From an optimization exercise on the open Yosys and OpenROAD flow, aimed at small area; shortcuts taken in it are not production practice. At most, simulation tests tie the RTL to the original design; equivalence was not proved. Some runs may be left out. An edit can pass the tests and still lose a function that they never use. Only the layout flow was run in run 3; the RTL was not checked for function there. The clock cells of run 6 come from the design's own scripts or RTL, not from TritonCTS. The flow treats the clock pin as an ideal source. Dropping or thinning the clock tree relies on that and would not hold on a real chip. Power is estimated from default activity; no workload was simulated.

**flow/config.mk**
```make
export PLATFORM = sky130hd
export DESIGN_NAME = bombMatrixBitMap
export DESIGN_NICKNAME = bombMatrixBitMap
export VERILOG_FILES = /design/flow/design.v
export SDC_FILE = /design/flow/constraint.sdc
export NUM_CORES = 4
export LEC_CHECK = 0
export CAP_MARGIN = 20
export CORE_MARGIN = 2
export CORE_UTILIZATION = 40
export SLEW_MARGIN = 20
```
**flow/run.sh**
```bash
#!/bin/bash
# synth_recipe.tcl (not shown) runs the flow's synth.tcl, then flattens the netlist and writes it again
# the make line also repeats each setting of config.mk as NAME=value (left out here)
make -C /OpenROAD-flow-scripts/flow DESIGN_CONFIG=/design/flow/config.mk WORK_HOME=/design/flow/orfs CLKGATE_MAP_FILE= SYNTH_SCRIPT=/design/flow/synth_recipe.tcl finish
```
**flow/constraint.sdc**
```tcl
create_clock -name core_clock -period 10.0 [get_ports {clk}]
set_input_delay 2.0000 -clock core_clock [delete_from_list [all_inputs] [get_ports {clk}]]
set_output_delay 2.0000 -clock core_clock [all_outputs]
set_load 0.01 [all_outputs]
```
**flow/design.v**
```verilog
module	bombMatrixBitMap	(	
					input	logic	clk,
					input	logic	resetN,
					input logic	[10:0] offsetX, 
					input logic	[10:0] offsetY,
					input	logic	InsideRectangle,  
					input logic enter_hit,  
					input	 logic signed 	[10:0]	topLeftX,  
					input	 logic signed	[10:0]	topLeftY,   
					input logic OneSecPulse, 
					input logic addBombCollected,
					output logic [3:0] explosionIndexX,
					output logic [3:0] explosionIndexY,
					output logic explodeBomb,  
					output	logic	drawingRequest,  
					output	logic	[7:0] RGBout   
 ) ;
localparam logic [7:0] TRANSPARENT_ENCODING = 8'hFF ; 
	localparam logic [3:0] bomb_timer = 4'd3;
	logic [3:0] max_bomb_limit_p;  
	logic [3:0] max_bomb_limit_n;
   logic [3:0] bomb_counter_p;
	logic [3:0] bomb_counter_n;
	logic [3:0] remaining_time;
	logic bomb_placement_executed_p;
	logic bomb_placement_executed_n;
	logic [3:0] explosionIndexX_n;
	logic [3:0] explosionIndexY_n;
	logic explodeBomb_n;
	logic [0:15] [0:15] [3:0]  bombBitMapMask_p;
	logic [0:15] [0:15] [3:0]  bombBitMapMask_n;
	localparam logic [8191:0] bomb_a = {
	{8'hff,8'hff,8'hff,8'hff,8'hff,8'hff,8'hff,8'hff,8'hff,8'hff,8'hff,8'hff,8'hff,8'hff,8'hff,8'hff,8'hff,8'hff,8'hff,8'hff,8'hff,8'hff,8'hff,8'hff,8'hff,8'hff,8'hff,8'hff,8'hff,8'hff,8'hff,8'hff},
	{8'hff,8'hff,8'hff,8'hff,8'hff,8'hff,8'hff,8'hff,8'hff,8'hff,8'hff,8'hff,8'hff,8'hff,8'hff,8'hff,8'hff,8'hff,8'hff,8'hff,8'hff,8'hff,8'hff,8'hff,8'hff,8'hff,8'hff,8'hff,8'hff,8'hff,8'hff,8'hff},
	{8'hff,8'hff,8'hff,8'hff,8'hff,8'hff,8'hff,8'hff,8'hff,8'hff,8'hff,8'hff,8'hff,8'hff,8'hff,8'hff,8'hff,8'hff,8'hff,8'hf9,8'hfc,8'hfc,8'hf8,8'hff,8'hff,8'hff,8'hff,8'hff,8'hff,8'hff,8'hff,8'hff},
	{8'hff,8'hff,8'hff,8'hff,8'hff,8'hff,8'hff,8'hff,8'hff,8'hff,8'hff,8'hff,8'hff,8'hff,8'hff,8'hff,8'hff,8'hff,8'hff,8'hf9,8'he4,8'he0,8'hf8,8'hff,8'hff,8'hff,8'hff,8'hff,8'hff,8'hff,8'hff,8'hff},
	{8'hff,8'hff,8'hff,8'hff,8'hff,8'hff,8'hff,8'hff,8'hff,8'hff,8'hff,8'hff,8'hff,8'hff,8'hff,8'hff,8'hff,8'h00,8'hf9,8'hf8,8'hf4,8'hf4,8'hf8,8'hf8,8'hff,8'hff,8'hff,8'hff,8'hff,8'hff,8'hff,8'hff},
	{8'hff,8'hff,8'hff,8'hff,8'hff,8'hff,8'hff,8'hff,8'hff,8'hff,8'hff,8'hff,8'hff,8'hff,8'hff,8'hff,8'h00,8'hff,8'hff,8'hff,8'hf9,8'hf8,8'hff,8'hff,8'hff,8'hff,8'hff,8'hff,8'hff,8'hff,8'hff,8'hff},
	{8'hff,8'hff,8'hff,8'hff,8'hff,8'hff,8'hff,8'hff,8'hff,8'hff,8'hff,8'hff,8'hff,8'hff,8'hff,8'hff,8'hff,8'hff,8'hff,8'hff,8'hff,8'hff,8'hff,8'hff,8'hff,8'hff,8'hff,8'hff,8'hff,8'hff,8'hff,8'hff},
	{8'hff,8'hff,8'hff,8'hff,8'hff,8'hff,8'hff,8'hff,8'hff,8'hff,8'hff,8'hff,8'hff,8'hff,8'hff,8'h8d,8'hff,8'hff,8'hff,8'hff,8'hff,8'hff,8'hff,8'hff,8'hff,8'hff,8'hff,8'hff,8'hff,8'hff,8'hff,8'hff},
	{8'hff,8'hff,8'hff,8'hff,8'hff,8'hff,8'hff,8'hff,8'hff,8'hff,8'hff,8'hff,8'hff,8'hff,8'hff,8'h00,8'hff,8'hff,8'hff,8'hff,8'hff,8'hff,8'hff,8'hff,8'hff,8'hff,8'hff,8'hff,8'hff,8'hff,8'hff,8'hff},
	{8'hff,8'hff,8'hff,8'hff,8'hff,8'hff,8'hff,8'hff,8'hff,8'hff,8'hff,8'hff,8'hff,8'hff,8'hff,8'h00,8'hff,8'hff,8'hff,8'hff,8'hff,8'hff,8'hff,8'hff,8'hff,8'hff,8'hff,8'hff,8'hff,8'hff,8'hff,8'hff},
	{8'hff,8'hff,8'hff,8'hff,8'hff,8'hff,8'hff,8'hff,8'hff,8'hff,8'hff,8'hff,8'h20,8'h00,8'h00,8'h00,8'h00,8'h00,8'h00,8'h20,8'hff,8'hff,8'hff,8'hff,8'hff,8'hff,8'hff,8'hff,8'hff,8'hff,8'hff,8'hff},
	{8'hff,8'hff,8'hff,8'hff,8'hff,8'hff,8'hff,8'hff,8'hff,8'hff,8'hff,8'hff,8'h20,8'h00,8'h64,8'h64,8'h64,8'h64,8'h20,8'h20,8'hff,8'hff,8'hff,8'hff,8'hff,8'hff,8'hff,8'hff,8'hff,8'hff,8'hff,8'hff},
	{8'hff,8'hff,8'hff,8'hff,8'hff,8'hff,8'hff,8'hff,8'hff,8'hff,8'h20,8'h20,8'h00,8'h00,8'h00,8'h00,8'h00,8'h00,8'h00,8'h00,8'h00,8'h00,8'hff,8'hff,8'hff,8'hff,8'hff,8'hff,8'hff,8'hff,8'hff,8'hff},
	{8'hff,8'hff,8'hff,8'hff,8'hff,8'hff,8'hff,8'hff,8'h20,8'h20,8'h00,8'h64,8'h64,8'h64,8'h64,8'h64,8'h64,8'h64,8'h64,8'h64,8'h64,8'h00,8'h20,8'h20,8'hff,8'hff,8'hff,8'hff,8'hff,8'hff,8'hff,8'hff},
	{8'hff,8'hff,8'hff,8'hff,8'hff,8'hff,8'hff,8'h00,8'h00,8'h64,8'h64,8'h64,8'hff,8'hff,8'hff,8'h64,8'h64,8'h64,8'h64,8'h64,8'h64,8'h64,8'h00,8'h20,8'h00,8'hff,8'hff,8'hff,8'hff,8'hff,8'hff,8'hff},
	{8'hff,8'hff,8'hff,8'hff,8'hff,8'hff,8'h00,8'h20,8'h64,8'h64,8'h64,8'hff,8'hff,8'hff,8'hff,8'h64,8'h64,8'h64,8'h64,8'h64,8'h64,8'h64,8'h24,8'h24,8'h00,8'h00,8'hff,8'hff,8'hff,8'hff,8'hff,8'hff},
	{8'hff,8'hff,8'hff,8'hff,8'hff,8'hff,8'h20,8'h20,8'h64,8'h64,8'h24,8'hff,8'hff,8'hff,8'hff,8'h64,8'h64,8'h64,8'h64,8'h64,8'h64,8'h64,8'h24,8'h24,8'h00,8'h20,8'hff,8'hff,8'hff,8'hff,8'hff,8'hff},
	{8'hff,8'hff,8'hff,8'hff,8'hff,8'h20,8'h00,8'h64,8'h65,8'h24,8'hff,8'hff,8'hff,8'hff,8'h64,8'h64,8'h64,8'h64,8'h64,8'h64,8'h64,8'h64,8'h64,8'h24,8'h24,8'h00,8'h20,8'hff,8'hff,8'hff,8'hff,8'hff},
	{8'hff,8'hff,8'hff,8'hff,8'h00,8'h00,8'h64,8'h64,8'h64,8'hff,8'hff,8'hff,8'h64,8'h64,8'h64,8'h64,8'h64,8'h64,8'h64,8'h64,8'h64,8'h64,8'h64,8'h24,8'h24,8'h24,8'h00,8'h00,8'hff,8'hff,8'hff,8'hff},
	{8'hff,8'hff,8'hff,8'hff,8'h00,8'h00,8'h64,8'h64,8'h64,8'hff,8'hff,8'h64,8'h64,8'h64,8'h64,8'h64,8'h64,8'h64,8'h64,8'h64,8'h64,8'h64,8'h64,8'h24,8'h24,8'h24,8'h00,8'h00,8'hff,8'hff,8'hff,8'hff},
	{8'hff,8'hff,8'hff,8'hff,8'h00,8'h24,8'h64,8'h64,8'h64,8'h64,8'h64,8'h64,8'h64,8'h64,8'h64,8'h64,8'h64,8'h64,8'h64,8'h64,8'h64,8'h64,8'h64,8'h24,8'h24,8'h24,8'h00,8'h00,8'hff,8'hff,8'hff,8'hff},
	{8'hff,8'hff,8'hff,8'hff,8'h00,8'h00,8'h64,8'h64,8'hff,8'hff,8'h64,8'h64,8'h64,8'h64,8'h64,8'h64,8'h64,8'h64,8'h64,8'h64,8'h64,8'h64,8'h24,8'h24,8'h24,8'h24,8'h00,8'h00,8'hff,8'hff,8'hff,8'hff},
	{8'hff,8'hff,8'hff,8'hff,8'h20,8'h00,8'h64,8'hff,8'hff,8'hff,8'h64,8'h64,8'h64,8'h64,8'h64,8'h64,8'h64,8'h64,8'h64,8'h64,8'h64,8'h24,8'h24,8'h24,8'h24,8'h24,8'h00,8'h00,8'hff,8'hff,8'hff,8'hff},
	{8'hff,8'hff,8'hff,8'hff,8'hff,8'h20,8'h24,8'h64,8'h64,8'h64,8'h64,8'h64,8'h64,8'h64,8'h64,8'h64,8'h64,8'h64,8'h64,8'h64,8'h24,8'h24,8'h24,8'h24,8'h24,8'h24,8'h00,8'hff,8'hff,8'hff,8'hff,8'hff},
	{8'hff,8'hff,8'hff,8'hff,8'hff,8'h20,8'h24,8'h64,8'h64,8'h64,8'h64,8'h64,8'h64,8'h64,8'h64,8'h64,8'h64,8'h64,8'h64,8'h64,8'h24,8'h24,8'h24,8'h24,8'h24,8'h24,8'h20,8'hff,8'hff,8'hff,8'hff,8'hff},
	{8'hff,8'hff,8'hff,8'hff,8'hff,8'h00,8'h00,8'h64,8'h64,8'h64,8'h64,8'h64,8'h64,8'h64,8'h64,8'h64,8'h64,8'h64,8'h24,8'h24,8'h24,8'h24,8'h24,8'h24,8'h64,8'h00,8'h00,8'hff,8'hff,8'hff,8'hff,8'hff},
	{8'hff,8'hff,8'hff,8'hff,8'hff,8'hff,8'h20,8'h00,8'h24,8'h24,8'h24,8'h24,8'h64,8'h64,8'h64,8'h24,8'h24,8'h24,8'h24,8'h24,8'h24,8'h24,8'h24,8'h24,8'h00,8'h20,8'hff,8'hff,8'hff,8'hff,8'hff,8'hff},
	{8'hff,8'hff,8'hff,8'hff,8'hff,8'hff,8'hff,8'h20,8'h00,8'h24,8'h24,8'h24,8'h24,8'h24,8'h24,8'h24,8'h24,8'h24,8'h24,8'h24,8'h24,8'h24,8'h24,8'h00,8'h20,8'hff,8'hff,8'hff,8'hff,8'hff,8'hff,8'hff},
	{8'hff,8'hff,8'hff,8'hff,8'hff,8'hff,8'hff,8'hff,8'hff,8'h20,8'h20,8'h00,8'h24,8'h24,8'h24,8'h24,8'h24,8'h24,8'h24,8'h24,8'h20,8'h20,8'h20,8'hff,8'hff,8'hff,8'hff,8'hff,8'hff,8'hff,8'hff,8'hff},
	{8'hff,8'hff,8'hff,8'hff,8'hff,8'hff,8'hff,8'hff,8'hff,8'hff,8'hff,8'hff,8'h20,8'h00,8'h00,8'h00,8'h00,8'h00,8'h00,8'h20,8'hff,8'hff,8'hff,8'hff,8'hff,8'hff,8'hff,8'hff,8'hff,8'hff,8'hff,8'hff},
	{8'hff,8'hff,8'hff,8'hff,8'hff,8'hff,8'hff,8'hff,8'hff,8'hff,8'hff,8'hff,8'hff,8'hff,8'hff,8'hff,8'hff,8'hff,8'hff,8'hff,8'hff,8'hff,8'hff,8'hff,8'hff,8'hff,8'hff,8'hff,8'hff,8'hff,8'hff,8'hff},
	{8'hff,8'hff,8'hff,8'hff,8'hff,8'hff,8'hff,8'hff,8'hff,8'hff,8'hff,8'hff,8'hff,8'hff,8'hff,8'hff,8'hff,8'hff,8'hff,8'hff,8'hff,8'hff,8'hff,8'hff,8'hff,8'hff,8'hff,8'hff,8'hff,8'hff,8'hff,8'hff}
	};
	localparam logic [8191:0] bomb_b = {	
	{8'hff,8'hff,8'hff,8'hff,8'hff,8'hff,8'hff,8'hff,8'hff,8'hff,8'hff,8'hff,8'hff,8'hff,8'hff,8'hff,8'hff,8'hff,8'hff,8'hff,8'hff,8'hff,8'hff,8'hff,8'hff,8'hff,8'hff,8'hff,8'hff,8'hff,8'hff,8'hff},
	{8'hff,8'hff,8'hff,8'hff,8'hff,8'hff,8'hff,8'hff,8'hff,8'hff,8'hff,8'hff,8'hff,8'hff,8'hff,8'hff,8'hff,8'hff,8'hff,8'hff,8'hff,8'hff,8'hff,8'hff,8'hff,8'hff,8'hff,8'hff,8'hff,8'hff,8'hff,8'hff},
	{8'hff,8'hff,8'hff,8'hff,8'hff,8'hff,8'hff,8'hff,8'hff,8'hff,8'hff,8'hff,8'hff,8'hff,8'hff,8'hff,8'hff,8'hff,8'hff,8'hfd,8'hfc,8'hfc,8'hfc,8'hff,8'hff,8'hff,8'hff,8'hff,8'hff,8'hff,8'hff,8'hff},
	{8'hff,8'hff,8'hff,8'hff,8'hff,8'hff,8'hff,8'hff,8'hff,8'hff,8'hff,8'hff,8'hff,8'hff,8'hff,8'hff,8'hff,8'hff,8'hff,8'hfd,8'he4,8'he4,8'hfc,8'hff,8'hff,8'hff,8'hff,8'hff,8'hff,8'hff,8'hff,8'hff},
	{8'hff,8'hff,8'hff,8'hff,8'hff,8'hff,8'hff,8'hff,8'hff,8'hff,8'hff,8'hff,8'hff,8'hff,8'hff,8'hff,8'hff,8'h00,8'hfd,8'hfc,8'hf8,8'hf8,8'hfc,8'hfc,8'hff,8'hff,8'hff,8'hff,8'hff,8'hff,8'hff,8'hff},
	{8'hff,8'hff,8'hff,8'hff,8'hff,8'hff,8'hff,8'hff,8'hff,8'hff,8'hff,8'hff,8'hff,8'hff,8'hff,8'hff,8'h20,8'hff,8'hff,8'hff,8'hfd,8'hfc,8'hff,8'hff,8'hff,8'hff,8'hff,8'hff,8'hff,8'hff,8'hff,8'hff},
	{8'hff,8'hff,8'hff,8'hff,8'hff,8'hff,8'hff,8'hff,8'hff,8'hff,8'hff,8'hff,8'hff,8'hff,8'hff,8'hff,8'hff,8'hff,8'hff,8'hff,8'hff,8'hff,8'hff,8'hff,8'hff,8'hff,8'hff,8'hff,8'hff,8'hff,8'hff,8'hff},
	{8'hff,8'hff,8'hff,8'hff,8'hff,8'hff,8'hff,8'hff,8'hff,8'hff,8'hff,8'hff,8'hff,8'hff,8'hff,8'had,8'hff,8'hff,8'hff,8'hff,8'hff,8'hff,8'hff,8'hff,8'hff,8'hff,8'hff,8'hff,8'hff,8'hff,8'hff,8'hff},
	{8'hff,8'hff,8'hff,8'hff,8'hff,8'hff,8'hff,8'hff,8'hff,8'hff,8'hff,8'hff,8'hff,8'hff,8'hff,8'h20,8'hff,8'hff,8'hff,8'hff,8'hff,8'hff,8'hff,8'hff,8'hff,8'hff,8'hff,8'hff,8'hff,8'hff,8'hff,8'hff},
	{8'hff,8'hff,8'hff,8'hff,8'hff,8'hff,8'hff,8'hff,8'hff,8'hff,8'hff,8'hff,8'hff,8'hff,8'hff,8'h20,8'hff,8'hff,8'hff,8'hff,8'hff,8'hff,8'hff,8'hff,8'hff,8'hff,8'hff,8'hff,8'hff,8'hff,8'hff,8'hff},
	{8'hff,8'hff,8'hff,8'hff,8'hff,8'hff,8'hff,8'hff,8'hff,8'hff,8'hff,8'hff,8'h20,8'h20,8'h20,8'h20,8'h20,8'h20,8'h20,8'h20,8'hff,8'hff,8'hff,8'hff,8'hff,8'hff,8'hff,8'hff,8'hff,8'hff,8'hff,8'hff},
	{8'hff,8'hff,8'hff,8'hff,8'hff,8'hff,8'hff,8'hff,8'hff,8'hff,8'hff,8'hff,8'h20,8'h20,8'h84,8'h84,8'h84,8'h84,8'h20,8'h20,8'hff,8'hff,8'hff,8'hff,8'hff,8'hff,8'hff,8'hff,8'hff,8'hff,8'hff,8'hff},
	{8'hff,8'hff,8'hff,8'hff,8'hff,8'hff,8'hff,8'hff,8'hff,8'hff,8'h20,8'h20,8'h20,8'h20,8'h20,8'h20,8'h20,8'h20,8'h20,8'h20,8'h20,8'h20,8'hff,8'hff,8'hff,8'hff,8'hff,8'hff,8'hff,8'hff,8'hff,8'hff},
	{8'hff,8'hff,8'hff,8'hff,8'hff,8'hff,8'hff,8'hff,8'h20,8'h20,8'h20,8'h84,8'h84,8'h84,8'h84,8'h84,8'h84,8'h84,8'h84,8'h84,8'h84,8'h20,8'h20,8'h20,8'hff,8'hff,8'hff,8'hff,8'hff,8'hff,8'hff,8'hff},
	{8'hff,8'hff,8'hff,8'hff,8'hff,8'hff,8'hff,8'h20,8'h20,8'h84,8'h84,8'h84,8'hff,8'hff,8'hff,8'h84,8'h84,8'h84,8'h84,8'h84,8'h84,8'h85,8'h20,8'h20,8'h20,8'hff,8'hff,8'hff,8'hff,8'hff,8'hff,8'hff},
	{8'hff,8'hff,8'hff,8'hff,8'hff,8'hff,8'h00,8'h20,8'h84,8'h84,8'h84,8'hff,8'hff,8'hff,8'hff,8'h84,8'h84,8'h84,8'h84,8'h84,8'h84,8'h84,8'h64,8'h64,8'h20,8'h00,8'hff,8'hff,8'hff,8'hff,8'hff,8'hff},
	{8'hff,8'hff,8'hff,8'hff,8'hff,8'hff,8'h20,8'h20,8'h84,8'h85,8'h64,8'hff,8'hff,8'hff,8'hff,8'h84,8'h84,8'h84,8'h84,8'h84,8'h84,8'h84,8'h64,8'h64,8'h20,8'h20,8'hff,8'hff,8'hff,8'hff,8'hff,8'hff},
	{8'hff,8'hff,8'hff,8'hff,8'hff,8'h20,8'h20,8'h84,8'h8d,8'h64,8'hff,8'hff,8'hff,8'hff,8'h84,8'h84,8'h84,8'h84,8'h84,8'h84,8'h84,8'h84,8'h84,8'h64,8'h64,8'h20,8'h20,8'hff,8'hff,8'hff,8'hff,8'hff},
	{8'hff,8'hff,8'hff,8'hff,8'h20,8'h20,8'h84,8'h84,8'h84,8'hff,8'hff,8'hff,8'h85,8'h84,8'h84,8'h84,8'h84,8'h84,8'h84,8'h84,8'h84,8'h84,8'h84,8'h64,8'h64,8'h64,8'h20,8'h20,8'hff,8'hff,8'hff,8'hff},
	{8'hff,8'hff,8'hff,8'hff,8'h20,8'h20,8'h84,8'h84,8'h84,8'hff,8'hff,8'h84,8'h84,8'h84,8'h84,8'h84,8'h84,8'h84,8'h84,8'h84,8'h84,8'h84,8'h84,8'h64,8'h64,8'h64,8'h20,8'h20,8'hff,8'hff,8'hff,8'hff},
	{8'hff,8'hff,8'hff,8'hff,8'h20,8'h64,8'h84,8'h84,8'h84,8'h85,8'h84,8'h84,8'h84,8'h84,8'h84,8'h84,8'h84,8'h84,8'h84,8'h84,8'h84,8'h84,8'h84,8'h64,8'h64,8'h64,8'h20,8'h20,8'hff,8'hff,8'hff,8'hff},
	{8'hff,8'hff,8'hff,8'hff,8'h20,8'h20,8'h84,8'h84,8'hff,8'hff,8'h84,8'h84,8'h84,8'h84,8'h84,8'h84,8'h84,8'h84,8'h84,8'h84,8'h84,8'h84,8'h64,8'h64,8'h64,8'h64,8'h20,8'h20,8'hff,8'hff,8'hff,8'hff},
	{8'hff,8'hff,8'hff,8'hff,8'h20,8'h20,8'h84,8'hff,8'hff,8'hff,8'h84,8'h84,8'h84,8'h84,8'h84,8'h84,8'h84,8'h84,8'h84,8'h84,8'h84,8'h64,8'h64,8'h64,8'h64,8'h64,8'h20,8'h20,8'hff,8'hff,8'hff,8'hff},
	{8'hff,8'hff,8'hff,8'hff,8'hff,8'h20,8'h64,8'h84,8'h84,8'h84,8'h84,8'h84,8'h84,8'h84,8'h84,8'h84,8'h84,8'h84,8'h84,8'h84,8'h64,8'h64,8'h64,8'h64,8'h64,8'h64,8'h20,8'hff,8'hff,8'hff,8'hff,8'hff},
	{8'hff,8'hff,8'hff,8'hff,8'hff,8'h20,8'h64,8'h84,8'h84,8'h84,8'h84,8'h84,8'h84,8'h84,8'h84,8'h84,8'h84,8'h84,8'h84,8'h84,8'h64,8'h64,8'h64,8'h64,8'h64,8'h64,8'h20,8'hff,8'hff,8'hff,8'hff,8'hff},
	{8'hff,8'hff,8'hff,8'hff,8'hff,8'h00,8'h20,8'h84,8'h84,8'h84,8'h84,8'h84,8'h84,8'h84,8'h84,8'h84,8'h84,8'h84,8'h64,8'h64,8'h64,8'h64,8'h64,8'h64,8'h84,8'h20,8'h00,8'hff,8'hff,8'hff,8'hff,8'hff},
	{8'hff,8'hff,8'hff,8'hff,8'hff,8'hff,8'h20,8'h20,8'h64,8'h64,8'h64,8'h64,8'h84,8'h84,8'h84,8'h64,8'h64,8'h64,8'h64,8'h64,8'h64,8'h64,8'h64,8'h64,8'h20,8'h20,8'hff,8'hff,8'hff,8'hff,8'hff,8'hff},
	{8'hff,8'hff,8'hff,8'hff,8'hff,8'hff,8'hff,8'h20,8'h20,8'h64,8'h64,8'h64,8'h64,8'h64,8'h64,8'h64,8'h64,8'h64,8'h64,8'h64,8'h64,8'h64,8'h64,8'h20,8'h20,8'hff,8'hff,8'hff,8'hff,8'hff,8'hff,8'hff},
	{8'hff,8'hff,8'hff,8'hff,8'hff,8'hff,8'hff,8'hff,8'hff,8'h20,8'h20,8'h20,8'h64,8'h64,8'h64,8'h64,8'h64,8'h64,8'h64,8'h64,8'h20,8'h20,8'h20,8'hff,8'hff,8'hff,8'hff,8'hff,8'hff,8'hff,8'hff,8'hff},
	{8'hff,8'hff,8'hff,8'hff,8'hff,8'hff,8'hff,8'hff,8'hff,8'hff,8'hff,8'hff,8'h20,8'h20,8'h20,8'h20,8'h20,8'h20,8'h20,8'h64,8'hff,8'hff,8'hff,8'hff,8'hff,8'hff,8'hff,8'hff,8'hff,8'hff,8'hff,8'hff},
	{8'hff,8'hff,8'hff,8'hff,8'hff,8'hff,8'hff,8'hff,8'hff,8'hff,8'hff,8'hff,8'hff,8'hff,8'hff,8'hff,8'hff,8'hff,8'hff,8'hff,8'hff,8'hff,8'hff,8'hff,8'hff,8'hff,8'hff,8'hff,8'hff,8'hff,8'hff,8'hff},
	{8'hff,8'hff,8'hff,8'hff,8'hff,8'hff,8'hff,8'hff,8'hff,8'hff,8'hff,8'hff,8'hff,8'hff,8'hff,8'hff,8'hff,8'hff,8'hff,8'hff,8'hff,8'hff,8'hff,8'hff,8'hff,8'hff,8'hff,8'hff,8'hff,8'hff,8'hff,8'hff}
	};
	localparam logic [16383:0] object_colors = { bomb_b, bomb_a};
	logic [9:0] pixel_index;
	assign pixel_index = 10'd1023 - {offsetY[4:0], offsetX[4:0]};
	assign remaining_time = bombBitMapMask_p[offsetY[8:5] ][offsetX[8:5]];
always_ff@(posedge clk or negedge resetN)
begin
	if(!resetN) begin
		RGBout <= TRANSPARENT_ENCODING ;
		bomb_counter_p <= 0;
	   bombBitMapMask_p <= '0;
		bomb_placement_executed_p <= 0;
		explodeBomb <= 0;
		explosionIndexX <= 0;
		explosionIndexY <= 0;
		max_bomb_limit_p <= 3;
	end
	else begin
		RGBout <= TRANSPARENT_ENCODING ;  
      bomb_counter_p <= bomb_counter_n;
		bombBitMapMask_p <= bombBitMapMask_n;
		bomb_placement_executed_p <= bomb_placement_executed_n;
		explosionIndexX <= explosionIndexX_n;
		explosionIndexY <= explosionIndexY_n;
		explodeBomb <= explodeBomb_n;
		max_bomb_limit_p <= max_bomb_limit_n;
		if ((InsideRectangle == 1'b1 ) && (remaining_time > 4'h00 ))    
						RGBout <= object_colors[{remaining_time[0], pixel_index, 3'b000} +: 8] ; 
		end 
end
always_comb begin
	bomb_counter_n = bomb_counter_p;
	bombBitMapMask_n = bombBitMapMask_p;
	bomb_placement_executed_n = bomb_placement_executed_p;
	explosionIndexX_n = explosionIndexX;
	explosionIndexY_n = explosionIndexY;
	explodeBomb_n = explodeBomb;
	max_bomb_limit_n = max_bomb_limit_p;	
	if( (enter_hit == 1'b1) && (bomb_counter_p < max_bomb_limit_p) && (!bomb_placement_executed_p )
		  && (bombBitMapMask_n[topLeftY[8:5] ][topLeftX[8:5]] == 0)	)	begin 	
				bomb_counter_n = bomb_counter_p + 3'b001;
				bombBitMapMask_n[topLeftY[8:5] ][topLeftX[8:5]] = bomb_timer; 
				bomb_placement_executed_n = 1'b1;
	end
		if(addBombCollected) begin
			max_bomb_limit_n = 4;  
		end
		if ( OneSecPulse ) begin 
			explodeBomb_n = 0;
			bomb_placement_executed_n = 1'b0;
			for (int i = 0; i <= 15; i++) begin
				for (int j = 0; j <= 15; j++) begin
						if ( bombBitMapMask_p[i][j] == 4'b0001) begin  
								bomb_counter_n = bomb_counter_p - 3'b001;
								explosionIndexX_n = j;
								explosionIndexY_n = i;
								explodeBomb_n = 1;
						end 
						if( bombBitMapMask_p[i][j] > 4'b0000) begin
								bombBitMapMask_n[i][j] = bombBitMapMask_p[i][j] - 1;  
						end 
				end 
			end 
		end  
end  
assign drawingRequest = (RGBout != TRANSPARENT_ENCODING ) ? 1'b1 : 1'b0 ;  
endmodule
```
==> run_1/pdn.png <==
Scale: 1 px per µm. Pins as bars on the die edge. Tap cells in gray.
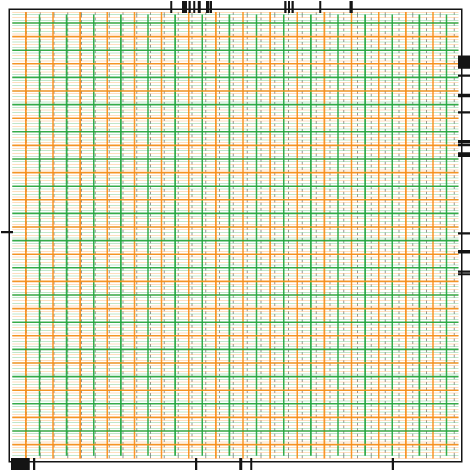
| net | color |
|---|---|
| VDD | green |
| VSS | orange |
met5 straps: 32
met1 rails: 165

==> run_1/cell_classes.png <==
Scale: 1 px per µm.
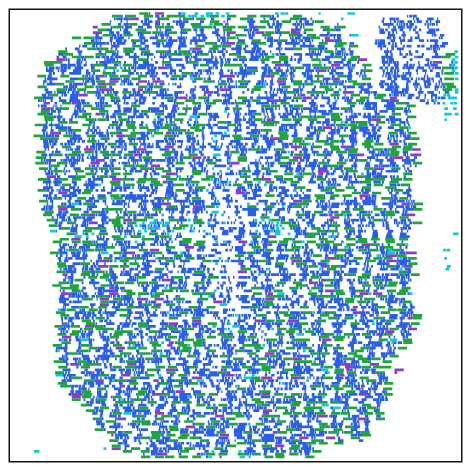
| class | color | cells | share of their area |
|---|---|---|---|
| flops | green | 1048 | 31% |
| all other logic | blue | 8011 | 61% |
| clock drivers and dummy loads | purple | 242 | 5.3% |
| other buffers and delay cells | cyan | 260 | 2.7% |

==> run_1/clock_map.png <==
Scale: 1 px per µm.
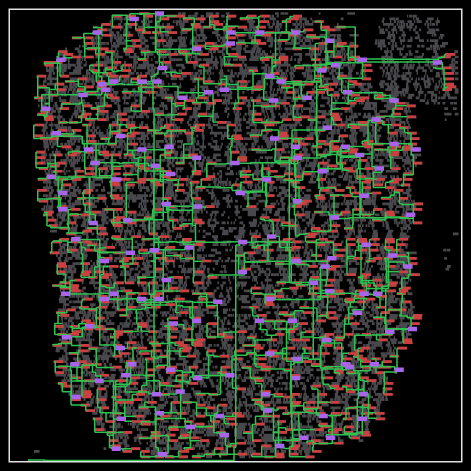
[flip-flops] red | count: 1048
[cells driving clock nets] purple | count: 135
[clock wires] green | length: 18000 µm
flops lie: widely spread
routed clock nets: 136

==> parameters.txt, run 1 <==
Parameter                              Value

Global route
  Most congested layer reported by global routing ... met2
  GR met1 Demand/Resource ... between 40% and 50%
  Total global-route track usage ... approximately a third
  Gr ovfl total ... 0
  Pin count of the biggest net entering global routing ... 177
  Global-route wire length before repair ... approximately 490000 µm
  Via count of the first global-routing pass ... 71315
  Initial antenna violation count ... 21
  Grt met2 use ... approximately 46%
  M3 GR Usage ... 8.33%

Detailed routing
  Detailed-route wire length per cell ... around 28 µm
  Max layer used ... met5
  Remaining design rule violation count ... 0
  Initial DRC Count ... 10341
  Routed wl met2 ... about 140000 µm
  Wire length after detailed routing ... 338000 µm
  Number of vias per cell after detailed routing ... ~6.4
  Drt pass-1 iters ... 8
  Met1 wire length ... between 100000 and 150000 µm
  Amount of wire on met3 after detailed routing ... 38600 µm
  Vias post-DR ... around 79000
  Final ANT Viol Nets ... 0

CTS
  Count of cells resized by post-cts repair ... 0
  H-tree levels ... 4
  Largest buffer count on any clock path ... 3
  TritonCTS clock tree ... done
  Total of hold buffers inserted after clock tree synthesis ... 0
  Clock sink count ... 1048
  Number of buffers inserted during clock tree synthesis ... ~140
  Post-CTS Repair Setup Buffers ... 0
  Clock root cell ... clkbuf_16
  Clock transition at the registers of the reported paths ... 0.06 ns
  Worst-Skew Late Latency ... 0.83 ns

Final layout
  Largest register FFs ... between 1000 and 1500
  Largest register by flop count ... bombBitMapMask_p
  Final cell utilization of the core ... about 44%
  Total number of nets in the final design ... roughly 10000
  Most frequent cells in the layout ... 1157 x nand2_1, 1101 x a21oi_1, 1039 x dfrtp_1
  Final cell count without fillers ... around 12000
  Most frequent standard cell in the layout excluding fill and tap cells ... nand2_1
  Layout overhead on the synthesized area ... 10.5%
  Proportion of layout cells with a drive suffix above 1 ... a little over a tenth
  Regs by FF count ... bombBitMapMask_p (1024), RGBout (8)

Timing
  Number of hold violations in the final report ... 0
  Clock tree skew after final layout ... ~0.040 ns
  Slew at the pin closest to its max-slew limit ... 1.30 ns
  FMAX ... 144 MHz
  Final total negative setup slack ... 0 ns
  Minimum clock period ... ~7.0 ns
  Setup repair after global routing missed its margin ... false
  Count of final max-slew check failures ... 0
  Normalized max-slew margin ... 12.9%
  Final worst path period share ... between 60% and 70%
  Worst-case setup margin in the final layout ... roughly 3.0 ns
  Final setup fails ... 0

Placement
  Placed Instances ... 11974
  Number of buffers added on ports ... between 40 and 50
  Final HPWL DP ... about 240000 µm
  Setup slack at placement ... around 2.5 ns
  GP Congestion ... 1.06

Critical path
  Capturing element of the worst setup path ... bombBitMapMask_p[509]$_DFF_PN0_
  Element type at the critical path end ... register
  Beginning of the worst register-to-register path ... bombBitMapMask_p[400]$_DFF_PN0_
  Slowest cell delay on critical path ... between 0.9 and 1 ns
  Register-to-Register Setup Slack ... around 5 ns
  Largest driver fanout on the critical path ... between 40 and 50
  Library cell contributing the largest single delay on the critical path ... o311ai_0
  Launching instance or port of the critical path ... topLeftX[6]
  Cell breakdown of the critical path ... buf_6 -> buf_4 -> nand2b_1 -> nor3_1 -> o311ai_0 -> a21oi_1 -> nor4_1 -> a21oi_1 -> and3_1 -> buf_4 -> o21ai_4 -> buf_4 -> o21ai_0
  WP data arrival ... approximately 7.6 ns
  Most frequent cell on the critical path ... buf_4
  Total stage count of the critical path ... 13
  WP buf/inv ... 4
  Startpoint type of the worst setup path ... input pin
  Endpoint required time on the critical path ... between 10 and 15 ns
  Worst path top cell family by delay ... compound AO/OA/AOI/OAI gates
  Worst setup path class ... in -> reg
  Worst R2R Path Depth ... 10
  End of the worst register-to-register path ... bombBitMapMask_p[509]$_DFF_PN0_

Logic synthesis
  Synth top area cells ... dfrtp_1 33%, ha_1 8.3%, a21oi_1 6.9%
  Sequential cell area fraction in the yosys report ... approximately a third
  Flip-flop cell with the highest count after synthesis ... dfrtp_1
  Leading area contributor after synthesis ... dfrtp_1
  Commonest cells in the netlist ... 1157 x nand2_1, 1102 x a21oi_1, 1039 x dfrtp_1
  Count of unique library cells instantiated by Yosys ... 92
  Top-area cell type share of the netlist area ... 32.5%
  Summed instance area of the synthesized netlist ... around 0.080 mm²
  Warnings from Yosys ... 1
  Syn avg cell area ... approximately 8.4 µm²
  Post-synth net total ... 10116
  Post-Syn Instances ... 9533
  Number of synthesized register bits ... roughly 1000
  Most numerous cell in the Yosys netlist ... nand2_1
  Number of flops mapped to enable cells by yosys ... 0
  Share of async-settable or async-resettable flops after synthesis ... 100%

Power
  Share of power burned in registers ... between 30% and 40%
  Net switching component of the power ... about 14 mW
  Proportion of power drawn by combinational gates ... 51.7%
  Peak ir drop on the vdd network ... around 0.21 mV
  Clock group share of total power ... between 15 and 20%
  Pleak ... 36.4 nW
  Switching Fraction ... between 40% and 50%
  Final total power ... 30.1 mW
  Power per standard cell area ... roughly 340 mW/mm²
  Design internal power ... between 15 and 20 mW

Run
  Max-capacitance violation count ... 0

Floorplan
  Number of core rows ... 164
  I/O pin total ... 68
  Area of the die ... a little over 0.2 mm²
  Chip width ... ~450 µm
  Die height ... about 450 µm
  Initial standard-cell utilization of the core ... 40.1%
  CORE AREA ... about 0.2 mm²

Run status
  Status ... timing/DRC/antenna clean

Min path
  Cells on Worst Hold Path ... 1
  Hold Crit Endpoint ... max_bomb_limit_p[2]$_DFFE_PN0P_
  Worst hold path startpoint ... max_bomb_limit_p[2]$_DFFE_PN0P_
  Worst hold path type ... reg -> reg
==> run 1: cells by family after synthesis <==
group / synth area share [%]
AOI/OAI and AO/OA: 22.8
xor gates and xnor gates: 2.95
adders and majority gates: 8.35
buffers and inverters: 5.38
DFF: 32.8
muxes: 6.78
and+or+nand+nor: 20.9
==> run 1: area by class of cell <==
cell class	instances	area, µm²
Clock inverter	50	524
Antenna cell	6	15.0
Multi-Input combinational cell	7420	49600
Sequential cell	1048	26200
Timing Repair Buffer	260	2330
Inverter	591	2230
Tap cell	2656	3320
Clock buffer	192	3980
Fill cell	19437	111000
==> run 1: power by group through the flow <==
stage	registers, mW	clock network, mW	logic (mW)
2_1_floorplan	8.45	0	10.8
3_3_place_gp	9.24	0	14.7
3_5_place_dp	9.34	0	15.0
4_1_cts	9.30	5.16	15.1
5_1_grt	9.80	5.34	17.0
6_report	9.42	5.12	15.6
==> run 1: metrics by stage <==
| stage | area (µm²) | hold WS (ns) |
|---|---|---|
| floorplan | 79900 | 0.440 |
| global placement | 83700 | 0.454 |
| detailed placement | 83700 | 0.459 |
| CTS | 88200 | 0.472 |
| global route | 88300 | 0.495 |
| finish | 88300 | 0.473 |
==> run_1/final_ir_drop.png <==
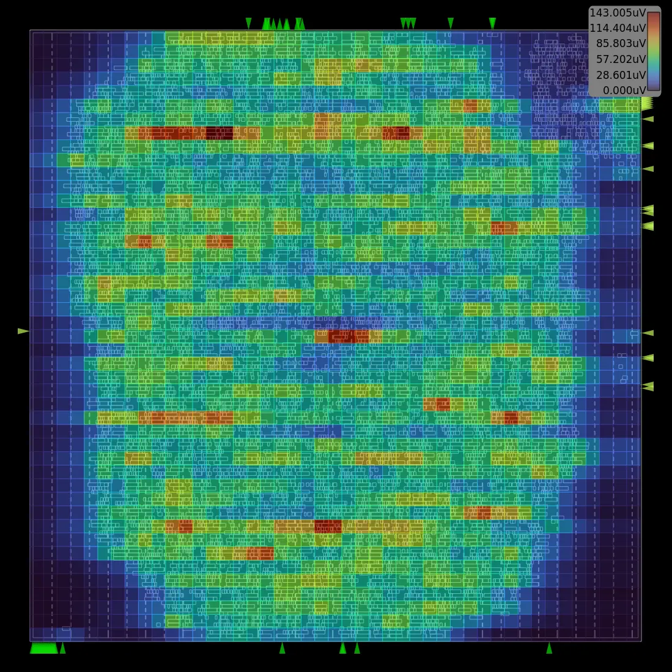

==> run 2, diff against run 1 <==
--- a/flow/design.v
+++ b/flow/design.v
@@ -1,2 +1,2 @@
-module	bombMatrixBitMap	(	
+module	bombMatrixBitMap	(
 					input	logic	clk,
@@ -9,3 +9,3 @@
 					input	 logic signed	[10:0]	topLeftY,   
-					input logic OneSecPulse, 
+					input logic OneSecPulse,
 					input logic addBombCollected,
@@ -13,3 +13,3 @@
 					output logic [3:0] explosionIndexY,
-					output logic explodeBomb,  
+					output logic explodeBomb,
 					output	logic	drawingRequest,  
@@ -17,16 +17,3 @@
  ) ;
-localparam logic [7:0] TRANSPARENT_ENCODING = 8'hFF ; 
-	localparam logic [3:0] bomb_timer = 4'd3;
-	logic [3:0] max_bomb_limit_p;  
-	logic [3:0] max_bomb_limit_n;
-   logic [3:0] bomb_counter_p;
-	logic [3:0] bomb_counter_n;
-	logic [3:0] remaining_time;
-	logic bomb_placement_executed_p;
-	logic bomb_placement_executed_n;
-	logic [3:0] explosionIndexX_n;
-	logic [3:0] explosionIndexY_n;
-	logic explodeBomb_n;
-	logic [0:15] [0:15] [3:0]  bombBitMapMask_p;
-	logic [0:15] [0:15] [3:0]  bombBitMapMask_n;
+localparam logic [7:0] TRANSPARENT_ENCODING = 8'hFF ;
 	localparam logic [8191:0] bomb_a = {
@@ -100,5 +87,31 @@
 	localparam logic [16383:0] object_colors = { bomb_b, bomb_a};
+	logic [7:0] pos0, pos1, pos2, pos3;  
+	logic v0, v1, v2, v3;                
+	logic a1, a2;                        
+	logic [3:0] bomb_counter;
+	logic limit4;                        
+	logic [7:0] player_sq, pixel_sq;
+	assign player_sq = {topLeftY[8:5], topLeftX[8:5]};
+	assign pixel_sq  = {offsetY[8:5], offsetX[8:5]};
+	logic occupied, below_limit, place;
+	assign occupied = (v0 && pos0 == player_sq) || (v1 && pos1 == player_sq) ||
+	                  (v2 && pos2 == player_sq) || (v3 && pos3 == player_sq);
+	assign below_limit = bomb_counter < (limit4 ? 4'd4 : 4'd3);
+	assign place = enter_hit && below_limit && !v3 && !occupied;
+	logic c0, c1, any_t1, pick0;
+	assign c0 = v0;
+	assign c1 = v1 && !a1;
+	assign any_t1 = c0 || c1;
+	assign pick0 = c0 && (!c1 || pos0 > pos1);
+	logic [7:0] pos3_n;
+	assign pos3_n = v3 ? pos3 : player_sq;
+	logic h0, h1, h2, h3, hit, even;
+	assign h0 = v0 && pos0 == pixel_sq;
+	assign h1 = v1 && pos1 == pixel_sq;
+	assign h2 = v2 && pos2 == pixel_sq;
+	assign h3 = v3 && pos3 == pixel_sq;
+	assign hit = h0 || h1 || h2 || h3;
+	assign even = (h1 && a1) || (h2 && !a2);
 	logic [9:0] pixel_index;
 	assign pixel_index = 10'd1023 - {offsetY[4:0], offsetX[4:0]};
-	assign remaining_time = bombBitMapMask_p[offsetY[8:5] ][offsetX[8:5]];
 always_ff@(posedge clk or negedge resetN)
@@ -106,6 +119,5 @@
 	if(!resetN) begin
-		RGBout <= TRANSPARENT_ENCODING ;
-		bomb_counter_p <= 0;
-	   bombBitMapMask_p <= '0;
-		bomb_placement_executed_p <= 0;
+		RGBout <= TRANSPARENT_ENCODING;
+		bomb_counter <= 0;
+		v0 <= 0; v1 <= 0; v2 <= 0; v3 <= 0;
 		explodeBomb <= 0;
@@ -113,53 +125,40 @@
 		explosionIndexY <= 0;
-		max_bomb_limit_p <= 3;
+		limit4 <= 0;
 	end
 	else begin
-		RGBout <= TRANSPARENT_ENCODING ;  
-      bomb_counter_p <= bomb_counter_n;
-		bombBitMapMask_p <= bombBitMapMask_n;
-		bomb_placement_executed_p <= bomb_placement_executed_n;
-		explosionIndexX <= explosionIndexX_n;
-		explosionIndexY <= explosionIndexY_n;
-		explodeBomb <= explodeBomb_n;
-		max_bomb_limit_p <= max_bomb_limit_n;
-		if ((InsideRectangle == 1'b1 ) && (remaining_time > 4'h00 ))    
-						RGBout <= object_colors[{remaining_time[0], pixel_index, 3'b000} +: 8] ; 
-		end 
+		if (addBombCollected) limit4 <= 1'b1;
+		if (OneSecPulse) begin
+			v0 <= v1 && a1;
+			v1 <= v2;
+			v2 <= v3 || place;
+			v3 <= 1'b0;
+			explodeBomb <= any_t1;
+			if (any_t1) begin
+				{explosionIndexY, explosionIndexX} <= pick0 ? pos0 : pos1;
+				bomb_counter <= bomb_counter - 4'd1;
+			end
+			else if (place) bomb_counter <= bomb_counter + 4'd1;
+		end
+		else begin
+			v3 <= v3 || place;
+			if (place) bomb_counter <= bomb_counter + 4'd1;
+		end
+		if (InsideRectangle && hit)
+			RGBout <= object_colors[{!even, pixel_index, 3'b000} +: 8];
+		else
+			RGBout <= TRANSPARENT_ENCODING;
+	end
 end
-always_comb begin
-	bomb_counter_n = bomb_counter_p;
-	bombBitMapMask_n = bombBitMapMask_p;
-	bomb_placement_executed_n = bomb_placement_executed_p;
-	explosionIndexX_n = explosionIndexX;
-	explosionIndexY_n = explosionIndexY;
-	explodeBomb_n = explodeBomb;
-	max_bomb_limit_n = max_bomb_limit_p;	
-	if( (enter_hit == 1'b1) && (bomb_counter_p < max_bomb_limit_p) && (!bomb_placement_executed_p )
-		  && (bombBitMapMask_n[topLeftY[8:5] ][topLeftX[8:5]] == 0)	)	begin 	
-				bomb_counter_n = bomb_counter_p + 3'b001;
-				bombBitMapMask_n[topLeftY[8:5] ][topLeftX[8:5]] = bomb_timer; 
-				bomb_placement_executed_n = 1'b1;
+always_ff@(posedge clk)
+begin
+	pos3 <= pos3_n;
+	if (OneSecPulse) begin
+		pos0 <= pos1;
+		pos1 <= pos2;
+		pos2 <= pos3_n;
+		a1 <= a2;
+		a2 <= !v3;
 	end
-		if(addBombCollected) begin
-			max_bomb_limit_n = 4;  
-		end
-		if ( OneSecPulse ) begin 
-			explodeBomb_n = 0;
-			bomb_placement_executed_n = 1'b0;
-			for (int i = 0; i <= 15; i++) begin
-				for (int j = 0; j <= 15; j++) begin
-						if ( bombBitMapMask_p[i][j] == 4'b0001) begin  
-								bomb_counter_n = bomb_counter_p - 3'b001;
-								explosionIndexX_n = j;
-								explosionIndexY_n = i;
-								explodeBomb_n = 1;
-						end 
-						if( bombBitMapMask_p[i][j] > 4'b0000) begin
-								bombBitMapMask_n[i][j] = bombBitMapMask_p[i][j] - 1;  
-						end 
-				end 
-			end 
-		end  
-end  
-assign drawingRequest = (RGBout != TRANSPARENT_ENCODING ) ? 1'b1 : 1'b0 ;  
+end
+assign drawingRequest = (RGBout != TRANSPARENT_ENCODING);
 endmodule
==> run_2/final_ir_drop.png <==
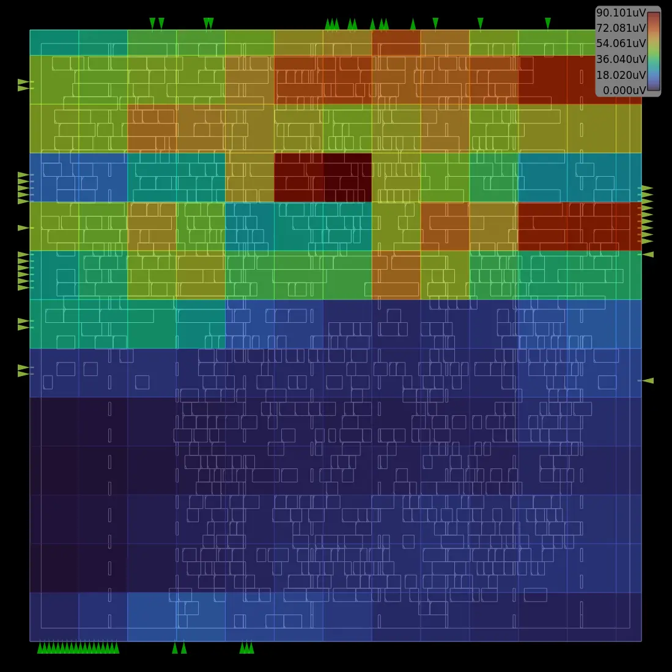
power per standard cell area: 157 mW/mm²
design internal power: 689 µW
final total power: 1.04 mW

==> run_2/metal_stack.png <==
Scale: 4 px per µm.
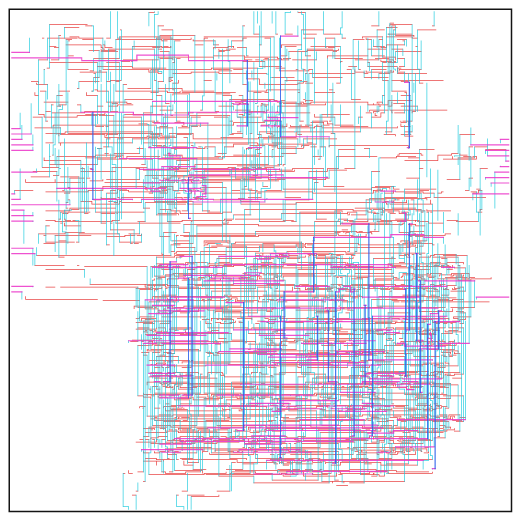
| layer | color | wire length |
|---|---|---|
| met2 | cyan | 8580 µm |
| met4 | blue | 641 µm |
| met3 | magenta | 2150 µm |
| met1 | red | 8820 µm |

==> parameters.txt, run 2 <==
Parameter                              Value

Critical path
  Total stage count of the critical path ... 10
  Startpoint type of the worst setup path ... input pin
  Beginning of the worst register-to-register path ... pos1[7]$_DFFE_PP_
  Worst path top cell family by delay ... compound AO/OA/AOI/OAI gates
  End of the worst register-to-register path ... RGBout[7]$_DFF_PN1_
  Capturing element of the worst setup path ... RGBout[7]$_DFF_PN1_
  WP data arrival ... approximately 5.4 ns
  Launching instance or port of the critical path ... offsetX[1]
  Slowest cell delay on critical path ... between 0.6 and 0.7 ns
  Cell breakdown of the critical path ... clkdlybuf4s50_1 -> inv_1 -> ha_1 -> and2b_1 -> o22ai_1 -> a22oi_1 -> a21oi_1 -> o31a_4 -> nor2_1 -> a2111oi_1
  WP buf/inv ... 2
  Worst R2R Path Depth ... 6
  Register-to-Register Setup Slack ... about 7.5 ns
  Element type at the critical path end ... register
  Worst setup path class ... in -> reg
  Library cell contributing the largest single delay on the critical path ... clkdlybuf4s50_1
  Largest driver fanout on the critical path ... 12
  Endpoint required time on the critical path ... approximately 10 ns

Placement
  Dpl cell area ... around 0.0063 mm²
  GP Congestion ... around 0.95
  Final HPWL DP ... between 10000 and 15000 µm
  Placed Instances ... just under 900
  Number of buffers added on ports ... 49
  Setup slack at placement ... 4.59 ns

Final layout
  Total number of nets in the final design ... 789
  Most frequent cells in the layout ... 48 x o21ai_0, 47 x nand2_1, 44 x clkdlybuf4s50_1
  Final cell count without fillers ... ~900
  Area of all placed cells without fillers ... about 0.0066 mm²
  Most frequent standard cell in the layout excluding fill and tap cells ... o21ai_0
  Diode insertion count for antenna repair ... 0
  Layout overhead on the synthesized area ... 12.7%
  Final cell utilization of the core ... between 40% and 50%
  Proportion of layout cells with a drive suffix above 1 ... just over 8%

CTS
  Post-CTS Repair Setup Buffers ... 0
  Clock sink count ... 60
  Total of hold buffers inserted after clock tree synthesis ... 0
  TritonCTS clock tree ... done
  Clock root cell ... clkbuf_16
  H-tree levels ... 3
  Number of buffers inserted during clock tree synthesis ... 9
  Count of cells resized by post-cts repair ... 0
  Clock transition at the registers of the reported paths ... ~0.05 ns
  Largest buffer count on any clock path ... 2
  Worst-Skew Late Latency ... 0.33 ns

Global route
  Global-route wire length before repair ... roughly 32000 µm
  Total global-route track usage ... 25.2%
  Pin count of the biggest net entering global routing ... 70
  Via count of the first global-routing pass ... between 5000 and 6000
  Initial antenna violation count ... 0
  Gr ovfl total ... 0

Min path
  Worst hold path startpoint ... explosionIndexY[0]$_DFFE_PN0P_
  Worst hold path type ... reg -> reg
  Hold Crit Endpoint ... explosionIndexY[0]$_DFFE_PN0P_
  Cells on Worst Hold Path ... 2

Timing
  Final setup fails ... 0
  Number of hold violations in the final report ... 0
  Minimum clock period ... 5.23 ns
  Final total negative setup slack ... 0 ns
  Setup repair after global routing missed its margin ... false
  Clock tree skew after final layout ... around 0.0066 ns
  FMAX ... between 150 and 200 MHz
  Worst-case setup margin in the final layout ... between 4 and 5 ns
  Final worst path period share ... 52.3%
  Slew at the pin closest to its max-slew limit ... slightly above 0.8 ns
  Hold slack ... ~0.48 ns
  Count of final max-slew check failures ... 0
  Normalized max-slew margin ... 45.6%

Logic synthesis
  Sequential cell area fraction in the yosys report ... between 20 and 30%
  Summed instance area of the synthesized netlist ... between 0.005 and 0.006 mm²
  Number of flops mapped to enable cells by yosys ... 26
  Synth top area cells ... edfxtp_1 13%, dfrtp_1 7.7%, xnor2_1 6.1%
  Commonest cells in the netlist ... 48 x o21ai_0, 47 x nand2_1, 41 x a21oi_1, 41 x xnor2_1, 36 x nor2_1
  Warnings from Yosys ... 1
  Syn avg cell area ... a little over 8 µm²
  Count of unique library cells instantiated by Yosys ... slightly above 80
  Number of synthesized register bits ... 60
  Post-synthesis share of cell area spent on xor and xnor gates ... approximately 8.9%
  Post-synth net total ... between 700 and 800
  Leading area contributor after synthesis ... edfxtp_1
  Post-synthesis share of cell area spent on and, or, nand and nor gates ... between 15 and 20%
  Adder-cell share of the synthesized area ... under 10%
  Flip-flop cell with the highest count after synthesis ... edfxtp_1
  Post-Syn Instances ... 708
  Portion of netlist area occupied by mux cells ... roughly 4%
  Share of async-settable or async-resettable flops after synthesis ... between 40 and 50%
  Most numerous cell in the Yosys netlist ... o21ai_0
  Top-area cell type share of the netlist area ... around an eighth
  Main combinational cell family by area after synthesis ... compound AO/OA/AOI/OAI gates
  Compound-cell area share of the yosys netlist ... between 20% and 30%

Power
  Seq power ... 369 µW
  Top power group ... registers
  Peak ir drop on the vdd network ... around 0.11 mV
  Share of power burned in registers ... about 36%
  Clock distribution power ... approximately 330 µW
  Clock group share of total power ... 31.6%
  Switching Fraction ... around a third
  Net switching component of the power ... 347 µW
  Power attributed to combinational cells ... about 340 µW
  Proportion of power drawn by combinational gates ... 32.8%
  Pleak ... between 2 and 2.5 nW

Floorplan
  Number of core rows ... 44
  Die height ... approximately 130 µm
  CORE AREA ... around 0.014 mm²
  Area of the die ... 0.0157 mm²
  I/O pin total ... slightly below 70
  Initial standard-cell utilization of the core ... between 40% and 50%
  Chip width ... roughly 130 µm

Run status
  Status ... timing/DRC/antenna clean

Detailed routing
  Number of vias per cell after detailed routing ... between 6 and 7
  Final ANT Viol Nets ... 0
  Wire length after detailed routing ... roughly 20000 µm
  Vias post-DR ... between 5000 and 6000
  Remaining design rule violation count ... 0
  Initial DRC Count ... a little over 800
  Drt pass-1 iters ... 5
  Detailed-route wire length per cell ... about 22 µm

Run
  Max-capacitance violation count ... 0
-- run 2: cell count changes after synthesis, sizes merged, moves of 214 or more --
cell,previous run,this run
nor2,843,36
dfrtp,1039,18
o31ai,278,3
xnor2,267,41
o21ai,515,55
nand2,1157,48
a21oi,1102,42
inv,588,32
ha,533,24
nor3,273,14
mux4,214,0
clkbuf,293,26
-- run 2: metal layers --
| layer | global-route usage [%] | vias to the layer above | wire [µm] |
|---|---|---|---|
| li1 | - | 2661 | - |
| met1 | 36.5 | 2826 | 8820 |
| met2 | 36.7 | 374 | 8580 |
| met3 | 5.61 | 57 | 2150 |
| met4 | 9.54 | 0 | 641 |
| met5 | 0 | - | 0 |
-- run 2: final cells by class --
| cell class | count | area (µm²) |
|---|---|---|
| multi-input cells | 554 | 3820 |
| clock buffers | 10 | 239 |
| flip-flops and latches | 60 | 1600 |
| well taps | 184 | 230 |
| repair buffers | 57 | 526 |
| inverters | 33 | 124 |
| clock inverters | 6 | 77.6 |
| fillers | 1440 | 7800 |
-- run 2: worst register-to-register path: stages, from the launching register on --
cell       delay [ns]
edfxtp_1         0.49
xnor2_1          0.23
nand3_1          0.15
nor4_1           0.58
or2_1            0.42
nor4_1           0.11
a2111oi_1        0.44
==> run_2/clock_map.png <==
Scale: 4 px per µm.
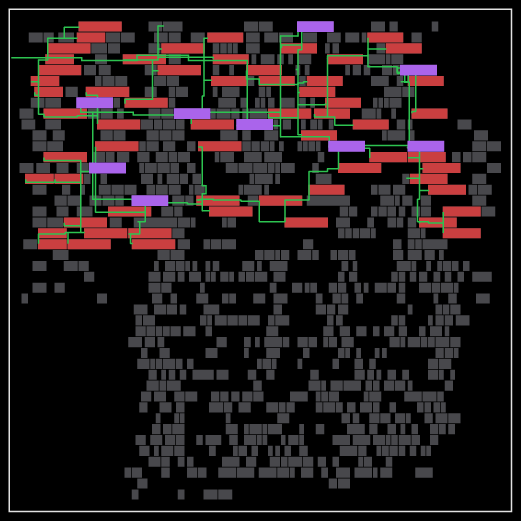

==> run 3: a larger rewrite; changed files in full <==
removed: flow/run.sh
==> flow/design.v <==
module	bombMatrixBitMap	(
					input	logic	clk,
					input	logic	resetN,
					input logic	[10:0] offsetX, 
					input logic	[10:0] offsetY,
					input	logic	InsideRectangle,  
					input logic enter_hit,  
					input	 logic signed 	[10:0]	topLeftX,  
					input	 logic signed	[10:0]	topLeftY,   
					input logic OneSecPulse,
					input logic addBombCollected,
					output logic [3:0] explosionIndexX,
					output logic [3:0] explosionIndexY,
					output logic explodeBomb,
					output	logic	drawingRequest,  
					output	logic	[7:0] RGBout   
 ) ;
	logic [7:0] pos0, pos1, pos2, pos3;  
	logic v0, v1, v2, v3;                
	logic a1, a2;                        
	logic [3:0] bomb_counter;
	logic limit4;                        
	logic [3:0] k_q;                     
	logic odd_q;                         
	logic [7:0] player_sq, pixel_sq;
	assign player_sq = {topLeftY[8:5], topLeftX[8:5]};
	assign pixel_sq  = {offsetY[8:5], offsetX[8:5]};
	logic occupied, below_limit, place;
	assign occupied = (v0 && pos0 == player_sq) || (v1 && pos1 == player_sq) ||
	                  (v2 && pos2 == player_sq);
	assign below_limit = bomb_counter < (limit4 ? 4'd4 : 4'd3);
	assign place = enter_hit && below_limit && !v3 && !occupied;
	logic c0, c1, any_t1, pick0;
	assign c0 = v0;
	assign c1 = v1 && !a1;
	assign any_t1 = c0 || c1;
	assign pick0 = c0 && (!c1 || pos0 > pos1);
	logic [7:0] pos3_n;
	assign pos3_n = v3 ? pos3 : player_sq;
	logic h0, h1, h2, h3, hit, even;
	assign h0 = v0 && pos0 == pixel_sq;
	assign h1 = v1 && pos1 == pixel_sq;
	assign h2 = v2 && pos2 == pixel_sq;
	assign h3 = v3 && pos3 == pixel_sq;
	assign hit = h0 || h1 || h2 || h3;
	assign even = (h1 && a1) || (h2 && !a2);
	logic [3:0] k;
	bomb_shape shape (.y(offsetY[4:0]), .x(offsetX[4:0]), .k(k));
always_ff@(posedge clk or negedge resetN)
begin
	if(!resetN) begin
		k_q <= 4'd0;
		odd_q <= 1'b0;
		bomb_counter <= 0;
		v0 <= 0; v1 <= 0; v2 <= 0; v3 <= 0;
		explodeBomb <= 0;
		explosionIndexX <= 0;
		explosionIndexY <= 0;
		limit4 <= 0;
	end
	else begin
		if (addBombCollected) limit4 <= 1'b1;
		if (OneSecPulse) begin
			v0 <= v1 && a1;
			v1 <= v2;
			v2 <= v3 || place;
			v3 <= 1'b0;
			explodeBomb <= any_t1;
			if (any_t1) begin
				{explosionIndexY, explosionIndexX} <= pick0 ? pos0 : pos1;
				bomb_counter <= bomb_counter - 4'd1;
			end
			else if (place) bomb_counter <= bomb_counter + 4'd1;
		end
		else begin
			v3 <= v3 || place;
			if (place) bomb_counter <= bomb_counter + 4'd1;
		end
		k_q <= (InsideRectangle && hit) ? k : 4'd0;
		odd_q <= !even;
	end
end
always_ff@(posedge clk)
begin
	pos3 <= pos3_n;
	if (OneSecPulse) begin
		pos0 <= pos1;
		pos1 <= pos2;
		pos2 <= pos3_n;
		a1 <= a2;
		a2 <= !v3;
	end
end
	always_comb
		case ({odd_q, k_q})
			5'd0: RGBout = 8'hff;
			5'd16: RGBout = 8'hff;
			5'd1: RGBout = 8'h64;
			5'd17: RGBout = 8'h85;
			5'd2: RGBout = 8'h24;
			5'd18: RGBout = 8'h64;
			5'd3: RGBout = 8'h8d;
			5'd19: RGBout = 8'had;
			5'd4: RGBout = 8'h20;
			5'd20: RGBout = 8'h64;
			5'd5: RGBout = 8'hf4;
			5'd21: RGBout = 8'hf8;
			5'd6: RGBout = 8'he4;
			5'd22: RGBout = 8'he4;
			5'd7: RGBout = 8'hf9;
			5'd23: RGBout = 8'hfd;
			5'd8: RGBout = 8'h00;
			5'd24: RGBout = 8'h20;
			5'd9: RGBout = 8'hfc;
			5'd25: RGBout = 8'hfc;
			5'd10: RGBout = 8'h65;
			5'd26: RGBout = 8'h8d;
			5'd11: RGBout = 8'h00;
			5'd27: RGBout = 8'h00;
			5'd12: RGBout = 8'he0;
			5'd28: RGBout = 8'he4;
			5'd13: RGBout = 8'hf8;
			5'd29: RGBout = 8'hfc;
			5'd14: RGBout = 8'h64;
			5'd30: RGBout = 8'h84;
			5'd15: RGBout = 8'h20;
			5'd31: RGBout = 8'h20;
			default: RGBout = 8'hff;
		endcase
assign drawingRequest = (k_q != 4'd0);
endmodule
module bomb_shape (input logic [4:0] y, input logic [4:0] x, output logic [3:0] k);
	always_comb
		case ({y, x})
			10'd83: k = 4'd7;
			10'd84: k = 4'd9;
			10'd85: k = 4'd9;
			10'd86: k = 4'd13;
			10'd115: k = 4'd7;
			10'd116: k = 4'd6;
			10'd117: k = 4'd12;
			10'd118: k = 4'd13;
			10'd145: k = 4'd11;
			10'd146: k = 4'd7;
			10'd147: k = 4'd13;
			10'd148: k = 4'd5;
			10'd149: k = 4'd5;
			10'd150: k = 4'd13;
			10'd151: k = 4'd13;
			10'd176: k = 4'd8;
			10'd180: k = 4'd7;
			10'd181: k = 4'd13;
			10'd239: k = 4'd3;
			10'd271: k = 4'd8;
			10'd303: k = 4'd8;
			10'd332: k = 4'd15;
			10'd333: k = 4'd8;
			10'd334: k = 4'd8;
			10'd335: k = 4'd8;
			10'd336: k = 4'd8;
			10'd337: k = 4'd8;
			10'd338: k = 4'd8;
			10'd339: k = 4'd15;
			10'd364: k = 4'd15;
			10'd365: k = 4'd8;
			10'd366: k = 4'd14;
			10'd367: k = 4'd14;
			10'd368: k = 4'd14;
			10'd369: k = 4'd14;
			10'd370: k = 4'd15;
			10'd371: k = 4'd15;
			10'd394: k = 4'd15;
			10'd395: k = 4'd15;
			10'd396: k = 4'd8;
			10'd397: k = 4'd8;
			10'd398: k = 4'd8;
			10'd399: k = 4'd8;
			10'd400: k = 4'd8;
			10'd401: k = 4'd8;
			10'd402: k = 4'd8;
			10'd403: k = 4'd8;
			10'd404: k = 4'd8;
			10'd405: k = 4'd8;
			10'd424: k = 4'd15;
			10'd425: k = 4'd15;
			10'd426: k = 4'd8;
			10'd427: k = 4'd14;
			10'd428: k = 4'd14;
			10'd429: k = 4'd14;
			10'd430: k = 4'd14;
			10'd431: k = 4'd14;
			10'd432: k = 4'd14;
			10'd433: k = 4'd14;
			10'd434: k = 4'd14;
			10'd435: k = 4'd14;
			10'd436: k = 4'd14;
			10'd437: k = 4'd8;
			10'd438: k = 4'd15;
			10'd439: k = 4'd15;
			10'd455: k = 4'd8;
			10'd456: k = 4'd8;
			10'd457: k = 4'd14;
			10'd458: k = 4'd14;
			10'd459: k = 4'd14;
			10'd463: k = 4'd14;
			10'd464: k = 4'd14;
			10'd465: k = 4'd14;
			10'd466: k = 4'd14;
			10'd467: k = 4'd14;
			10'd468: k = 4'd14;
			10'd469: k = 4'd1;
			10'd470: k = 4'd8;
			10'd471: k = 4'd15;
			10'd472: k = 4'd8;
			10'd486: k = 4'd11;
			10'd487: k = 4'd15;
			10'd488: k = 4'd14;
			10'd489: k = 4'd14;
			10'd490: k = 4'd14;
			10'd495: k = 4'd14;
			10'd496: k = 4'd14;
			10'd497: k = 4'd14;
			10'd498: k = 4'd14;
			10'd499: k = 4'd14;
			10'd500: k = 4'd14;
			10'd501: k = 4'd14;
			10'd502: k = 4'd2;
			10'd503: k = 4'd2;
			10'd504: k = 4'd8;
			10'd505: k = 4'd11;
			10'd518: k = 4'd15;
			10'd519: k = 4'd15;
			10'd520: k = 4'd14;
			10'd521: k = 4'd1;
			10'd522: k = 4'd2;
			10'd527: k = 4'd14;
			10'd528: k = 4'd14;
			10'd529: k = 4'd14;
			10'd530: k = 4'd14;
			10'd531: k = 4'd14;
			10'd532: k = 4'd14;
			10'd533: k = 4'd14;
			10'd534: k = 4'd2;
			10'd535: k = 4'd2;
			10'd536: k = 4'd8;
			10'd537: k = 4'd15;
			10'd549: k = 4'd15;
			10'd550: k = 4'd8;
			10'd551: k = 4'd14;
			10'd552: k = 4'd10;
			10'd553: k = 4'd2;
			10'd558: k = 4'd14;
			10'd559: k = 4'd14;
			10'd560: k = 4'd14;
			10'd561: k = 4'd14;
			10'd562: k = 4'd14;
			10'd563: k = 4'd14;
			10'd564: k = 4'd14;
			10'd565: k = 4'd14;
			10'd566: k = 4'd14;
			10'd567: k = 4'd2;
			10'd568: k = 4'd2;
			10'd569: k = 4'd8;
			10'd570: k = 4'd15;
			10'd580: k = 4'd8;
			10'd581: k = 4'd8;
			10'd582: k = 4'd14;
			10'd583: k = 4'd14;
			10'd584: k = 4'd14;
			10'd588: k = 4'd1;
			10'd589: k = 4'd14;
			10'd590: k = 4'd14;
			10'd591: k = 4'd14;
			10'd592: k = 4'd14;
			10'd593: k = 4'd14;
			10'd594: k = 4'd14;
			10'd595: k = 4'd14;
			10'd596: k = 4'd14;
			10'd597: k = 4'd14;
			10'd598: k = 4'd14;
			10'd599: k = 4'd2;
			10'd600: k = 4'd2;
			10'd601: k = 4'd2;
			10'd602: k = 4'd8;
			10'd603: k = 4'd8;
			10'd612: k = 4'd8;
			10'd613: k = 4'd8;
			10'd614: k = 4'd14;
			10'd615: k = 4'd14;
			10'd616: k = 4'd14;
			10'd619: k = 4'd14;
			10'd620: k = 4'd14;
			10'd621: k = 4'd14;
			10'd622: k = 4'd14;
			10'd623: k = 4'd14;
			10'd624: k = 4'd14;
			10'd625: k = 4'd14;
			10'd626: k = 4'd14;
			10'd627: k = 4'd14;
			10'd628: k = 4'd14;
			10'd629: k = 4'd14;
			10'd630: k = 4'd14;
			10'd631: k = 4'd2;
			10'd632: k = 4'd2;
			10'd633: k = 4'd2;
			10'd634: k = 4'd8;
			10'd635: k = 4'd8;
			10'd644: k = 4'd8;
			10'd645: k = 4'd2;
			10'd646: k = 4'd14;
			10'd647: k = 4'd14;
			10'd648: k = 4'd14;
			10'd649: k = 4'd1;
			10'd650: k = 4'd14;
			10'd651: k = 4'd14;
			10'd652: k = 4'd14;
			10'd653: k = 4'd14;
			10'd654: k = 4'd14;
			10'd655: k = 4'd14;
			10'd656: k = 4'd14;
			10'd657: k = 4'd14;
			10'd658: k = 4'd14;
			10'd659: k = 4'd14;
			10'd660: k = 4'd14;
			10'd661: k = 4'd14;
			10'd662: k = 4'd14;
			10'd663: k = 4'd2;
			10'd664: k = 4'd2;
			10'd665: k = 4'd2;
			10'd666: k = 4'd8;
			10'd667: k = 4'd8;
			10'd676: k = 4'd8;
			10'd677: k = 4'd8;
			10'd678: k = 4'd14;
			10'd679: k = 4'd14;
			10'd682: k = 4'd14;
			10'd683: k = 4'd14;
			10'd684: k = 4'd14;
			10'd685: k = 4'd14;
			10'd686: k = 4'd14;
			10'd687: k = 4'd14;
			10'd688: k = 4'd14;
			10'd689: k = 4'd14;
			10'd690: k = 4'd14;
			10'd691: k = 4'd14;
			10'd692: k = 4'd14;
			10'd693: k = 4'd14;
			10'd694: k = 4'd2;
			10'd695: k = 4'd2;
			10'd696: k = 4'd2;
			10'd697: k = 4'd2;
			10'd698: k = 4'd8;
			10'd699: k = 4'd8;
			10'd708: k = 4'd15;
			10'd709: k = 4'd8;
			10'd710: k = 4'd14;
			10'd714: k = 4'd14;
			10'd715: k = 4'd14;
			10'd716: k = 4'd14;
			10'd717: k = 4'd14;
			10'd718: k = 4'd14;
			10'd719: k = 4'd14;
			10'd720: k = 4'd14;
			10'd721: k = 4'd14;
			10'd722: k = 4'd14;
			10'd723: k = 4'd14;
			10'd724: k = 4'd14;
			10'd725: k = 4'd2;
			10'd726: k = 4'd2;
			10'd727: k = 4'd2;
			10'd728: k = 4'd2;
			10'd729: k = 4'd2;
			10'd730: k = 4'd8;
			10'd731: k = 4'd8;
			10'd741: k = 4'd15;
			10'd742: k = 4'd2;
			10'd743: k = 4'd14;
			10'd744: k = 4'd14;
			10'd745: k = 4'd14;
			10'd746: k = 4'd14;
			10'd747: k = 4'd14;
			10'd748: k = 4'd14;
			10'd749: k = 4'd14;
			10'd750: k = 4'd14;
			10'd751: k = 4'd14;
			10'd752: k = 4'd14;
			10'd753: k = 4'd14;
			10'd754: k = 4'd14;
			10'd755: k = 4'd14;
			10'd756: k = 4'd2;
			10'd757: k = 4'd2;
			10'd758: k = 4'd2;
			10'd759: k = 4'd2;
			10'd760: k = 4'd2;
			10'd761: k = 4'd2;
			10'd762: k = 4'd8;
			10'd773: k = 4'd15;
			10'd774: k = 4'd2;
			10'd775: k = 4'd14;
			10'd776: k = 4'd14;
			10'd777: k = 4'd14;
			10'd778: k = 4'd14;
			10'd779: k = 4'd14;
			10'd780: k = 4'd14;
			10'd781: k = 4'd14;
			10'd782: k = 4'd14;
			10'd783: k = 4'd14;
			10'd784: k = 4'd14;
			10'd785: k = 4'd14;
			10'd786: k = 4'd14;
			10'd787: k = 4'd14;
			10'd788: k = 4'd2;
			10'd789: k = 4'd2;
			10'd790: k = 4'd2;
			10'd791: k = 4'd2;
			10'd792: k = 4'd2;
			10'd793: k = 4'd2;
			10'd794: k = 4'd15;
			10'd805: k = 4'd11;
			10'd806: k = 4'd8;
			10'd807: k = 4'd14;
			10'd808: k = 4'd14;
			10'd809: k = 4'd14;
			10'd810: k = 4'd14;
			10'd811: k = 4'd14;
			10'd812: k = 4'd14;
			10'd813: k = 4'd14;
			10'd814: k = 4'd14;
			10'd815: k = 4'd14;
			10'd816: k = 4'd14;
			10'd817: k = 4'd14;
			10'd818: k = 4'd2;
			10'd819: k = 4'd2;
			10'd820: k = 4'd2;
			10'd821: k = 4'd2;
			10'd822: k = 4'd2;
			10'd823: k = 4'd2;
			10'd824: k = 4'd14;
			10'd825: k = 4'd8;
			10'd826: k = 4'd11;
			10'd838: k = 4'd15;
			10'd839: k = 4'd8;
			10'd840: k = 4'd2;
			10'd841: k = 4'd2;
			10'd842: k = 4'd2;
			10'd843: k = 4'd2;
			10'd844: k = 4'd14;
			10'd845: k = 4'd14;
			10'd846: k = 4'd14;
			10'd847: k = 4'd2;
			10'd848: k = 4'd2;
			10'd849: k = 4'd2;
			10'd850: k = 4'd2;
			10'd851: k = 4'd2;
			10'd852: k = 4'd2;
			10'd853: k = 4'd2;
			10'd854: k = 4'd2;
			10'd855: k = 4'd2;
			10'd856: k = 4'd8;
			10'd857: k = 4'd15;
			10'd871: k = 4'd15;
			10'd872: k = 4'd8;
			10'd873: k = 4'd2;
			10'd874: k = 4'd2;
			10'd875: k = 4'd2;
			10'd876: k = 4'd2;
			10'd877: k = 4'd2;
			10'd878: k = 4'd2;
			10'd879: k = 4'd2;
			10'd880: k = 4'd2;
			10'd881: k = 4'd2;
			10'd882: k = 4'd2;
			10'd883: k = 4'd2;
			10'd884: k = 4'd2;
			10'd885: k = 4'd2;
			10'd886: k = 4'd2;
			10'd887: k = 4'd8;
			10'd888: k = 4'd15;
			10'd905: k = 4'd15;
			10'd906: k = 4'd15;
			10'd907: k = 4'd8;
			10'd908: k = 4'd2;
			10'd909: k = 4'd2;
			10'd910: k = 4'd2;
			10'd911: k = 4'd2;
			10'd912: k = 4'd2;
			10'd913: k = 4'd2;
			10'd914: k = 4'd2;
			10'd915: k = 4'd2;
			10'd916: k = 4'd15;
			10'd917: k = 4'd15;
			10'd918: k = 4'd15;
			10'd940: k = 4'd15;
			10'd941: k = 4'd8;
			10'd942: k = 4'd8;
			10'd943: k = 4'd8;
			10'd944: k = 4'd8;
			10'd945: k = 4'd8;
			10'd946: k = 4'd8;
			10'd947: k = 4'd4;
			default: k = 4'd0;
		endcase
endmodule
==> flow/flow/run.sh <==
#!/bin/bash
set -e
export BUFFER_PORTS_ARGS="-buffer_cell sky130_fd_sc_hd__buf_1"
bash standard.sh > standard.log 2>&1
==> flow/standard.sh <==
#!/bin/bash
# synth_recipe.tcl (not shown) runs the flow's synth.tcl, then flattens the netlist and writes it again
# the make line also repeats each setting of config.mk as NAME=value (left out here)
make -C /OpenROAD-flow-scripts/flow DESIGN_CONFIG=/design/flow/config.mk WORK_HOME=/design/flow/orfs CLKGATE_MAP_FILE= SYNTH_SCRIPT=/design/flow/synth_recipe.tcl "${@:-finish}"
==> flow/config.mk <==
export PLATFORM = sky130hd
export DESIGN_NAME = bombMatrixBitMap
export DESIGN_NICKNAME = bombMatrixBitMap
export VERILOG_FILES = /design/flow/design.v
export SDC_FILE = /design/flow/constraint.sdc
export NUM_CORES = 4
export LEC_CHECK = 0
export CAP_MARGIN = 20
export CORE_MARGIN = 2
export CORE_UTILIZATION = 60
export CTS_BUF_LIST = sky130_fd_sc_hd__clkbuf_8
export SLEW_MARGIN = 20
==> run_3/clock_map.png <==
Scale: 4 px per µm.
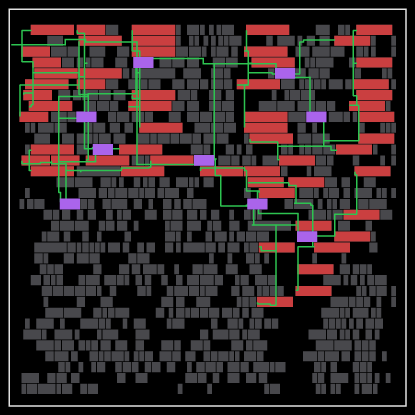
[flip-flops] red | count: 57
[cells driving clock nets] purple | count: 9
[clock wires] green | length: 795 µm
routed clock nets: 10

==> parameters.txt, run 3 <==
Parameter                              Value

Final layout
  Clock network share of area ... under 10%
  Area of all placed cells without fillers ... between 0.005 and 0.006 mm²
  Most frequent standard cell in the layout excluding fill and tap cells ... nand2_1
  Total number of multi-input combinational cells ... 508
  Diode insertion count for antenna repair ... 0
  Most frequent cells in the layout ... 57 x nand2_1, 51 x o21ai_0, 46 x buf_1
  Final sequential cell count ... 57
  Proportion of layout cells with a drive suffix above 1 ... 7.19%
  Number of logic inverters in the finished layout ... 30
  Total area of sequential cells ... 0.00152 mm²
  Number of non-clock buffers ... 57
  Biggest area consumer among cell classes ... multi-input combinational cells
  Fill cell total of the finished layout ... roughly 750
  Combined area of the multi-input logic cells ... 0.00351 mm²
  Sequential portion of the cell area ... 26.3%
  Total number of nets in the final design ... between 700 and 800
  Layout clock buffers ... 10
  Non-Clock Buffer Area Fraction ... between 4 and 5%
  Layout overhead on the synthesized area ... 6.89%

Min path
  Cells on Worst Hold Path ... 0
  Worst hold path type ... reg -> reg
  Worst hold path startpoint ... a2$_DFFE_PP_

Global route
  Via count of the first global-routing pass ... 4747
  GR met1 Demand/Resource ... a little under half
  Grt met2 use ... ~45%
  Pin count of the biggest net entering global routing ... 60
  Most congested layer reported by global routing ... met1
  M3 GR Usage ... roughly 9.7%
  Global-route wire length before repair ... approximately 25000 µm
  Gr ovfl total ... 0
  Initial antenna violation count ... 0
  Total global-route track usage ... a little under a third

Logic synthesis
  Sequential cell area fraction in the yosys report ... between 20 and 30%
  Post-synthesis share of cell area spent on and, or, nand and nor gates ... ~20%
  Compound-cell area share of the yosys netlist ... a little under a quarter
  Post-synth net total ... 728
  Synth top area cells ... edfxtp_1 14%, dfrtp_1 11%, ha_1 7.2%
  Flip-flop cell with the highest count after synthesis ... edfxtp_1
  Commonest cells in the netlist ... 57 x nand2_1, 52 x o21ai_0, 35 x nor2_1
  Share of async-settable or async-resettable flops after synthesis ... between 40% and 50%
  Number of synthesized register bits ... 57
  Summed instance area of the synthesized netlist ... 0.00539 mm²
  Adder-cell share of the synthesized area ... around 7.2%
  Syn avg cell area ... between 8 and 9 µm²
  Post-synthesis share of cell area spent on xor and xnor gates ... roughly 9.7%
  Most numerous cell in the Yosys netlist ... nand2_1
  Main combinational cell family by area after synthesis ... compound AO/OA/AOI/OAI gates
  Warnings from Yosys ... 2

Critical path
  Startpoint type of the worst setup path ... input pin
  Capturing element of the worst setup path ... k_q[3]$_DFF_PN0_
  Register-to-Register Setup Slack ... 7.70 ns
  WP data arrival ... around 4.7 ns
  Largest driver fanout on the critical path ... 11
  Element type at the critical path end ... register
  Worst R2R Path Depth ... 7
  Beginning of the worst register-to-register path ... pos0[5]$_DFFE_PP_
  Worst setup path class ... in -> reg
  Endpoint required time on the critical path ... approximately 10 ns
  Launching instance or port of the critical path ... offsetX[1]
  End of the worst register-to-register path ... explosionIndexX[3]$_DFFE_PN0P_

Timing
  Count of final max-slew check failures ... 0
  Slew at the pin closest to its max-slew limit ... between 0.9 and 1 ns
  Final total negative setup slack ... 0 ns
  Number of hold violations in the final report ... 0
  FMAX ... 224 MHz
  Normalized max-slew margin ... between 30% and 40%
  Setup repair after global routing missed its margin ... false
  Minimum clock period ... 4.47 ns
  Clock tree skew after final layout ... 0.0107 ns
  Hold slack ... 0.463 ns
  Final worst path period share ... between 40% and 50%

Floorplan
  Number of core rows ... 34
  Initial standard-cell utilization of the core ... approximately three fifths
  Chip width ... 98.8 µm
  I/O pin total ... roughly 70
  Area of the die ... about 0.0098 mm²
  Die height ... between 90 and 100 µm
  CORE AREA ... around 0.0087 mm²

Power
  Switching Fraction ... between 30 and 40%
  Share of power burned in registers ... between 30% and 40%
  Clock group share of total power ... between 20% and 30%
  Proportion of power drawn by combinational gates ... a little under a third
  Pleak ... around 2.2 nW
  Power per standard cell area ... around 150 mW/mm²
  Net switching component of the power ... a little over 300 µW
  Design internal power ... around 590 µW

CTS
  Worst-Skew Late Latency ... about 0.35 ns
  Clock sink count ... between 50 and 60
  H-tree levels ... 3
  Largest buffer count on any clock path ... 2
  Clock root cell ... clkbuf_8
  Total of hold buffers inserted after clock tree synthesis ... 0
  Number of buffers inserted during clock tree synthesis ... 9
  Count of cells resized by post-cts repair ... 0
  TritonCTS clock tree ... done
  Post-CTS Repair Setup Buffers ... 0

Detailed routing
  Final ANT Viol Nets ... 0
  Wire length after detailed routing ... 15400 µm
  Routed wl met2 ... between 6000 and 7000 µm
  Remaining design rule violation count ... 0
  Met1 wire length ... ~6600 µm
  Vias post-DR ... approximately 5200
  Number of vias per cell after detailed routing ... 6.69
  Amount of wire on met3 after detailed routing ... between 1500 and 2000 µm
  Initial DRC Count ... approximately 750
  Drt pass-1 iters ... 6

Run status
  Status ... timing/DRC/antenna clean

Placement
  GP Congestion ... roughly 1.0
  Final HPWL DP ... approximately 11000 µm
  Dpl cell area ... ~0.0055 mm²
  Number of buffers added on ports ... approximately 50

Run
  Max-capacitance violation count ... 0
==> run_3/metal_stack.png <==
Scale: 6 px per µm.
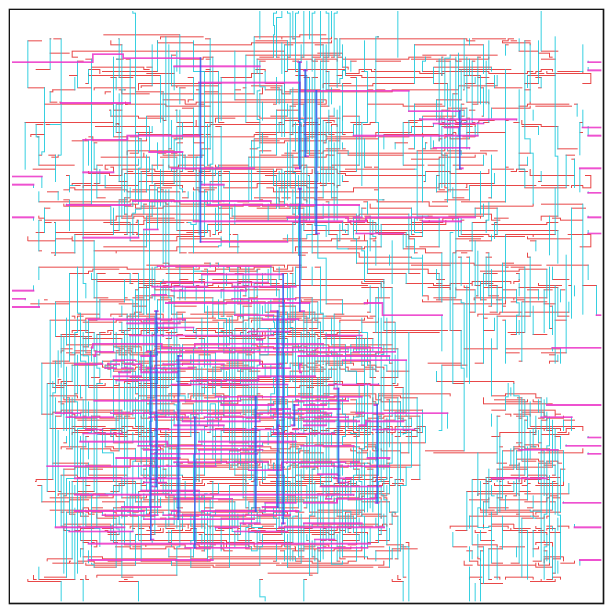
| layer | color | wire length |
|---|---|---|
| met2 | cyan | 6630 µm |
| met4 | blue | 354 µm |
| met3 | magenta | 1770 µm |
| met1 | red | 6600 µm |

==> run 3: stage by stage <==
stage | setup slack (ns) | util [%] | std cells | power (mW)
CTS | 5.61 | 66.1 | 776 | 0.891
detailed placement | 5.26 | 63.3 | 760 | 0.624
global placement | 5.35 | 63.3 | 760 | 0.611
global route | 5.43 | 66.1 | 776 | 0.941
floorplan | 5.90 | - | 647 | 0.541
finish | 5.53 | 66.1 | 776 | 0.890
==> run 3: power by group through the flow <==
stage | clock network, mW | registers, mW | logic [mW]
6_report | 0.264 | 0.351 | 0.274
3_5_place_dp | 0 | 0.355 | 0.269
4_1_cts | 0.268 | 0.350 | 0.272
3_3_place_gp | 0 | 0.352 | 0.258
2_1_floorplan | 0 | 0.349 | 0.193
5_1_grt | 0.278 | 0.359 | 0.304
==> run 3: critical path: stages <==
cell      delay (ns)
buf_1           0.37
inv_1           0.24
ha_1            0.41
and2b_1         0.28
nor3_1          0.05
or4_1           0.50
a311o_1         0.30
a211o_1         0.32
a311oi_2        0.25
==> run_3/pdn.png <==
Scale: 4 px per µm. Pins as bars on the die edge. Tap cells in gray.
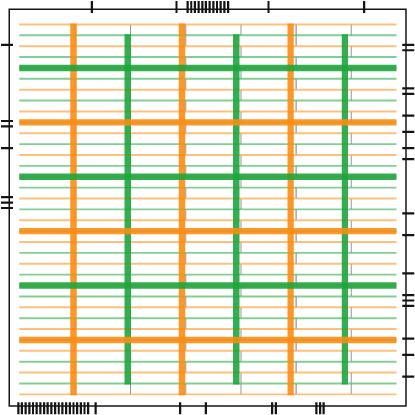

--- run 4 (changed files replaced; the others as in run 3) ---
==> flow/design.v <==
module	bombMatrixBitMap	(
					input	logic	clk,
					input	logic	resetN,
					input logic	[10:0] offsetX, 
					input logic	[10:0] offsetY,
					input	logic	InsideRectangle,  
					input logic enter_hit,  
					input	 logic signed 	[10:0]	topLeftX,  
					input	 logic signed	[10:0]	topLeftY,   
					input logic OneSecPulse,
					input logic addBombCollected,
					output logic [3:0] explosionIndexX,
					output logic [3:0] explosionIndexY,
					output logic explodeBomb,
					output	logic	drawingRequest,  
					output	logic	[7:0] RGBout   
 ) ;
	logic [7:0] pos0, pos1, pos2, pos3;  
	logic v0, v1, v2, v3;                
	logic a1, a2;                        
	logic [3:0] bomb_counter;
	logic limit4;                        
	logic [3:0] k_q;                     
	logic odd_q;                         
	logic [7:0] player_sq, pixel_sq;
	assign player_sq = {topLeftY[8:5], topLeftX[8:5]};
	assign pixel_sq  = {offsetY[8:5], offsetX[8:5]};
	logic occupied, below_limit, place;
	assign occupied = (v0 && pos0 == player_sq) || (v1 && pos1 == player_sq) ||
	                  (v2 && pos2 == player_sq);
	assign below_limit = bomb_counter < (limit4 ? 4'd4 : 4'd3);
	assign place = enter_hit && below_limit && !v3 && !occupied;
	logic c0, c1, any_t1, pick0;
	assign c0 = v0;
	assign c1 = v1 && !a1;
	assign any_t1 = c0 || c1;
	assign pick0 = c0 && (!c1 || pos0 > pos1);
	logic [7:0] pos3_n;
	assign pos3_n = v3 ? pos3 : player_sq;
	logic h0, h1, h2, h3, hit, even;
	assign h0 = v0 && pos0 == pixel_sq;
	assign h1 = v1 && pos1 == pixel_sq;
	assign h2 = v2 && pos2 == pixel_sq;
	assign h3 = v3 && pos3 == pixel_sq;
	assign hit = h0 || h1 || h2 || h3;
	assign even = (h1 && a1) || (h2 && !a2);
	logic [3:0] k;
	bomb_shape shape (.y(offsetY[4:0]), .x(offsetX[4:0]), .k(k));
always_ff@(posedge clk or negedge resetN)
begin
	if(!resetN) begin
		k_q <= 4'd0;
		odd_q <= 1'b0;
		bomb_counter <= 0;
		v0 <= 0; v1 <= 0; v2 <= 0; v3 <= 0;
		explodeBomb <= 0;
		explosionIndexX <= 0;
		explosionIndexY <= 0;
		limit4 <= 0;
	end
	else begin
		if (addBombCollected) limit4 <= 1'b1;
		if (OneSecPulse) begin
			v0 <= v1 && a1;
			v1 <= v2;
			v2 <= v3 || place;
			v3 <= 1'b0;
			explodeBomb <= any_t1;
			if (any_t1) begin
				{explosionIndexY, explosionIndexX} <= pick0 ? pos0 : pos1;
				bomb_counter <= bomb_counter - 4'd1;
			end
			else if (place) bomb_counter <= bomb_counter + 4'd1;
		end
		else begin
			v3 <= v3 || place;
			if (place) bomb_counter <= bomb_counter + 4'd1;
		end
		k_q <= (InsideRectangle && hit) ? k : 4'd0;
		odd_q <= !even;
	end
end
always_ff@(posedge clk)
begin
	pos3 <= pos3_n;
	if (OneSecPulse) begin
		pos0 <= pos1;
		pos1 <= pos2;
		pos2 <= pos3_n;
		a1 <= a2;
		a2 <= !v3;
	end
end
	always_comb
		case ({odd_q, k_q})
			5'd0: RGBout = 8'hff;
			5'd16: RGBout = 8'hff;
			5'd1: RGBout = 8'h00;
			5'd17: RGBout = 8'h00;
			5'd2: RGBout = 8'h8d;
			5'd18: RGBout = 8'had;
			5'd3: RGBout = 8'h64;
			5'd19: RGBout = 8'h85;
			5'd4: RGBout = 8'he0;
			5'd20: RGBout = 8'he4;
			5'd5: RGBout = 8'hf4;
			5'd21: RGBout = 8'hf8;
			5'd6: RGBout = 8'h20;
			5'd22: RGBout = 8'h64;
			5'd7: RGBout = 8'h24;
			5'd23: RGBout = 8'h64;
			5'd8: RGBout = 8'hf9;
			5'd24: RGBout = 8'hfd;
			5'd9: RGBout = 8'h65;
			5'd25: RGBout = 8'h8d;
			5'd10: RGBout = 8'h00;
			5'd26: RGBout = 8'h20;
			5'd11: RGBout = 8'hfc;
			5'd27: RGBout = 8'hfc;
			5'd12: RGBout = 8'hf8;
			5'd28: RGBout = 8'hfc;
			5'd13: RGBout = 8'he4;
			5'd29: RGBout = 8'he4;
			5'd14: RGBout = 8'h20;
			5'd30: RGBout = 8'h20;
			5'd15: RGBout = 8'h64;
			5'd31: RGBout = 8'h84;
			default: RGBout = 8'hff;
		endcase
assign drawingRequest = (k_q != 4'd0);
endmodule
module bomb_shape (input logic [4:0] y, input logic [4:0] x, output logic [3:0] k);
	logic _000_;
	logic _001_;
	logic _002_;
	logic _003_;
	logic _004_;
	logic _005_;
	logic _006_;
	logic _007_;
	logic _008_;
	logic _009_;
	logic _010_;
	logic _011_;
	logic _012_;
	logic _013_;
	logic _014_;
	logic _015_;
	logic _016_;
	logic _017_;
	logic _018_;
	logic _019_;
	logic _020_;
	logic _021_;
	logic _022_;
	logic _023_;
	logic _024_;
	logic _025_;
	logic _026_;
	logic _027_;
	logic _028_;
	logic _029_;
	logic _030_;
	logic _031_;
	logic _032_;
	logic _033_;
	logic _034_;
	logic _035_;
	logic _036_;
	logic _037_;
	logic _038_;
	logic _039_;
	logic _040_;
	logic _041_;
	logic _042_;
	logic _043_;
	logic _044_;
	logic _045_;
	logic _046_;
	logic _047_;
	logic _048_;
	logic _049_;
	logic _050_;
	logic _051_;
	logic _052_;
	logic _053_;
	logic _054_;
	logic _055_;
	logic _056_;
	logic _057_;
	logic _058_;
	logic _059_;
	logic _060_;
	logic _061_;
	logic _062_;
	logic _063_;
	logic _064_;
	logic _065_;
	logic _066_;
	logic _067_;
	logic _068_;
	logic _069_;
	logic _070_;
	logic _071_;
	logic _072_;
	logic _073_;
	logic _074_;
	logic _075_;
	logic _076_;
	logic _077_;
	logic _078_;
	logic _079_;
	logic _080_;
	logic _081_;
	logic _082_;
	logic _083_;
	logic _084_;
	logic _085_;
	logic _086_;
	logic _087_;
	logic _088_;
	logic _089_;
	logic _090_;
	logic _091_;
	logic _092_;
	logic _093_;
	logic _094_;
	logic _095_;
	logic _096_;
	logic _097_;
	logic _098_;
	logic _099_;
	logic _100_;
	logic _101_;
	logic _102_;
	logic _103_;
	logic _104_;
	logic _105_;
	logic _106_;
	logic _107_;
	logic _108_;
	logic _109_;
	logic _110_;
	logic _111_;
	logic _112_;
	logic _113_;
	logic _114_;
	logic _115_;
	logic _116_;
	logic _117_;
	logic _118_;
	logic _119_;
	logic _120_;
	logic _121_;
	logic _122_;
	logic _123_;
	logic _124_;
	logic _125_;
	logic _126_;
	logic _127_;
	logic _128_;
	logic _129_;
	logic _130_;
	logic _131_;
	logic _132_;
	logic _133_;
	logic _134_;
	logic _135_;
	logic _136_;
	logic _137_;
	logic _138_;
	logic _139_;
	logic _140_;
	logic _141_;
	logic _142_;
	logic _143_;
	logic _144_;
	logic _145_;
	logic _146_;
	logic _147_;
	logic _148_;
	logic _149_;
	logic _150_;
	logic _151_;
	logic _152_;
	logic _153_;
	logic _154_;
	logic _155_;
	logic _156_;
	logic _157_;
	logic _158_;
	logic _159_;
	logic _160_;
	logic _161_;
	logic _162_;
	logic _163_;
	logic _164_;
	logic _165_;
	logic _166_;
	logic _167_;
	logic _168_;
	logic _169_;
	logic _170_;
	logic _171_;
	logic _172_;
	logic _173_;
	logic _174_;
	logic _175_;
	logic _176_;
	logic _177_;
	logic _178_;
	logic _179_;
	logic _180_;
	logic _181_;
	logic _182_;
	logic _183_;
	logic _184_;
	logic _185_;
	logic _186_;
	logic _187_;
	logic _188_;
	logic _189_;
	logic _190_;
	logic _191_;
	logic _192_;
	logic _193_;
	logic _194_;
	logic _195_;
	logic _196_;
	logic _197_;
	logic _198_;
	logic _199_;
	logic _200_;
	logic _201_;
	logic _202_;
	logic _203_;
	logic _204_;
	logic _205_;
	logic _206_;
	logic _207_;
	logic _208_;
	logic _209_;
	logic _210_;
	logic _211_;
	logic _212_;
	logic _213_;
	logic _214_;
	logic _215_;
	logic _216_;
	logic _217_;
	logic _218_;
	logic _219_;
	logic _220_;
	logic _221_;
	logic _222_;
	logic _223_;
	logic _224_;
	logic _225_;
	logic _226_;
	logic _227_;
	logic _228_;
	logic _229_;
	logic _230_;
	logic _231_;
	logic _232_;
	logic _233_;
	assign _050_ = ~y[4];
	assign _060_ = ~y[3];
	assign _071_ = y[1] | ~(y[2]);
	assign _082_ = x[0] & x[1];
	assign _093_ = x[2] & ~(_082_);
	assign _104_ = ~x[4];
	assign _114_ = x[0] & ~(y[0]);
	assign _125_ = _114_ | _104_;
	assign _135_ = ~(x[0] & y[0]);
	assign _146_ = ~_135_;
	assign _157_ = x[4] | x[2];
	assign _160_ = x[1] & ~(_157_);
	assign _161_ = ~((_160_ & _146_) | (_125_ & _093_));
	assign _162_ = ~x[3];
	assign _163_ = ~y[0];
	assign _164_ = ~(x[0] | x[1]);
	assign _165_ = ~((_164_ & _163_) | x[4]);
	assign _166_ = ~y[2];
	assign _167_ = ~(x[0] | y[0]);
	assign _168_ = x[2] & x[1];
	assign _169_ = ~((_168_ & _167_) | _166_);
	assign _170_ = ~((_165_ | _162_) & _169_);
	assign _171_ = _170_ | ~(_161_);
	assign _172_ = ~y[1];
	assign _173_ = x[0] ? x[2] : x[3];
	assign _174_ = x[1] ? x[2] : x[3];
	assign _175_ = _173_ & ~(_174_);
	assign _176_ = ~(x[4] ^ x[3]);
	assign _177_ = _176_ | _163_;
	assign _178_ = ~((_177_ | _175_) & _172_);
	assign _179_ = ~_178_;
	assign _180_ = y[0] | ~(y[1]);
	assign _181_ = ~x[1];
	assign _182_ = x[0] | ~(x[2]);
	assign _183_ = x[4] & x[0];
	assign _184_ = _176_ & ~(_183_);
	assign _185_ = ~((_179_ | _184_) & (_182_ | _181_));
	assign _186_ = _185_ | _180_;
	assign _187_ = ~x[2];
	assign _188_ = _165_ | _187_;
	assign _189_ = x[2] ? _082_ : _164_;
	assign _190_ = ~(x[0] & x[1]);
	assign _191_ = x[3] & ~(_190_);
	assign _192_ = x[4] ? x[3] : x[2];
	assign _193_ = _192_ & ~(_191_);
	assign _194_ = ~((_189_ | _163_) & _193_);
	assign _195_ = _188_ & ~(_194_);
	assign _196_ = _176_ & ~(_195_);
	assign _197_ = _196_ | _060_;
	assign _198_ = _186_ & ~(_197_);
	assign _199_ = x[3] | ~(x[4]);
	assign _200_ = ~(x[2] | x[0]);
	assign _201_ = _200_ | _199_;
	assign _202_ = x[2] | x[1];
	assign _203_ = _202_ & ~(_201_);
	assign _204_ = ~((_203_ & _179_) | _198_);
	assign _205_ = ~((_171_ & _071_) | _204_);
	assign _206_ = y[1] & ~(y[2]);
	assign _207_ = x[3] & x[2];
	assign _208_ = ~_207_;
	assign _209_ = ~((_208_ & _082_) | (_164_ & x[3]));
	assign _210_ = x[4] | ~(x[2]);
	assign _211_ = _181_ & ~(_210_);
	assign _212_ = ~((_211_ | _163_) & _209_);
	assign _213_ = x[4] ^ x[2];
	assign _214_ = _213_ & ~(_176_);
	assign _215_ = _214_ & ~(_060_);
	assign _216_ = ~(_213_ | _189_);
	assign _217_ = ~(x[1] | y[0]);
	assign _218_ = _217_ | _199_;
	assign _219_ = _060_ & ~(_218_);
	assign _220_ = ~((_219_ & _216_) | (_215_ & _212_));
	assign _221_ = _206_ & ~(_220_);
	assign _222_ = y[0] | ~(x[1]);
	assign _223_ = ~((_222_ | _157_) & _179_);
	assign _224_ = ~((_223_ | _060_) & (_221_ | _205_));
	assign _225_ = x[3] & ~(x[4]);
	assign _226_ = x[4] & ~(x[3]);
	assign _227_ = _226_ | _225_;
	assign _228_ = ~((_210_ | _181_) & (_202_ | _104_));
	assign _229_ = x[2] & ~(x[0]);
	assign _230_ = ~((_228_ | _227_) & (_229_ | x[4]));
	assign _231_ = ~x[0];
	assign _232_ = y[1] | y[0];
	assign _233_ = ~(y[1] & y[0]);
	assign _000_ = ~(_233_ & _232_);
	assign _001_ = ~((_180_ & _231_) | _210_);
	assign _002_ = ~((_000_ | _231_) & _001_);
	assign _003_ = _002_ & _230_;
	assign _004_ = x[3] | ~(x[2]);
	assign _005_ = ~(x[4] | x[2]);
	assign _006_ = x[3] & ~(x[1]);
	assign _007_ = ~(_006_ & _005_);
	assign _008_ = ~(_007_ & _004_);
	assign _009_ = _114_ | _082_;
	assign _010_ = ~((_009_ & _228_) | (_008_ & _146_));
	assign _011_ = ~((_004_ | _222_) & _199_);
	assign _012_ = x[4] | ~(x[3]);
	assign _013_ = _182_ & ~(_012_);
	assign _014_ = ~((_013_ & _167_) | _011_);
	assign _015_ = ~((_200_ & x[4]) | (_225_ & _168_));
	assign _016_ = y[0] & ~(_015_);
	assign _017_ = _014_ & ~(_016_);
	assign _018_ = x[4] & x[3];
	assign _019_ = _018_ | _178_;
	assign _020_ = ~((_017_ & _010_) | _019_);
	assign _021_ = ~((_002_ & _230_) | _231_);
	assign _022_ = ~(x[2] & x[1]);
	assign _023_ = _022_ & ~(_006_);
	assign _024_ = _184_ & ~(_173_);
	assign _025_ = ~((_024_ | _023_) & _233_);
	assign _026_ = y[1] & y[0];
	assign _027_ = _182_ & ~(_183_);
	assign _028_ = _214_ | _166_;
	assign _029_ = ~((_027_ & _026_) | _028_);
	assign _030_ = ~((_025_ | _021_) & _029_);
	assign _031_ = ~((_030_ | _020_) & (_157_ | x[3]));
	assign _032_ = _208_ | _165_;
	assign _033_ = _164_ | x[2];
	assign _034_ = ~((_135_ & _104_) | _181_);
	assign _035_ = ~(_034_ | _033_);
	assign _036_ = y[1] & ~(_035_);
	assign _037_ = ~((_036_ & _032_) | y[2]);
	assign _038_ = ~((_031_ & _003_) | _037_);
	assign _039_ = x[4] & y[1];
	assign _040_ = ~((_039_ | _038_) & (_228_ | _227_));
	assign _041_ = ~(_017_ & _010_);
	assign _042_ = y[2] | y[1];
	assign _043_ = _042_ | ~(_041_);
	assign _044_ = y[2] & ~(_003_);
	assign _045_ = _044_ | ~(_043_);
	assign _046_ = _040_ & ~(_045_);
	assign _047_ = _046_ | y[3];
	assign _048_ = _233_ | _213_;
	assign _049_ = _189_ & ~(_048_);
	assign _051_ = _166_ & ~(_049_);
	assign _052_ = _232_ | _176_;
	assign _053_ = _214_ & ~(y[1]);
	assign _054_ = ~_053_;
	assign _055_ = _209_ ? _052_ : _054_;
	assign _056_ = _051_ | ~(_055_);
	assign _057_ = ~((_056_ & _198_) | _050_);
	assign k[2] = ~((_057_ & _047_) | (_224_ & _050_));
	assign _058_ = ~(x[3] | x[2]);
	assign _059_ = ~((_058_ | _207_) & (_206_ | _191_));
	assign _061_ = y[1] & ~(_161_);
	assign _062_ = _172_ & ~(_207_);
	assign _063_ = _062_ & _174_;
	assign _064_ = _063_ & _177_;
	assign _065_ = ~((_048_ | _022_) & y[2]);
	assign _066_ = _065_ | _064_;
	assign _067_ = ~((_066_ | _061_) & _059_);
	assign _068_ = _176_ & ~(_228_);
	assign _069_ = ~((_183_ & x[3]) | _068_);
	assign _070_ = ~((_069_ & _067_) | _060_);
	assign _072_ = _050_ & ~(_070_);
	assign _073_ = _114_ & ~(_210_);
	assign _074_ = _052_ & ~(_073_);
	assign _075_ = _074_ | _071_;
	assign _076_ = _068_ | ~(_206_);
	assign _077_ = ~((_076_ | _216_) & _060_);
	assign _078_ = _077_ | ~(_075_);
	assign _079_ = _160_ & ~(_167_);
	assign _080_ = _163_ & ~(_013_);
	assign _081_ = _042_ | _211_;
	assign _083_ = ~((_080_ & _199_) | _081_);
	assign _084_ = _083_ & ~(_079_);
	assign _085_ = _084_ & ~(_196_);
	assign _086_ = ~(_085_ | _078_);
	assign _087_ = ~((_086_ & _040_) | _050_);
	assign _088_ = _067_ | _162_;
	assign _089_ = x[4] & ~(_202_);
	assign _090_ = _168_ & ~(_012_);
	assign _091_ = ~((_090_ | _089_) & _026_);
	assign _092_ = ~(_004_ | _222_);
	assign _094_ = _063_ | _092_;
	assign _095_ = ~((_091_ & _170_) | _094_);
	assign _096_ = ~(_095_ & _185_);
	assign _097_ = _088_ & ~(_096_);
	assign _098_ = _089_ & ~(_232_);
	assign _099_ = _176_ & ~(_098_);
	assign _100_ = _051_ & ~(_099_);
	assign _101_ = _100_ | _060_;
	assign _102_ = _043_ & ~(_101_);
	assign _103_ = ~((_097_ | _054_) & _102_);
	assign _105_ = ~(y[3] | x[1]);
	assign _106_ = ~(_105_ & _135_);
	assign _107_ = ~(_106_ | _201_);
	assign _108_ = _107_ & ~(_037_);
	assign _109_ = _097_ ? y[3] : _108_;
	assign k[0] = _087_ ? _103_ : _109_;
	assign _110_ = ~((k[0] & _226_) | _072_);
	assign _111_ = ~(x[4] & x[2]);
	assign _112_ = _111_ | ~(_217_);
	assign _113_ = ~((_112_ | _076_) & _060_);
	assign _115_ = _058_ & ~(y[1]);
	assign _116_ = ~((_115_ & _164_) | _191_);
	assign _117_ = y[0] & ~(_116_);
	assign _118_ = ~((_117_ & _044_) | _113_);
	assign _119_ = _078_ | _064_;
	assign _120_ = _119_ | ~(_043_);
	assign _121_ = _068_ | y[2];
	assign _122_ = _121_ | _196_;
	assign _123_ = ~(x[2] | y[0]);
	assign _124_ = ~((_175_ | _226_) & _123_);
	assign _126_ = _073_ | _225_;
	assign _127_ = ~((_228_ & y[0]) | _126_);
	assign _128_ = ~((_127_ & _124_) | _042_);
	assign _129_ = _216_ & ~(_075_);
	assign _130_ = _129_ | _060_;
	assign _131_ = _130_ | _128_;
	assign _132_ = _054_ & ~(_131_);
	assign _133_ = ~((_132_ & _122_) | _050_);
	assign _134_ = ~((_120_ | _038_) & _133_);
	assign k[1] = ~((_118_ | _110_) & _134_);
	assign _136_ = ~_072_;
	assign _137_ = ~((_187_ | _231_) & _206_);
	assign _138_ = x[1] & y[0];
	assign _139_ = _138_ | _071_;
	assign _140_ = ~((_139_ | _218_) & (_137_ | _201_));
	assign _141_ = _035_ | ~(_140_);
	assign _142_ = _141_ & ~(_113_);
	assign _143_ = ~_031_;
	assign _144_ = ~_210_;
	assign _145_ = y[0] & ~(_082_);
	assign _147_ = ~(_145_ & _157_);
	assign _148_ = _164_ | ~(_062_);
	assign _149_ = ~((_226_ & _022_) | (_164_ & _005_));
	assign _150_ = ~((_148_ | _147_) & _149_);
	assign _151_ = _150_ | _098_;
	assign _152_ = ~((_041_ & _144_) | _151_);
	assign _153_ = ~((_037_ | _189_) & _152_);
	assign _154_ = ~((_153_ & _143_) | _113_);
	assign _155_ = _051_ & _194_;
	assign _156_ = ~((_145_ | _016_) & _214_);
	assign _158_ = ~((_156_ | _071_) & (_155_ | _076_));
	assign _159_ = ~((_158_ | _131_) & y[4]);
	assign k[3] = ~((_159_ | _154_) & (_142_ | _136_));
endmodule
==> flow/flow/run.sh <==
#!/bin/bash
# The standard layout (standard.sh), with two changes:
# - ports are buffered with buf_1 instead of the default port buffer cell;
# - clock tree synthesis without dummy load cells.
set -e
export BUFFER_PORTS_ARGS="-buffer_cell sky130_fd_sc_hd__buf_1"
export CTS_ARGS="-sink_clustering_enable -repair_clock_nets -dont_use_dummy_load -buf_list sky130_fd_sc_hd__clkbuf_8"
bash standard.sh > standard.log 2>&1
==> flow/config.mk <==
export PLATFORM = sky130hd
export DESIGN_NAME = bombMatrixBitMap
export DESIGN_NICKNAME = bombMatrixBitMap
export VERILOG_FILES = /design/flow/design.v
export SDC_FILE = /design/flow/constraint.sdc
export NUM_CORES = 4
export LEC_CHECK = 0
export ABC_AREA = 1
export CAP_MARGIN = 20
export CORE_MARGIN = 2
export CORE_UTILIZATION = 60
export CTS_BUF_LIST = sky130_fd_sc_hd__clkbuf_8
export SLEW_MARGIN = 20
==> run_4/pdn.png <==
Scale: 4 px per µm. Pins as bars on the die edge. Tap cells in gray.
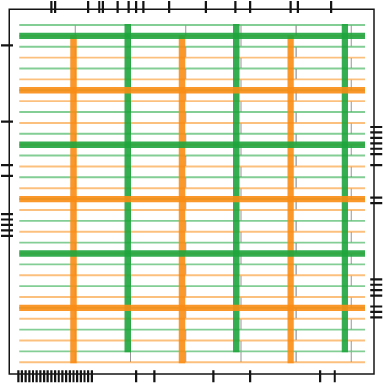
| net | color |
|---|---|
| VSS | orange |
| VDD | green |
met4 straps: 6
tap cells: 99

==> run_4/clock_map.png <==
Scale: 4 px per µm.
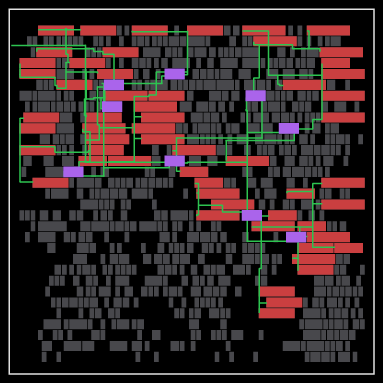
[clock wires] green | length: 773 µm
[flip-flops] red | count: 57
[cells driving clock nets] purple | count: 9
routed clock nets: 10

==> parameters.txt, run 4 <==
Parameter                              Value

Power
  Design internal power ... roughly 470 µW
  Clock distribution power ... around 160 µW
  Seq power ... 362 µW
  Switching Fraction ... approximately two fifths
  Power per standard cell area ... 159 mW/mm²
  Clock group share of total power ... 20.8%
  Proportion of power drawn by combinational gates ... between 30% and 40%
  Top power group ... registers
  Final total power ... 778 µW
  Peak ir drop on the vdd network ... about 0.15 mV
  Power attributed to combinational cells ... approximately 250 µW
  Net switching component of the power ... roughly 310 µW
  Pleak ... roughly 2.3 nW
  Share of power burned in registers ... a little under half

Global route
  Via count of the first global-routing pass ... about 4500
  Pin count of the biggest net entering global routing ... 33
  Initial antenna violation count ... 0
  Total global-route track usage ... roughly 34%
  Most congested layer reported by global routing ... met2
  GR met1 Demand/Resource ... 46.0%
  Grt met2 use ... a little over half
  M3 GR Usage ... roughly 8.5%
  Global-route wire length before repair ... 22100 µm
  Gr ovfl total ... 0

Detailed routing
  Wire length after detailed routing ... 13800 µm
  Initial DRC Count ... about 650
  Detailed-route wire length per cell ... 18.0 µm
  Remaining design rule violation count ... 0
  Vias post-DR ... 4734
  Drt pass-1 iters ... 6
  Routed wl met2 ... approximately 6000 µm
  Number of vias per cell after detailed routing ... roughly 6.2
  Met1 wire length ... between 5000 and 6000 µm
  Max layer used ... met4
  Final ANT Viol Nets ... 0
  Amount of wire on met3 after detailed routing ... between 1500 and 2000 µm

Placement
  Setup slack at placement ... 5.24 ns
  Final HPWL DP ... between 10000 and 15000 µm
  GP Congestion ... roughly 1
  Placed Instances ... ~760
  Number of buffers added on ports ... 49
  Dpl cell area ... roughly 0.0048 mm²

Final layout
  Diode insertion count for antenna repair ... 0
  Total number of nets in the final design ... about 750
  Area of all placed cells without fillers ... approximately 0.0049 mm²
  Proportion of layout cells with a drive suffix above 1 ... about 5.3%
  Final cell count without fillers ... ~770
  Final cell utilization of the core ... between 60% and 70%
  Layout overhead on the synthesized area ... 8.14%
  Most frequent cells in the layout ... 125 x nand2_1, 101 x inv_1, 53 x o21ai_0
  Most frequent standard cell in the layout excluding fill and tap cells ... nand2_1

Logic synthesis
  Most numerous cell in the Yosys netlist ... nand2_1
  Post-Syn Instances ... roughly 620
  Compound-cell area share of the yosys netlist ... 20.9%
  Adder-cell share of the synthesized area ... ~8.0%
  Portion of netlist area occupied by mux cells ... 0%
  Commonest cells in the netlist ... 125 x nand2_1, 101 x inv_1, 53 x o21ai_0
  Post-synthesis share of cell area spent on and, or, nand and nor gates ... 23.6%
  Share of async-settable or async-resettable flops after synthesis ... 40.4%
  Post-synthesis share of cell area spent on xor and xnor gates ... roughly 3.7%
  Leading area contributor after synthesis ... edfxtp_1
  Main combinational cell family by area after synthesis ... simple AND/OR/NAND/NOR gates
  Synth top area cells ... edfxtp_1 17%, dfrtp_1 13%, nand2_1 10%
  Syn avg cell area ... roughly 7.3 µm²
  Summed instance area of the synthesized netlist ... 0.00452 mm²
  Sequential cell area fraction in the yosys report ... between 30% and 40%
  Warnings from Yosys ... 1
  Number of flops mapped to enable cells by yosys ... 26
  Top-area cell type share of the netlist area ... 17.3%
  Post-synth net total ... roughly 700
  Flip-flop cell with the highest count after synthesis ... edfxtp_1
  Number of synthesized register bits ... 57
  Count of unique library cells instantiated by Yosys ... 47

CTS
  TritonCTS clock tree ... done
  Post-CTS Repair Setup Buffers ... 0
  Clock sink count ... 57
  H-tree levels ... 3
  Worst-Skew Late Latency ... 0.33 ns
  Clock root cell ... clkbuf_8
  Count of cells resized by post-cts repair ... 0
  Clock transition at the registers of the reported paths ... approximately 0.060 ns
  Number of buffers inserted during clock tree synthesis ... 9
  Largest buffer count on any clock path ... 2
  Total of hold buffers inserted after clock tree synthesis ... 0

Timing
  Count of final max-slew check failures ... 0
  Number of hold violations in the final report ... 0
  Minimum clock period ... around 4.5 ns
  Clock tree skew after final layout ... about 0.017 ns
  Hold slack ... ~0.46 ns
  Slew at the pin closest to its max-slew limit ... 0.899 ns
  FMAX ... around 220 MHz
  Setup repair after global routing missed its margin ... false
  Final worst path period share ... between 40% and 50%
  Final setup fails ... 0
  Worst-case setup margin in the final layout ... roughly 5.5 ns
  Final total negative setup slack ... 0 ns
  Normalized max-slew margin ... 40.1%

Critical path
  Endpoint required time on the critical path ... 10.20 ns
  Most frequent cell on the critical path ... nand2_1
  Worst setup path class ... in -> reg
  Largest driver fanout on the critical path ... 15
  WP buf/inv ... 5
  Worst path top cell family by delay ... buffers and inverters
  Element type at the critical path end ... register
  Cell breakdown of the critical path ... buf_1 -> inv_1 -> ha_1 -> inv_1 -> nor2_1 -> inv_1 -> nand3_1 -> inv_1 -> nand3_1 -> nand2_1 -> nand2_1 -> nand2_1 -> nand2_1 -> nand2_1 -> nand2_1 -> nand2_1 -> nand2_1 -> nand3_1 -> nand2_1 -> nand2_1 -> a21oi_1
  Slowest cell delay on critical path ... about 0.64 ns
  Startpoint type of the worst setup path ... input pin
  Library cell contributing the largest single delay on the critical path ... buf_1
  WP data arrival ... between 4 and 5 ns

Floorplan
  Number of core rows ... 31
  Die height ... approximately 91 µm
  CORE AREA ... roughly 0.0073 mm²
  I/O pin total ... between 60 and 70
  Initial standard-cell utilization of the core ... 62.0%
  Chip width ... just over 90 µm
  Area of the die ... about 0.008 mm²

Run
  Max-capacitance violation count ... 0

Min path
  Worst hold path type ... reg -> reg

Run status
  Status ... timing/DRC/antenna clean
run 4: cell count changes after synthesis, sizes merged, moves of 13 or more:
cell	previous run	this run
nand2	57	134
inv	30	103
xnor2	32	5
clkbuf	28	6
nor2	35	55
nand2b	19	0
buf	24	7
o22ai	4	21
nor2b	14	0
xor2	28	14
nand3	22	35
run 4: worst paths after layout:
| check | slack (ns) | end | startpoint | cells past startpoint |
|---|---|---|---|---|
| max | 5.53 | k_q[1]$_DFF_PN0_ | offsetX[2] | 21 |
| min | 0.46 | pos1[3]$_DFFE_PP_ | pos2[3]$_DFFE_PP_ | 0 |
| max reg2reg | 7.43 | explosionIndexY[1]$_DFFE_PN0P_ | pos1[3]$_DFFE_PP_ | 12 |
| min reg2reg | 0.46 | pos1[3]$_DFFE_PP_ | pos2[3]$_DFFE_PP_ | 0 |
| max in group asynchronous | 8.08 | explosionIndexX[2]$_DFFE_PN0P_ | resetN | 2 |
| min in group asynchronous | 1.65 | k_q[3]$_DFF_PN0_ | resetN | 2 |
run 4: final cells by class:
class / count / area, µm²
inverters: 103 / 387
well taps: 99 / 124
multi-input cells: 446 / 2540
flip-flops and latches: 57 / 1520
fillers: 661 / 2400
clock buffers: 9 / 124
repair buffers: 51 / 199
==> run_4/metal_stack.png <==
Scale: 6 px per µm.
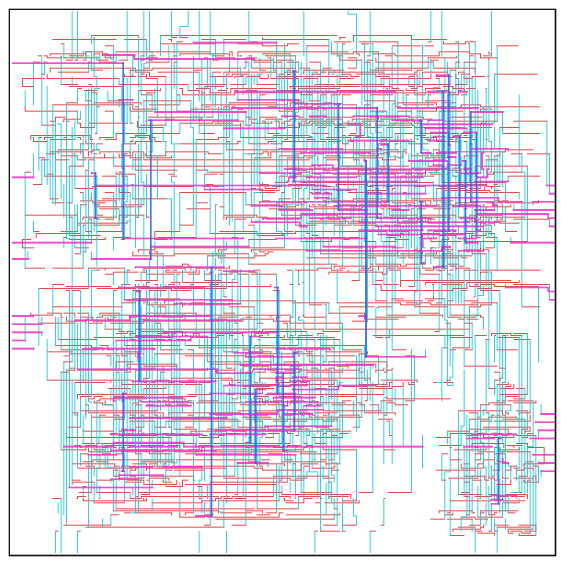

==> run 5, diff against run 4 <==
--- a/flow/design.v
+++ b/flow/design.v
@@ -30,4 +30,11 @@
 	                  (v2 && pos2 == player_sq);
-	assign below_limit = bomb_counter < (limit4 ? 4'd4 : 4'd3);
+	assign below_limit = !bomb_counter[3] && !bomb_counter[2] &&
+	                     (limit4 || !(bomb_counter[1] && bomb_counter[0]));
 	assign place = enter_hit && below_limit && !v3 && !occupied;
+	logic pos0_gt_pos1;
+	always_comb begin
+		pos0_gt_pos1 = 1'b0;
+		for (int i = 0; i < 8; i++)
+			pos0_gt_pos1 = (pos0[i] ^ pos1[i]) ? pos0[i] : pos0_gt_pos1;
+	end
 	logic c0, c1, any_t1, pick0;
@@ -36,3 +43,6 @@
 	assign any_t1 = c0 || c1;
-	assign pick0 = c0 && (!c1 || pos0 > pos1);
+	assign pick0 = c0 && (!c1 || pos0_gt_pos1);
+	logic [3:0] counter_inc, counter_dec;
+	assign counter_inc = bomb_counter ^ {&bomb_counter[2:0], &bomb_counter[1:0], bomb_counter[0], 1'b1};
+	assign counter_dec = bomb_counter ^ {~|bomb_counter[2:0], ~|bomb_counter[1:0], ~bomb_counter[0], 1'b1};
 	logic [7:0] pos3_n;
@@ -52,3 +62,2 @@
 		k_q <= 4'd0;
-		odd_q <= 1'b0;
 		bomb_counter <= 0;
@@ -70,5 +79,5 @@
 				{explosionIndexY, explosionIndexX} <= pick0 ? pos0 : pos1;
-				bomb_counter <= bomb_counter - 4'd1;
+				bomb_counter <= counter_dec;
 			end
-			else if (place) bomb_counter <= bomb_counter + 4'd1;
+			else if (place) bomb_counter <= counter_inc;
 		end
@@ -76,6 +85,5 @@
 			v3 <= v3 || place;
-			if (place) bomb_counter <= bomb_counter + 4'd1;
+			if (place) bomb_counter <= counter_inc;
 		end
 		k_q <= (InsideRectangle && hit) ? k : 4'd0;
-		odd_q <= !even;
 	end
@@ -85,2 +93,3 @@
 	pos3 <= pos3_n;
+	odd_q <= !even;   
 	if (OneSecPulse) begin
@@ -93,39 +102,3 @@
 end
-	always_comb
-		case ({odd_q, k_q})
-			5'd0: RGBout = 8'hff;
-			5'd16: RGBout = 8'hff;
-			5'd1: RGBout = 8'h00;
-			5'd17: RGBout = 8'h00;
-			5'd2: RGBout = 8'h8d;
-			5'd18: RGBout = 8'had;
-			5'd3: RGBout = 8'h64;
-			5'd19: RGBout = 8'h85;
-			5'd4: RGBout = 8'he0;
-			5'd20: RGBout = 8'he4;
-			5'd5: RGBout = 8'hf4;
-			5'd21: RGBout = 8'hf8;
-			5'd6: RGBout = 8'h20;
-			5'd22: RGBout = 8'h64;
-			5'd7: RGBout = 8'h24;
-			5'd23: RGBout = 8'h64;
-			5'd8: RGBout = 8'hf9;
-			5'd24: RGBout = 8'hfd;
-			5'd9: RGBout = 8'h65;
-			5'd25: RGBout = 8'h8d;
-			5'd10: RGBout = 8'h00;
-			5'd26: RGBout = 8'h20;
-			5'd11: RGBout = 8'hfc;
-			5'd27: RGBout = 8'hfc;
-			5'd12: RGBout = 8'hf8;
-			5'd28: RGBout = 8'hfc;
-			5'd13: RGBout = 8'he4;
-			5'd29: RGBout = 8'he4;
-			5'd14: RGBout = 8'h20;
-			5'd30: RGBout = 8'h20;
-			5'd15: RGBout = 8'h64;
-			5'd31: RGBout = 8'h84;
-			default: RGBout = 8'hff;
-		endcase
-assign drawingRequest = (k_q != 4'd0);
+	bomb_colour colour (.odd(odd_q), .k(k_q), .c(RGBout), .dr(drawingRequest));
 endmodule
@@ -605 +578,70 @@
 endmodule
+module bomb_colour (input logic odd, input logic [3:0] k, output logic [7:0] c, output logic dr);
+	logic _00_;
+	logic _01_;
+	logic _02_;
+	logic _03_;
+	logic _04_;
+	logic _05_;
+	logic _06_;
+	logic _07_;
+	logic _08_;
+	logic _09_;
+	logic _10_;
+	logic _11_;
+	logic _12_;
+	logic _13_;
+	logic _14_;
+	logic _15_;
+	logic _16_;
+	logic _17_;
+	logic _18_;
+	logic _19_;
+	logic _20_;
+	logic _21_;
+	logic _22_;
+	logic _23_;
+	logic _24_;
+	logic _25_;
+	logic _26_;
+	logic _27_;
+	logic _28_;
+	assign _00_ = ~k[1];
+	assign _01_ = k[2] | ~(k[0]);
+	assign _02_ = ~(_01_ & _00_);
+	assign _03_ = ~(k[3] & k[0]);
+	assign _04_ = ~((_03_ | odd) & (_01_ | _00_));
+	assign _05_ = k[3] | ~(odd);
+	assign _06_ = k[2] & ~(_05_);
+	assign _07_ = ~((_05_ & _04_) | _06_);
+	assign c[6] = ~(_07_ & _02_);
+	assign _08_ = k[0] | ~(odd);
+	assign _09_ = k[2] & ~(odd);
+	assign _10_ = _09_ | ~(_08_);
+	assign c[5] = _10_ | c[6];
+	assign _11_ = ~k[3];
+	assign _12_ = ~((_11_ & k[2]) | k[1]);
+	assign _13_ = k[3] & ~(k[2]);
+	assign _14_ = ~((_13_ | _00_) & k[0]);
+	assign _15_ = _12_ ? k[0] : _14_;
+	assign c[4] = ~_15_;
+	assign _16_ = ~(odd | k[3]);
+	assign _17_ = _09_ | k[3];
+	assign _18_ = _14_ & ~(_17_);
+	assign _19_ = ~((_18_ & _07_) | (_13_ & _00_));
+	assign c[3] = ~((_19_ | _04_) & (_16_ | _15_));
+	assign _20_ = _00_ & ~(_08_);
+	assign _21_ = _17_ ? k[0] : _14_;
+	assign c[2] = _21_ | _20_;
+	assign _22_ = k[0] | ~(_12_);
+	assign c[1] = _11_ & ~(_22_);
+	assign _23_ = ~(_18_ & _07_);
+	assign _24_ = ~(_13_ & _00_);
+	assign c[0] = ~(_24_ & _23_);
+	assign _25_ = ~odd;
+	assign _26_ = _01_ | _00_;
+	assign _27_ = ~((_26_ & _25_) | _03_);
+	assign _28_ = _02_ & ~(_27_);
+	assign c[7] = ~(_28_ & _23_);
+	assign dr = _22_ | k[3];
+endmodule
==> run_5/metal_stack.png <==
Scale: 6 px per µm.
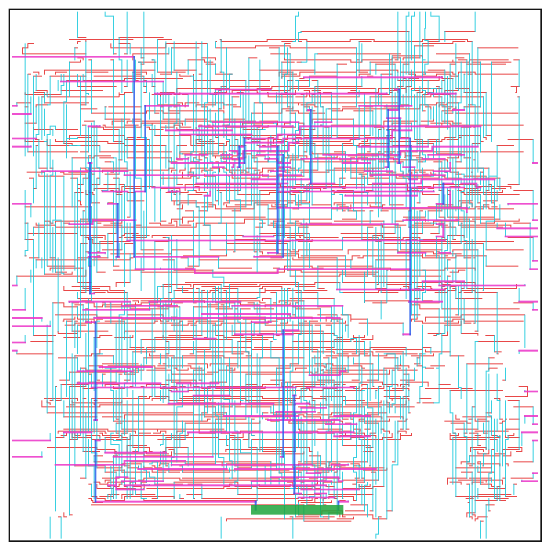
| layer | color | wire length |
|---|---|---|
| met4 | blue | 257 µm |
| met5 | green | 13.8 µm |
| met3 | magenta | 1530 µm |
| met1 | red | 5620 µm |
| met2 | cyan | 5570 µm |

==> parameters.txt, run 5 <==
Parameter                              Value

Run status
  Status ... timing/DRC/antenna clean

Critical path
  WP buf/inv ... 2
  Endpoint required time on the critical path ... 10.20 ns
  WP data arrival ... between 4 and 5 ns
  Worst R2R Path Depth ... 9
  Total stage count of the critical path ... 21
  Cell breakdown of the critical path ... buf_1 -> inv_1 -> ha_1 -> nand3_1 -> a21oi_1 -> nor2_1 -> nand2_1 -> nand2_1 -> nand3_1 -> nand2_1 -> nand2_1 -> nand2_1 -> nand2_1 -> nand2_1 -> nand2_1 -> nand2_1 -> nand2_1 -> nand3_1 -> nand2_1 -> nand2_1 -> a21oi_2
  Slowest cell delay on critical path ... 0.56 ns
  Startpoint type of the worst setup path ... input pin
  Worst path top cell family by delay ... simple AND/OR/NAND/NOR gates
  Beginning of the worst register-to-register path ... pos2[2]$_DFFE_PP_
  Most frequent cell on the critical path ... nand2_1
  Largest driver fanout on the critical path ... 15
  Element type at the critical path end ... register
  Capturing element of the worst setup path ... k_q[1]$_DFF_PN0_
  Library cell contributing the largest single delay on the critical path ... buf_1
  End of the worst register-to-register path ... v2$_DFFE_PN0P_
  Register-to-Register Setup Slack ... 7.54 ns
  Launching instance or port of the critical path ... offsetX[2]
  Worst setup path class ... in -> reg

Placement
  Number of buffers added on ports ... 49
  Final HPWL DP ... 9950 µm
  Dpl cell area ... 0.00452 mm²
  Placed Instances ... 730
  Setup slack at placement ... approximately 5.3 ns
  GP Congestion ... ~0.98

Global route
  Gr ovfl total ... 0
  Global-route wire length before repair ... between 20000 and 25000 µm
  Total global-route track usage ... a little over a third
  GR met1 Demand/Resource ... between 50% and 60%
  Grt met2 use ... roughly half
  Via count of the first global-routing pass ... roughly 4100
  Initial antenna violation count ... 1
  M3 GR Usage ... under 10%
  Most congested layer reported by global routing ... met2

Detailed routing
  Drt pass-1 iters ... 5
  Remaining design rule violation count ... 0
  Initial DRC Count ... between 400 and 500
  Routed wl met2 ... around 5600 µm
  Met1 wire length ... between 5000 and 6000 µm
  Final ANT Viol Nets ... 0
  Wire length after detailed routing ... 13000 µm
  Amount of wire on met3 after detailed routing ... roughly 1500 µm
  Max layer used ... met5
  Vias post-DR ... 4430
  Number of vias per cell after detailed routing ... 5.99

CTS
  Count of cells resized by post-cts repair ... 0
  Clock sink count ... 57
  Largest buffer count on any clock path ... 2
  Post-CTS Repair Setup Buffers ... 0
  Number of buffers inserted during clock tree synthesis ... 9
  TritonCTS clock tree ... done
  Clock root cell ... clkbuf_8
  Total of hold buffers inserted after clock tree synthesis ... 0
  Clock transition at the registers of the reported paths ... ~0.060 ns
  H-tree levels ... 3
  Worst-Skew Late Latency ... between 0.3 and 0.4 ns

Final layout
  Final cell count without fillers ... about 740
  Proportion of layout cells with a drive suffix above 1 ... 5.91%
  Final cell utilization of the core ... roughly 68%
  Area of all placed cells without fillers ... around 0.0046 mm²
  Layout overhead on the synthesized area ... 8.55%
  Total area of sequential cells ... approximately 0.0015 mm²
  Most frequent standard cell in the layout excluding fill and tap cells ... nand2_1
  Fill cell total of the finished layout ... a little under 600
  Combined area of the multi-input logic cells ... 0.00233 mm²
  Diode insertion count for antenna repair ... 0
  Most frequent cells in the layout ... 152 x nand2_1, 88 x inv_1, 48 x buf_1

Logic synthesis
  Post-synthesis share of cell area spent on xor and xnor gates ... between 4 and 5%
  Syn avg cell area ... 7.15 µm²
  Number of synthesized register bits ... between 50 and 60
  Share of async-settable or async-resettable flops after synthesis ... 38.6%
  Compound-cell area share of the yosys netlist ... between 10% and 20%
  Post-synthesis share of cell area spent on and, or, nand and nor gates ... 26.8%
  Summed instance area of the synthesized netlist ... roughly 0.0043 mm²
  Commonest cells in the netlist ... 152 x nand2_1, 88 x inv_1, 44 x nand3_1
  Warnings from Yosys ... 1
  Leading area contributor after synthesis ... edfxtp_1
  Count of unique library cells instantiated by Yosys ... 45
  Top-area cell type share of the netlist area ... 18.3%
  Post-synth net total ... approximately 660
  Portion of netlist area occupied by mux cells ... 0%
  Post-Syn Instances ... ~600
  Flip-flop cell with the highest count after synthesis ... edfxtp_1
  Number of flops mapped to enable cells by yosys ... 26
  Adder-cell share of the synthesized area ... 4.68%
  Main combinational cell family by area after synthesis ... simple AND/OR/NAND/NOR gates
  Most numerous cell in the Yosys netlist ... nand2_1

Timing
  Final setup fails ... 0
  Hold slack ... 0.448 ns
  Setup repair after global routing missed its margin ... false
  Clock tree skew after final layout ... roughly 0.024 ns
  Slew at the pin closest to its max-slew limit ... roughly 0.84 ns
  Number of hold violations in the final report ... 0
  FMAX ... 228 MHz
  Normalized max-slew margin ... between 40% and 50%
  Worst-case setup margin in the final layout ... 5.62 ns
  Final total negative setup slack ... 0 ns
  Count of final max-slew check failures ... 0
  Final worst path period share ... ~44%

Power
  Switching Fraction ... between 30% and 40%
  Pleak ... 2.15 nW
  Peak ir drop on the vdd network ... ~0.14 mV
  Clock group share of total power ... 22.4%
  Power per standard cell area ... roughly 150 mW/mm²
  Design internal power ... around 440 µW
  Net switching component of the power ... about 260 µW
  Final total power ... approximately 700 µW
  Proportion of power drawn by combinational gates ... 30.9%
  Share of power burned in registers ... 46.7%

Floorplan
  I/O pin total ... a little under 70
  Number of core rows ... 30
  Chip width ... around 90 µm
  Area of the die ... slightly below 0.008 mm²
  Die height ... around 90 µm
  Initial standard-cell utilization of the core ... approximately 63%
  CORE AREA ... a little under 0.007 mm²

Min path
  Worst hold path type ... reg -> reg
  Worst hold path startpoint ... a2$_DFFE_PP_
  Hold Crit Endpoint ... a1$_DFFE_PP_
  Cells on Worst Hold Path ... 0

Run
  Max-capacitance violation count ... 0
==> run_5/clock_map.png <==
Scale: 6 px per µm.
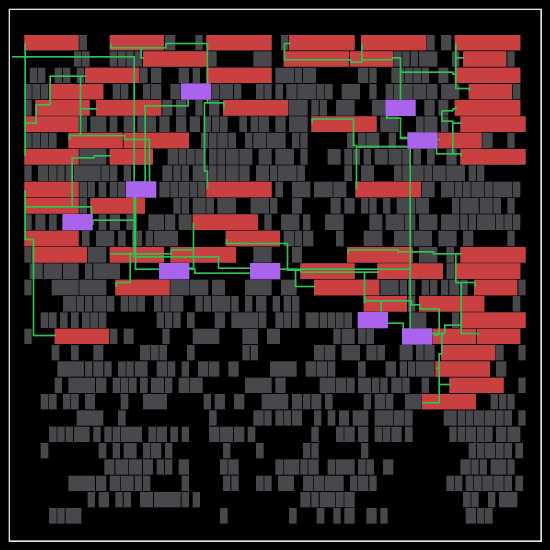
[clock wires] green | length: 683 µm
[cells driving clock nets] purple | count: 9
[flip-flops] red | count: 57
routed clock nets: 10

-- run 5: cell count changes after synthesis, sizes merged, moves of 6 or more --
cell | previous run | this run
ha | 29 | 16
inv | 103 | 93
nand2 | 134 | 158
nand3 | 35 | 45
nor2 | 55 | 46
nor3 | 7 | 1
o21ai | 55 | 41
xnor2 | 5 | 11
-- run 5: power by group through the flow --
stage / Clock [mW] / Sequential, mW / Combinational, mW
2_1_floorplan: 0 / 0.322 / 0.138
3_3_place_gp: 0 / 0.325 / 0.195
3_5_place_dp: 0 / 0.327 / 0.208
4_1_cts: 0.158 / 0.324 / 0.211
5_1_grt: 0.167 / 0.329 / 0.240
6_report: 0.156 / 0.326 / 0.215
-- run 5: kinds of logic after synthesis --
| kind of cell | after synthesis |
|---|---|
| compound gates | 125 |
| xor+xnor | 24 |
| fa+ha+maj | 16 |
| buf+inv | 109 |
| flops | 57 |
| simple gates | 267 |
-- run 5: layout make-up --
class	count	share of cell area, %
multi-input cells	432	50.2
flip-flops and latches	57	32.6
inverters	94	7.61
repair buffers	51	4.31
clock buffers	9	2.67
well taps	96	2.59
==> run_5/cell_classes.png <==
Scale: 6 px per µm.
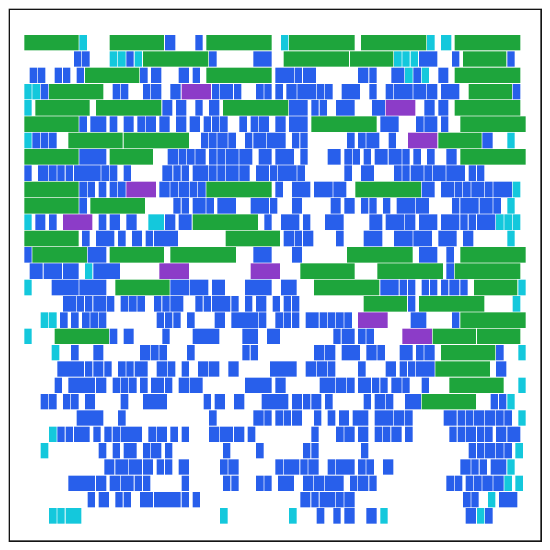

==> run 6, diff against run 5 <==
==> flow/flow/run.sh (replaced) <==
#!/bin/bash
# The standard layout (standard.sh), with two changes:
# - ports are buffered with buf_1 instead of the default port buffer cell;
# - the clock tree is two clkbuf_16 buffers fed by the clock port (clock_buffers.tcl,
#   run as ORFS's PRE_CTS_TCL hook) instead of TritonCTS's H-tree.
set -e
export BUFFER_PORTS_ARGS="-buffer_cell sky130_fd_sc_hd__buf_1"
export PRE_CTS_TCL="$(pwd)/flow/clock_buffers.tcl"
bash standard.sh > standard.log 2>&1
==> flow/flow/clock_buffers.tcl (new file) <==
# PRE_CTS_TCL hook: a flat clock distribution in place of TritonCTS's H-tree.
# The clock port drives two clkbuf_16 buffers; each drives half of the flip-flops
# (split by x position) and is placed at their centre (detailed placement, run
# after CTS in cts.tcl, legalizes it). Both buffers are alike and load-balanced, so
# every register's clock arrives at (nearly) the same time.
proc insert_clock_buffers { cell nbuf } {
  set block [ord::get_db_block]
  set master [[ord::get_db] findMaster $cell]
  set clknet [$block findNet clk]
  set sinks {}
  foreach it [$clknet getITerms] {
    set bb [[$it getInst] getBBox]
    lappend sinks [list [expr {([$bb xMin] + [$bb xMax]) / 2}] [expr {([$bb yMin] + [$bb yMax]) / 2}] $it]
  }
  set sinks [lsort -integer -index 0 $sinks]
  set n [llength $sinks]
  for {set g 0} {$g < $nbuf} {incr g} {
    set lo [expr {$g * $n / $nbuf}]
    set hi [expr {($g + 1) * $n / $nbuf - 1}]
    set grp [lrange $sinks $lo $hi]
    set inst [odb::dbInst_create $block $master clkbuf_leaf_$g]
    set net [odb::dbNet_create $block clknet_leaf_$g]
    $net setSigType CLOCK
    set xs 0; set ys 0
    foreach s $grp {
      set it [lindex $s 2]
      $it disconnect
      $it connect $net
      set xs [expr {$xs + [lindex $s 0]}]
      set ys [expr {$ys + [lindex $s 1]}]
    }
    [$inst findITerm A] connect $clknet
    [$inst findITerm X] connect $net
    set m [llength $grp]
    $inst setLocation [expr {$xs / $m}] [expr {$ys / $m}]
    $inst setPlacementStatus PLACED
    puts "clock buffer clkbuf_leaf_$g ($cell) drives $m clock pins"
  }
}

insert_clock_buffers sky130_fd_sc_hd__clkbuf_16 2

# cts.tcl calls clock_tree_synthesis next; the tree is already built.
rename clock_tree_synthesis tritoncts_clock_tree_synthesis
proc clock_tree_synthesis { args } {
  puts "clock_tree_synthesis skipped: clock buffers inserted by clock_buffers.tcl"
  set_propagated_clock [all_clocks]
}
--- a/flow/config.mk
+++ b/flow/config.mk
@@ -11,3 +11,2 @@
 export CORE_UTILIZATION = 60
-export CTS_BUF_LIST = sky130_fd_sc_hd__clkbuf_8
 export SLEW_MARGIN = 20
==> run_6/cell_classes.png <==
Scale: 6 px per µm.
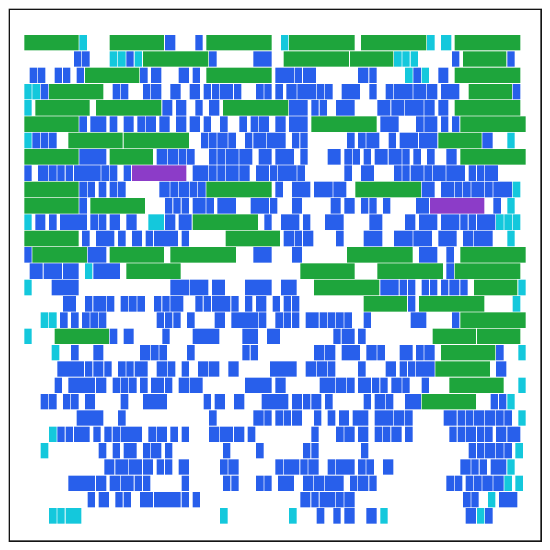
| class | color | cells | share of their area |
|---|---|---|---|
| flops | green | 57 | 34% |
| cells driving clock nets | purple | 2 | 1.1% |
| other buffers and delay cells | cyan | 51 | 4.5% |
| all other logic | blue | 526 | 60% |

==> run_6/final_ir_drop.png <==
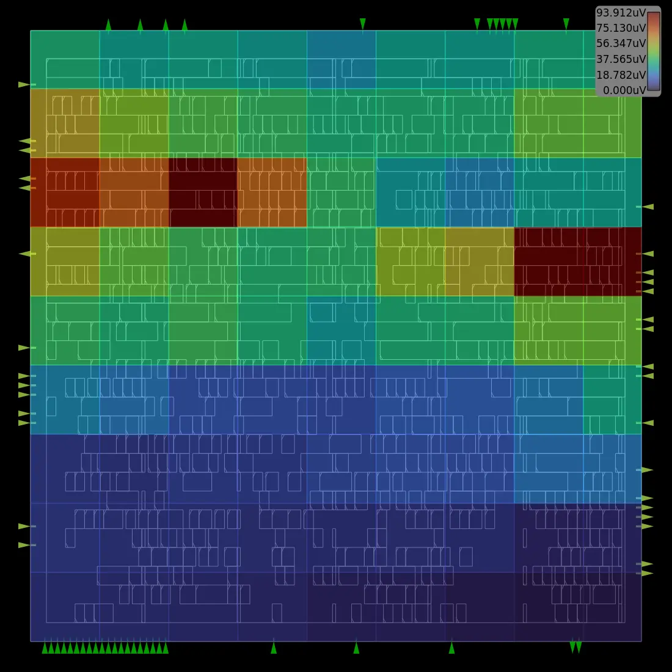
final total power: 632 µW
power per standard cell area: 138 mW/mm²

==> parameters.txt, run 6 <==
Parameter                              Value

Run status
  Status ... timing/DRC/antenna clean

Power
  Top power group ... registers
  Pleak ... roughly 2.1 nW
  Clock distribution power ... around 95 µW
  Proportion of power drawn by combinational gates ... between 30% and 40%
  Clock group share of total power ... 15.0%

Min path
  Worst hold path type ... reg -> reg
  Cells on Worst Hold Path ... 0

Logic synthesis
  Most numerous cell in the Yosys netlist ... nand2_1
  Number of flops mapped to enable cells by yosys ... 26
  Post-synthesis share of cell area spent on and, or, nand and nor gates ... a little over a quarter
  Leading area contributor after synthesis ... edfxtp_1
  Adder-cell share of the synthesized area ... roughly 4.7%
  Number of synthesized register bits ... between 50 and 60
  Syn avg cell area ... 7.15 µm²
  Count of unique library cells instantiated by Yosys ... 45
  Share of async-settable or async-resettable flops after synthesis ... between 30% and 40%
  Commonest cells in the netlist ... 152 x nand2_1, 88 x inv_1, 44 x nand3_1

Detailed routing
  Remaining design rule violation count ... 0
  Amount of wire on met3 after detailed routing ... about 1400 µm
  Initial DRC Count ... slightly below 600
  Drt pass-1 iters ... 6
  Routed wl met2 ... 5530 µm
  Final ANT Viol Nets ... 0
  Max layer used ... met5

Global route
  Most congested layer reported by global routing ... met2
  Global-route wire length before repair ... between 20000 and 25000 µm
  Pin count of the biggest net entering global routing ... 36
  Grt met2 use ... 49.8%
  GR met1 Demand/Resource ... about 49%

Timing
  Number of hold violations in the final report ... 0
  Slew at the pin closest to its max-slew limit ... approximately 0.83 ns
  Final total negative setup slack ... 0 ns
  Clock tree skew after final layout ... around 0.01 ns
  Setup repair after global routing missed its margin ... false
  Normalized max-slew margin ... 44.4%

Floorplan
  Die height ... around 88 µm
  Chip width ... approximately 90 µm
  I/O pin total ... 68

Final layout
  Total number of nets in the final design ... between 700 and 800
  Diode insertion count for antenna repair ... 0
  Combined area of the multi-input logic cells ... roughly 0.0023 mm²

Critical path
  Element type at the critical path end ... register
  Beginning of the worst register-to-register path ... pos2[2]$_DFFE_PP_
  Total stage count of the critical path ... 21
  WP data arrival ... 4.60 ns
  Worst setup path class ... in -> reg
  Most frequent cell on the critical path ... nand2_1
  WP buf/inv ... 2

Run
  Max-capacitance violation count ... 0

CTS
  Count of cells resized by post-cts repair ... 0

Placement
  GP Congestion ... just under 1
  Number of buffers added on ports ... between 40 and 50
  Dpl cell area ... around 0.0045 mm²
-- run 6: cell counts after synthesis --
No cell type changed its count.
-- run 6: stage by stage --
stage                     worst slack, ns  hold WS (ns)  power, mW  util, %
after floorplan                      6.24         0.421      0.460        -
after global placement               5.32         0.431      0.520     66.1
after detailed placement             5.32         0.438      0.535     66.1
after CTS                            5.49         0.463      0.626     66.8
after global routing                 5.15         0.485      0.669     66.8
final                                5.45         0.472      0.632     66.8
-- run 6: worst min path at each step --
stage | to | slack (ns) | startpoint
final | a1$_DFFE_PP_ | 0.47 | a2$_DFFE_PP_
after global routing | a1$_DFFE_PP_ | 0.49 | a2$_DFFE_PP_
after CTS | a1$_DFFE_PP_ | 0.46 | a2$_DFFE_PP_
after detailed placement | a1$_DFFE_PP_ | 0.44 | a2$_DFFE_PP_
after global placement | a1$_DFFE_PP_ | 0.43 | a2$_DFFE_PP_
after floorplan | a1$_DFFE_PP_ | 0.42 | a2$_DFFE_PP_
-- run 6: final cells by class --
type	count	share of cell area (%)
multi-input cells	432	51.1
flip-flops and latches	57	33.1
inverters	94	7.73
repair buffers	51	4.38
well taps	96	2.63
plain buffers	2	1.10

Check on run 6: ideal ports give 5.449 ns setup slack; a clkbuf_16 on the clock port and buf_2 on the inputs give 5.475 ns; moving port delays by the midpoint clock arrival (0.218 ns) as well gives 5.257 ns.
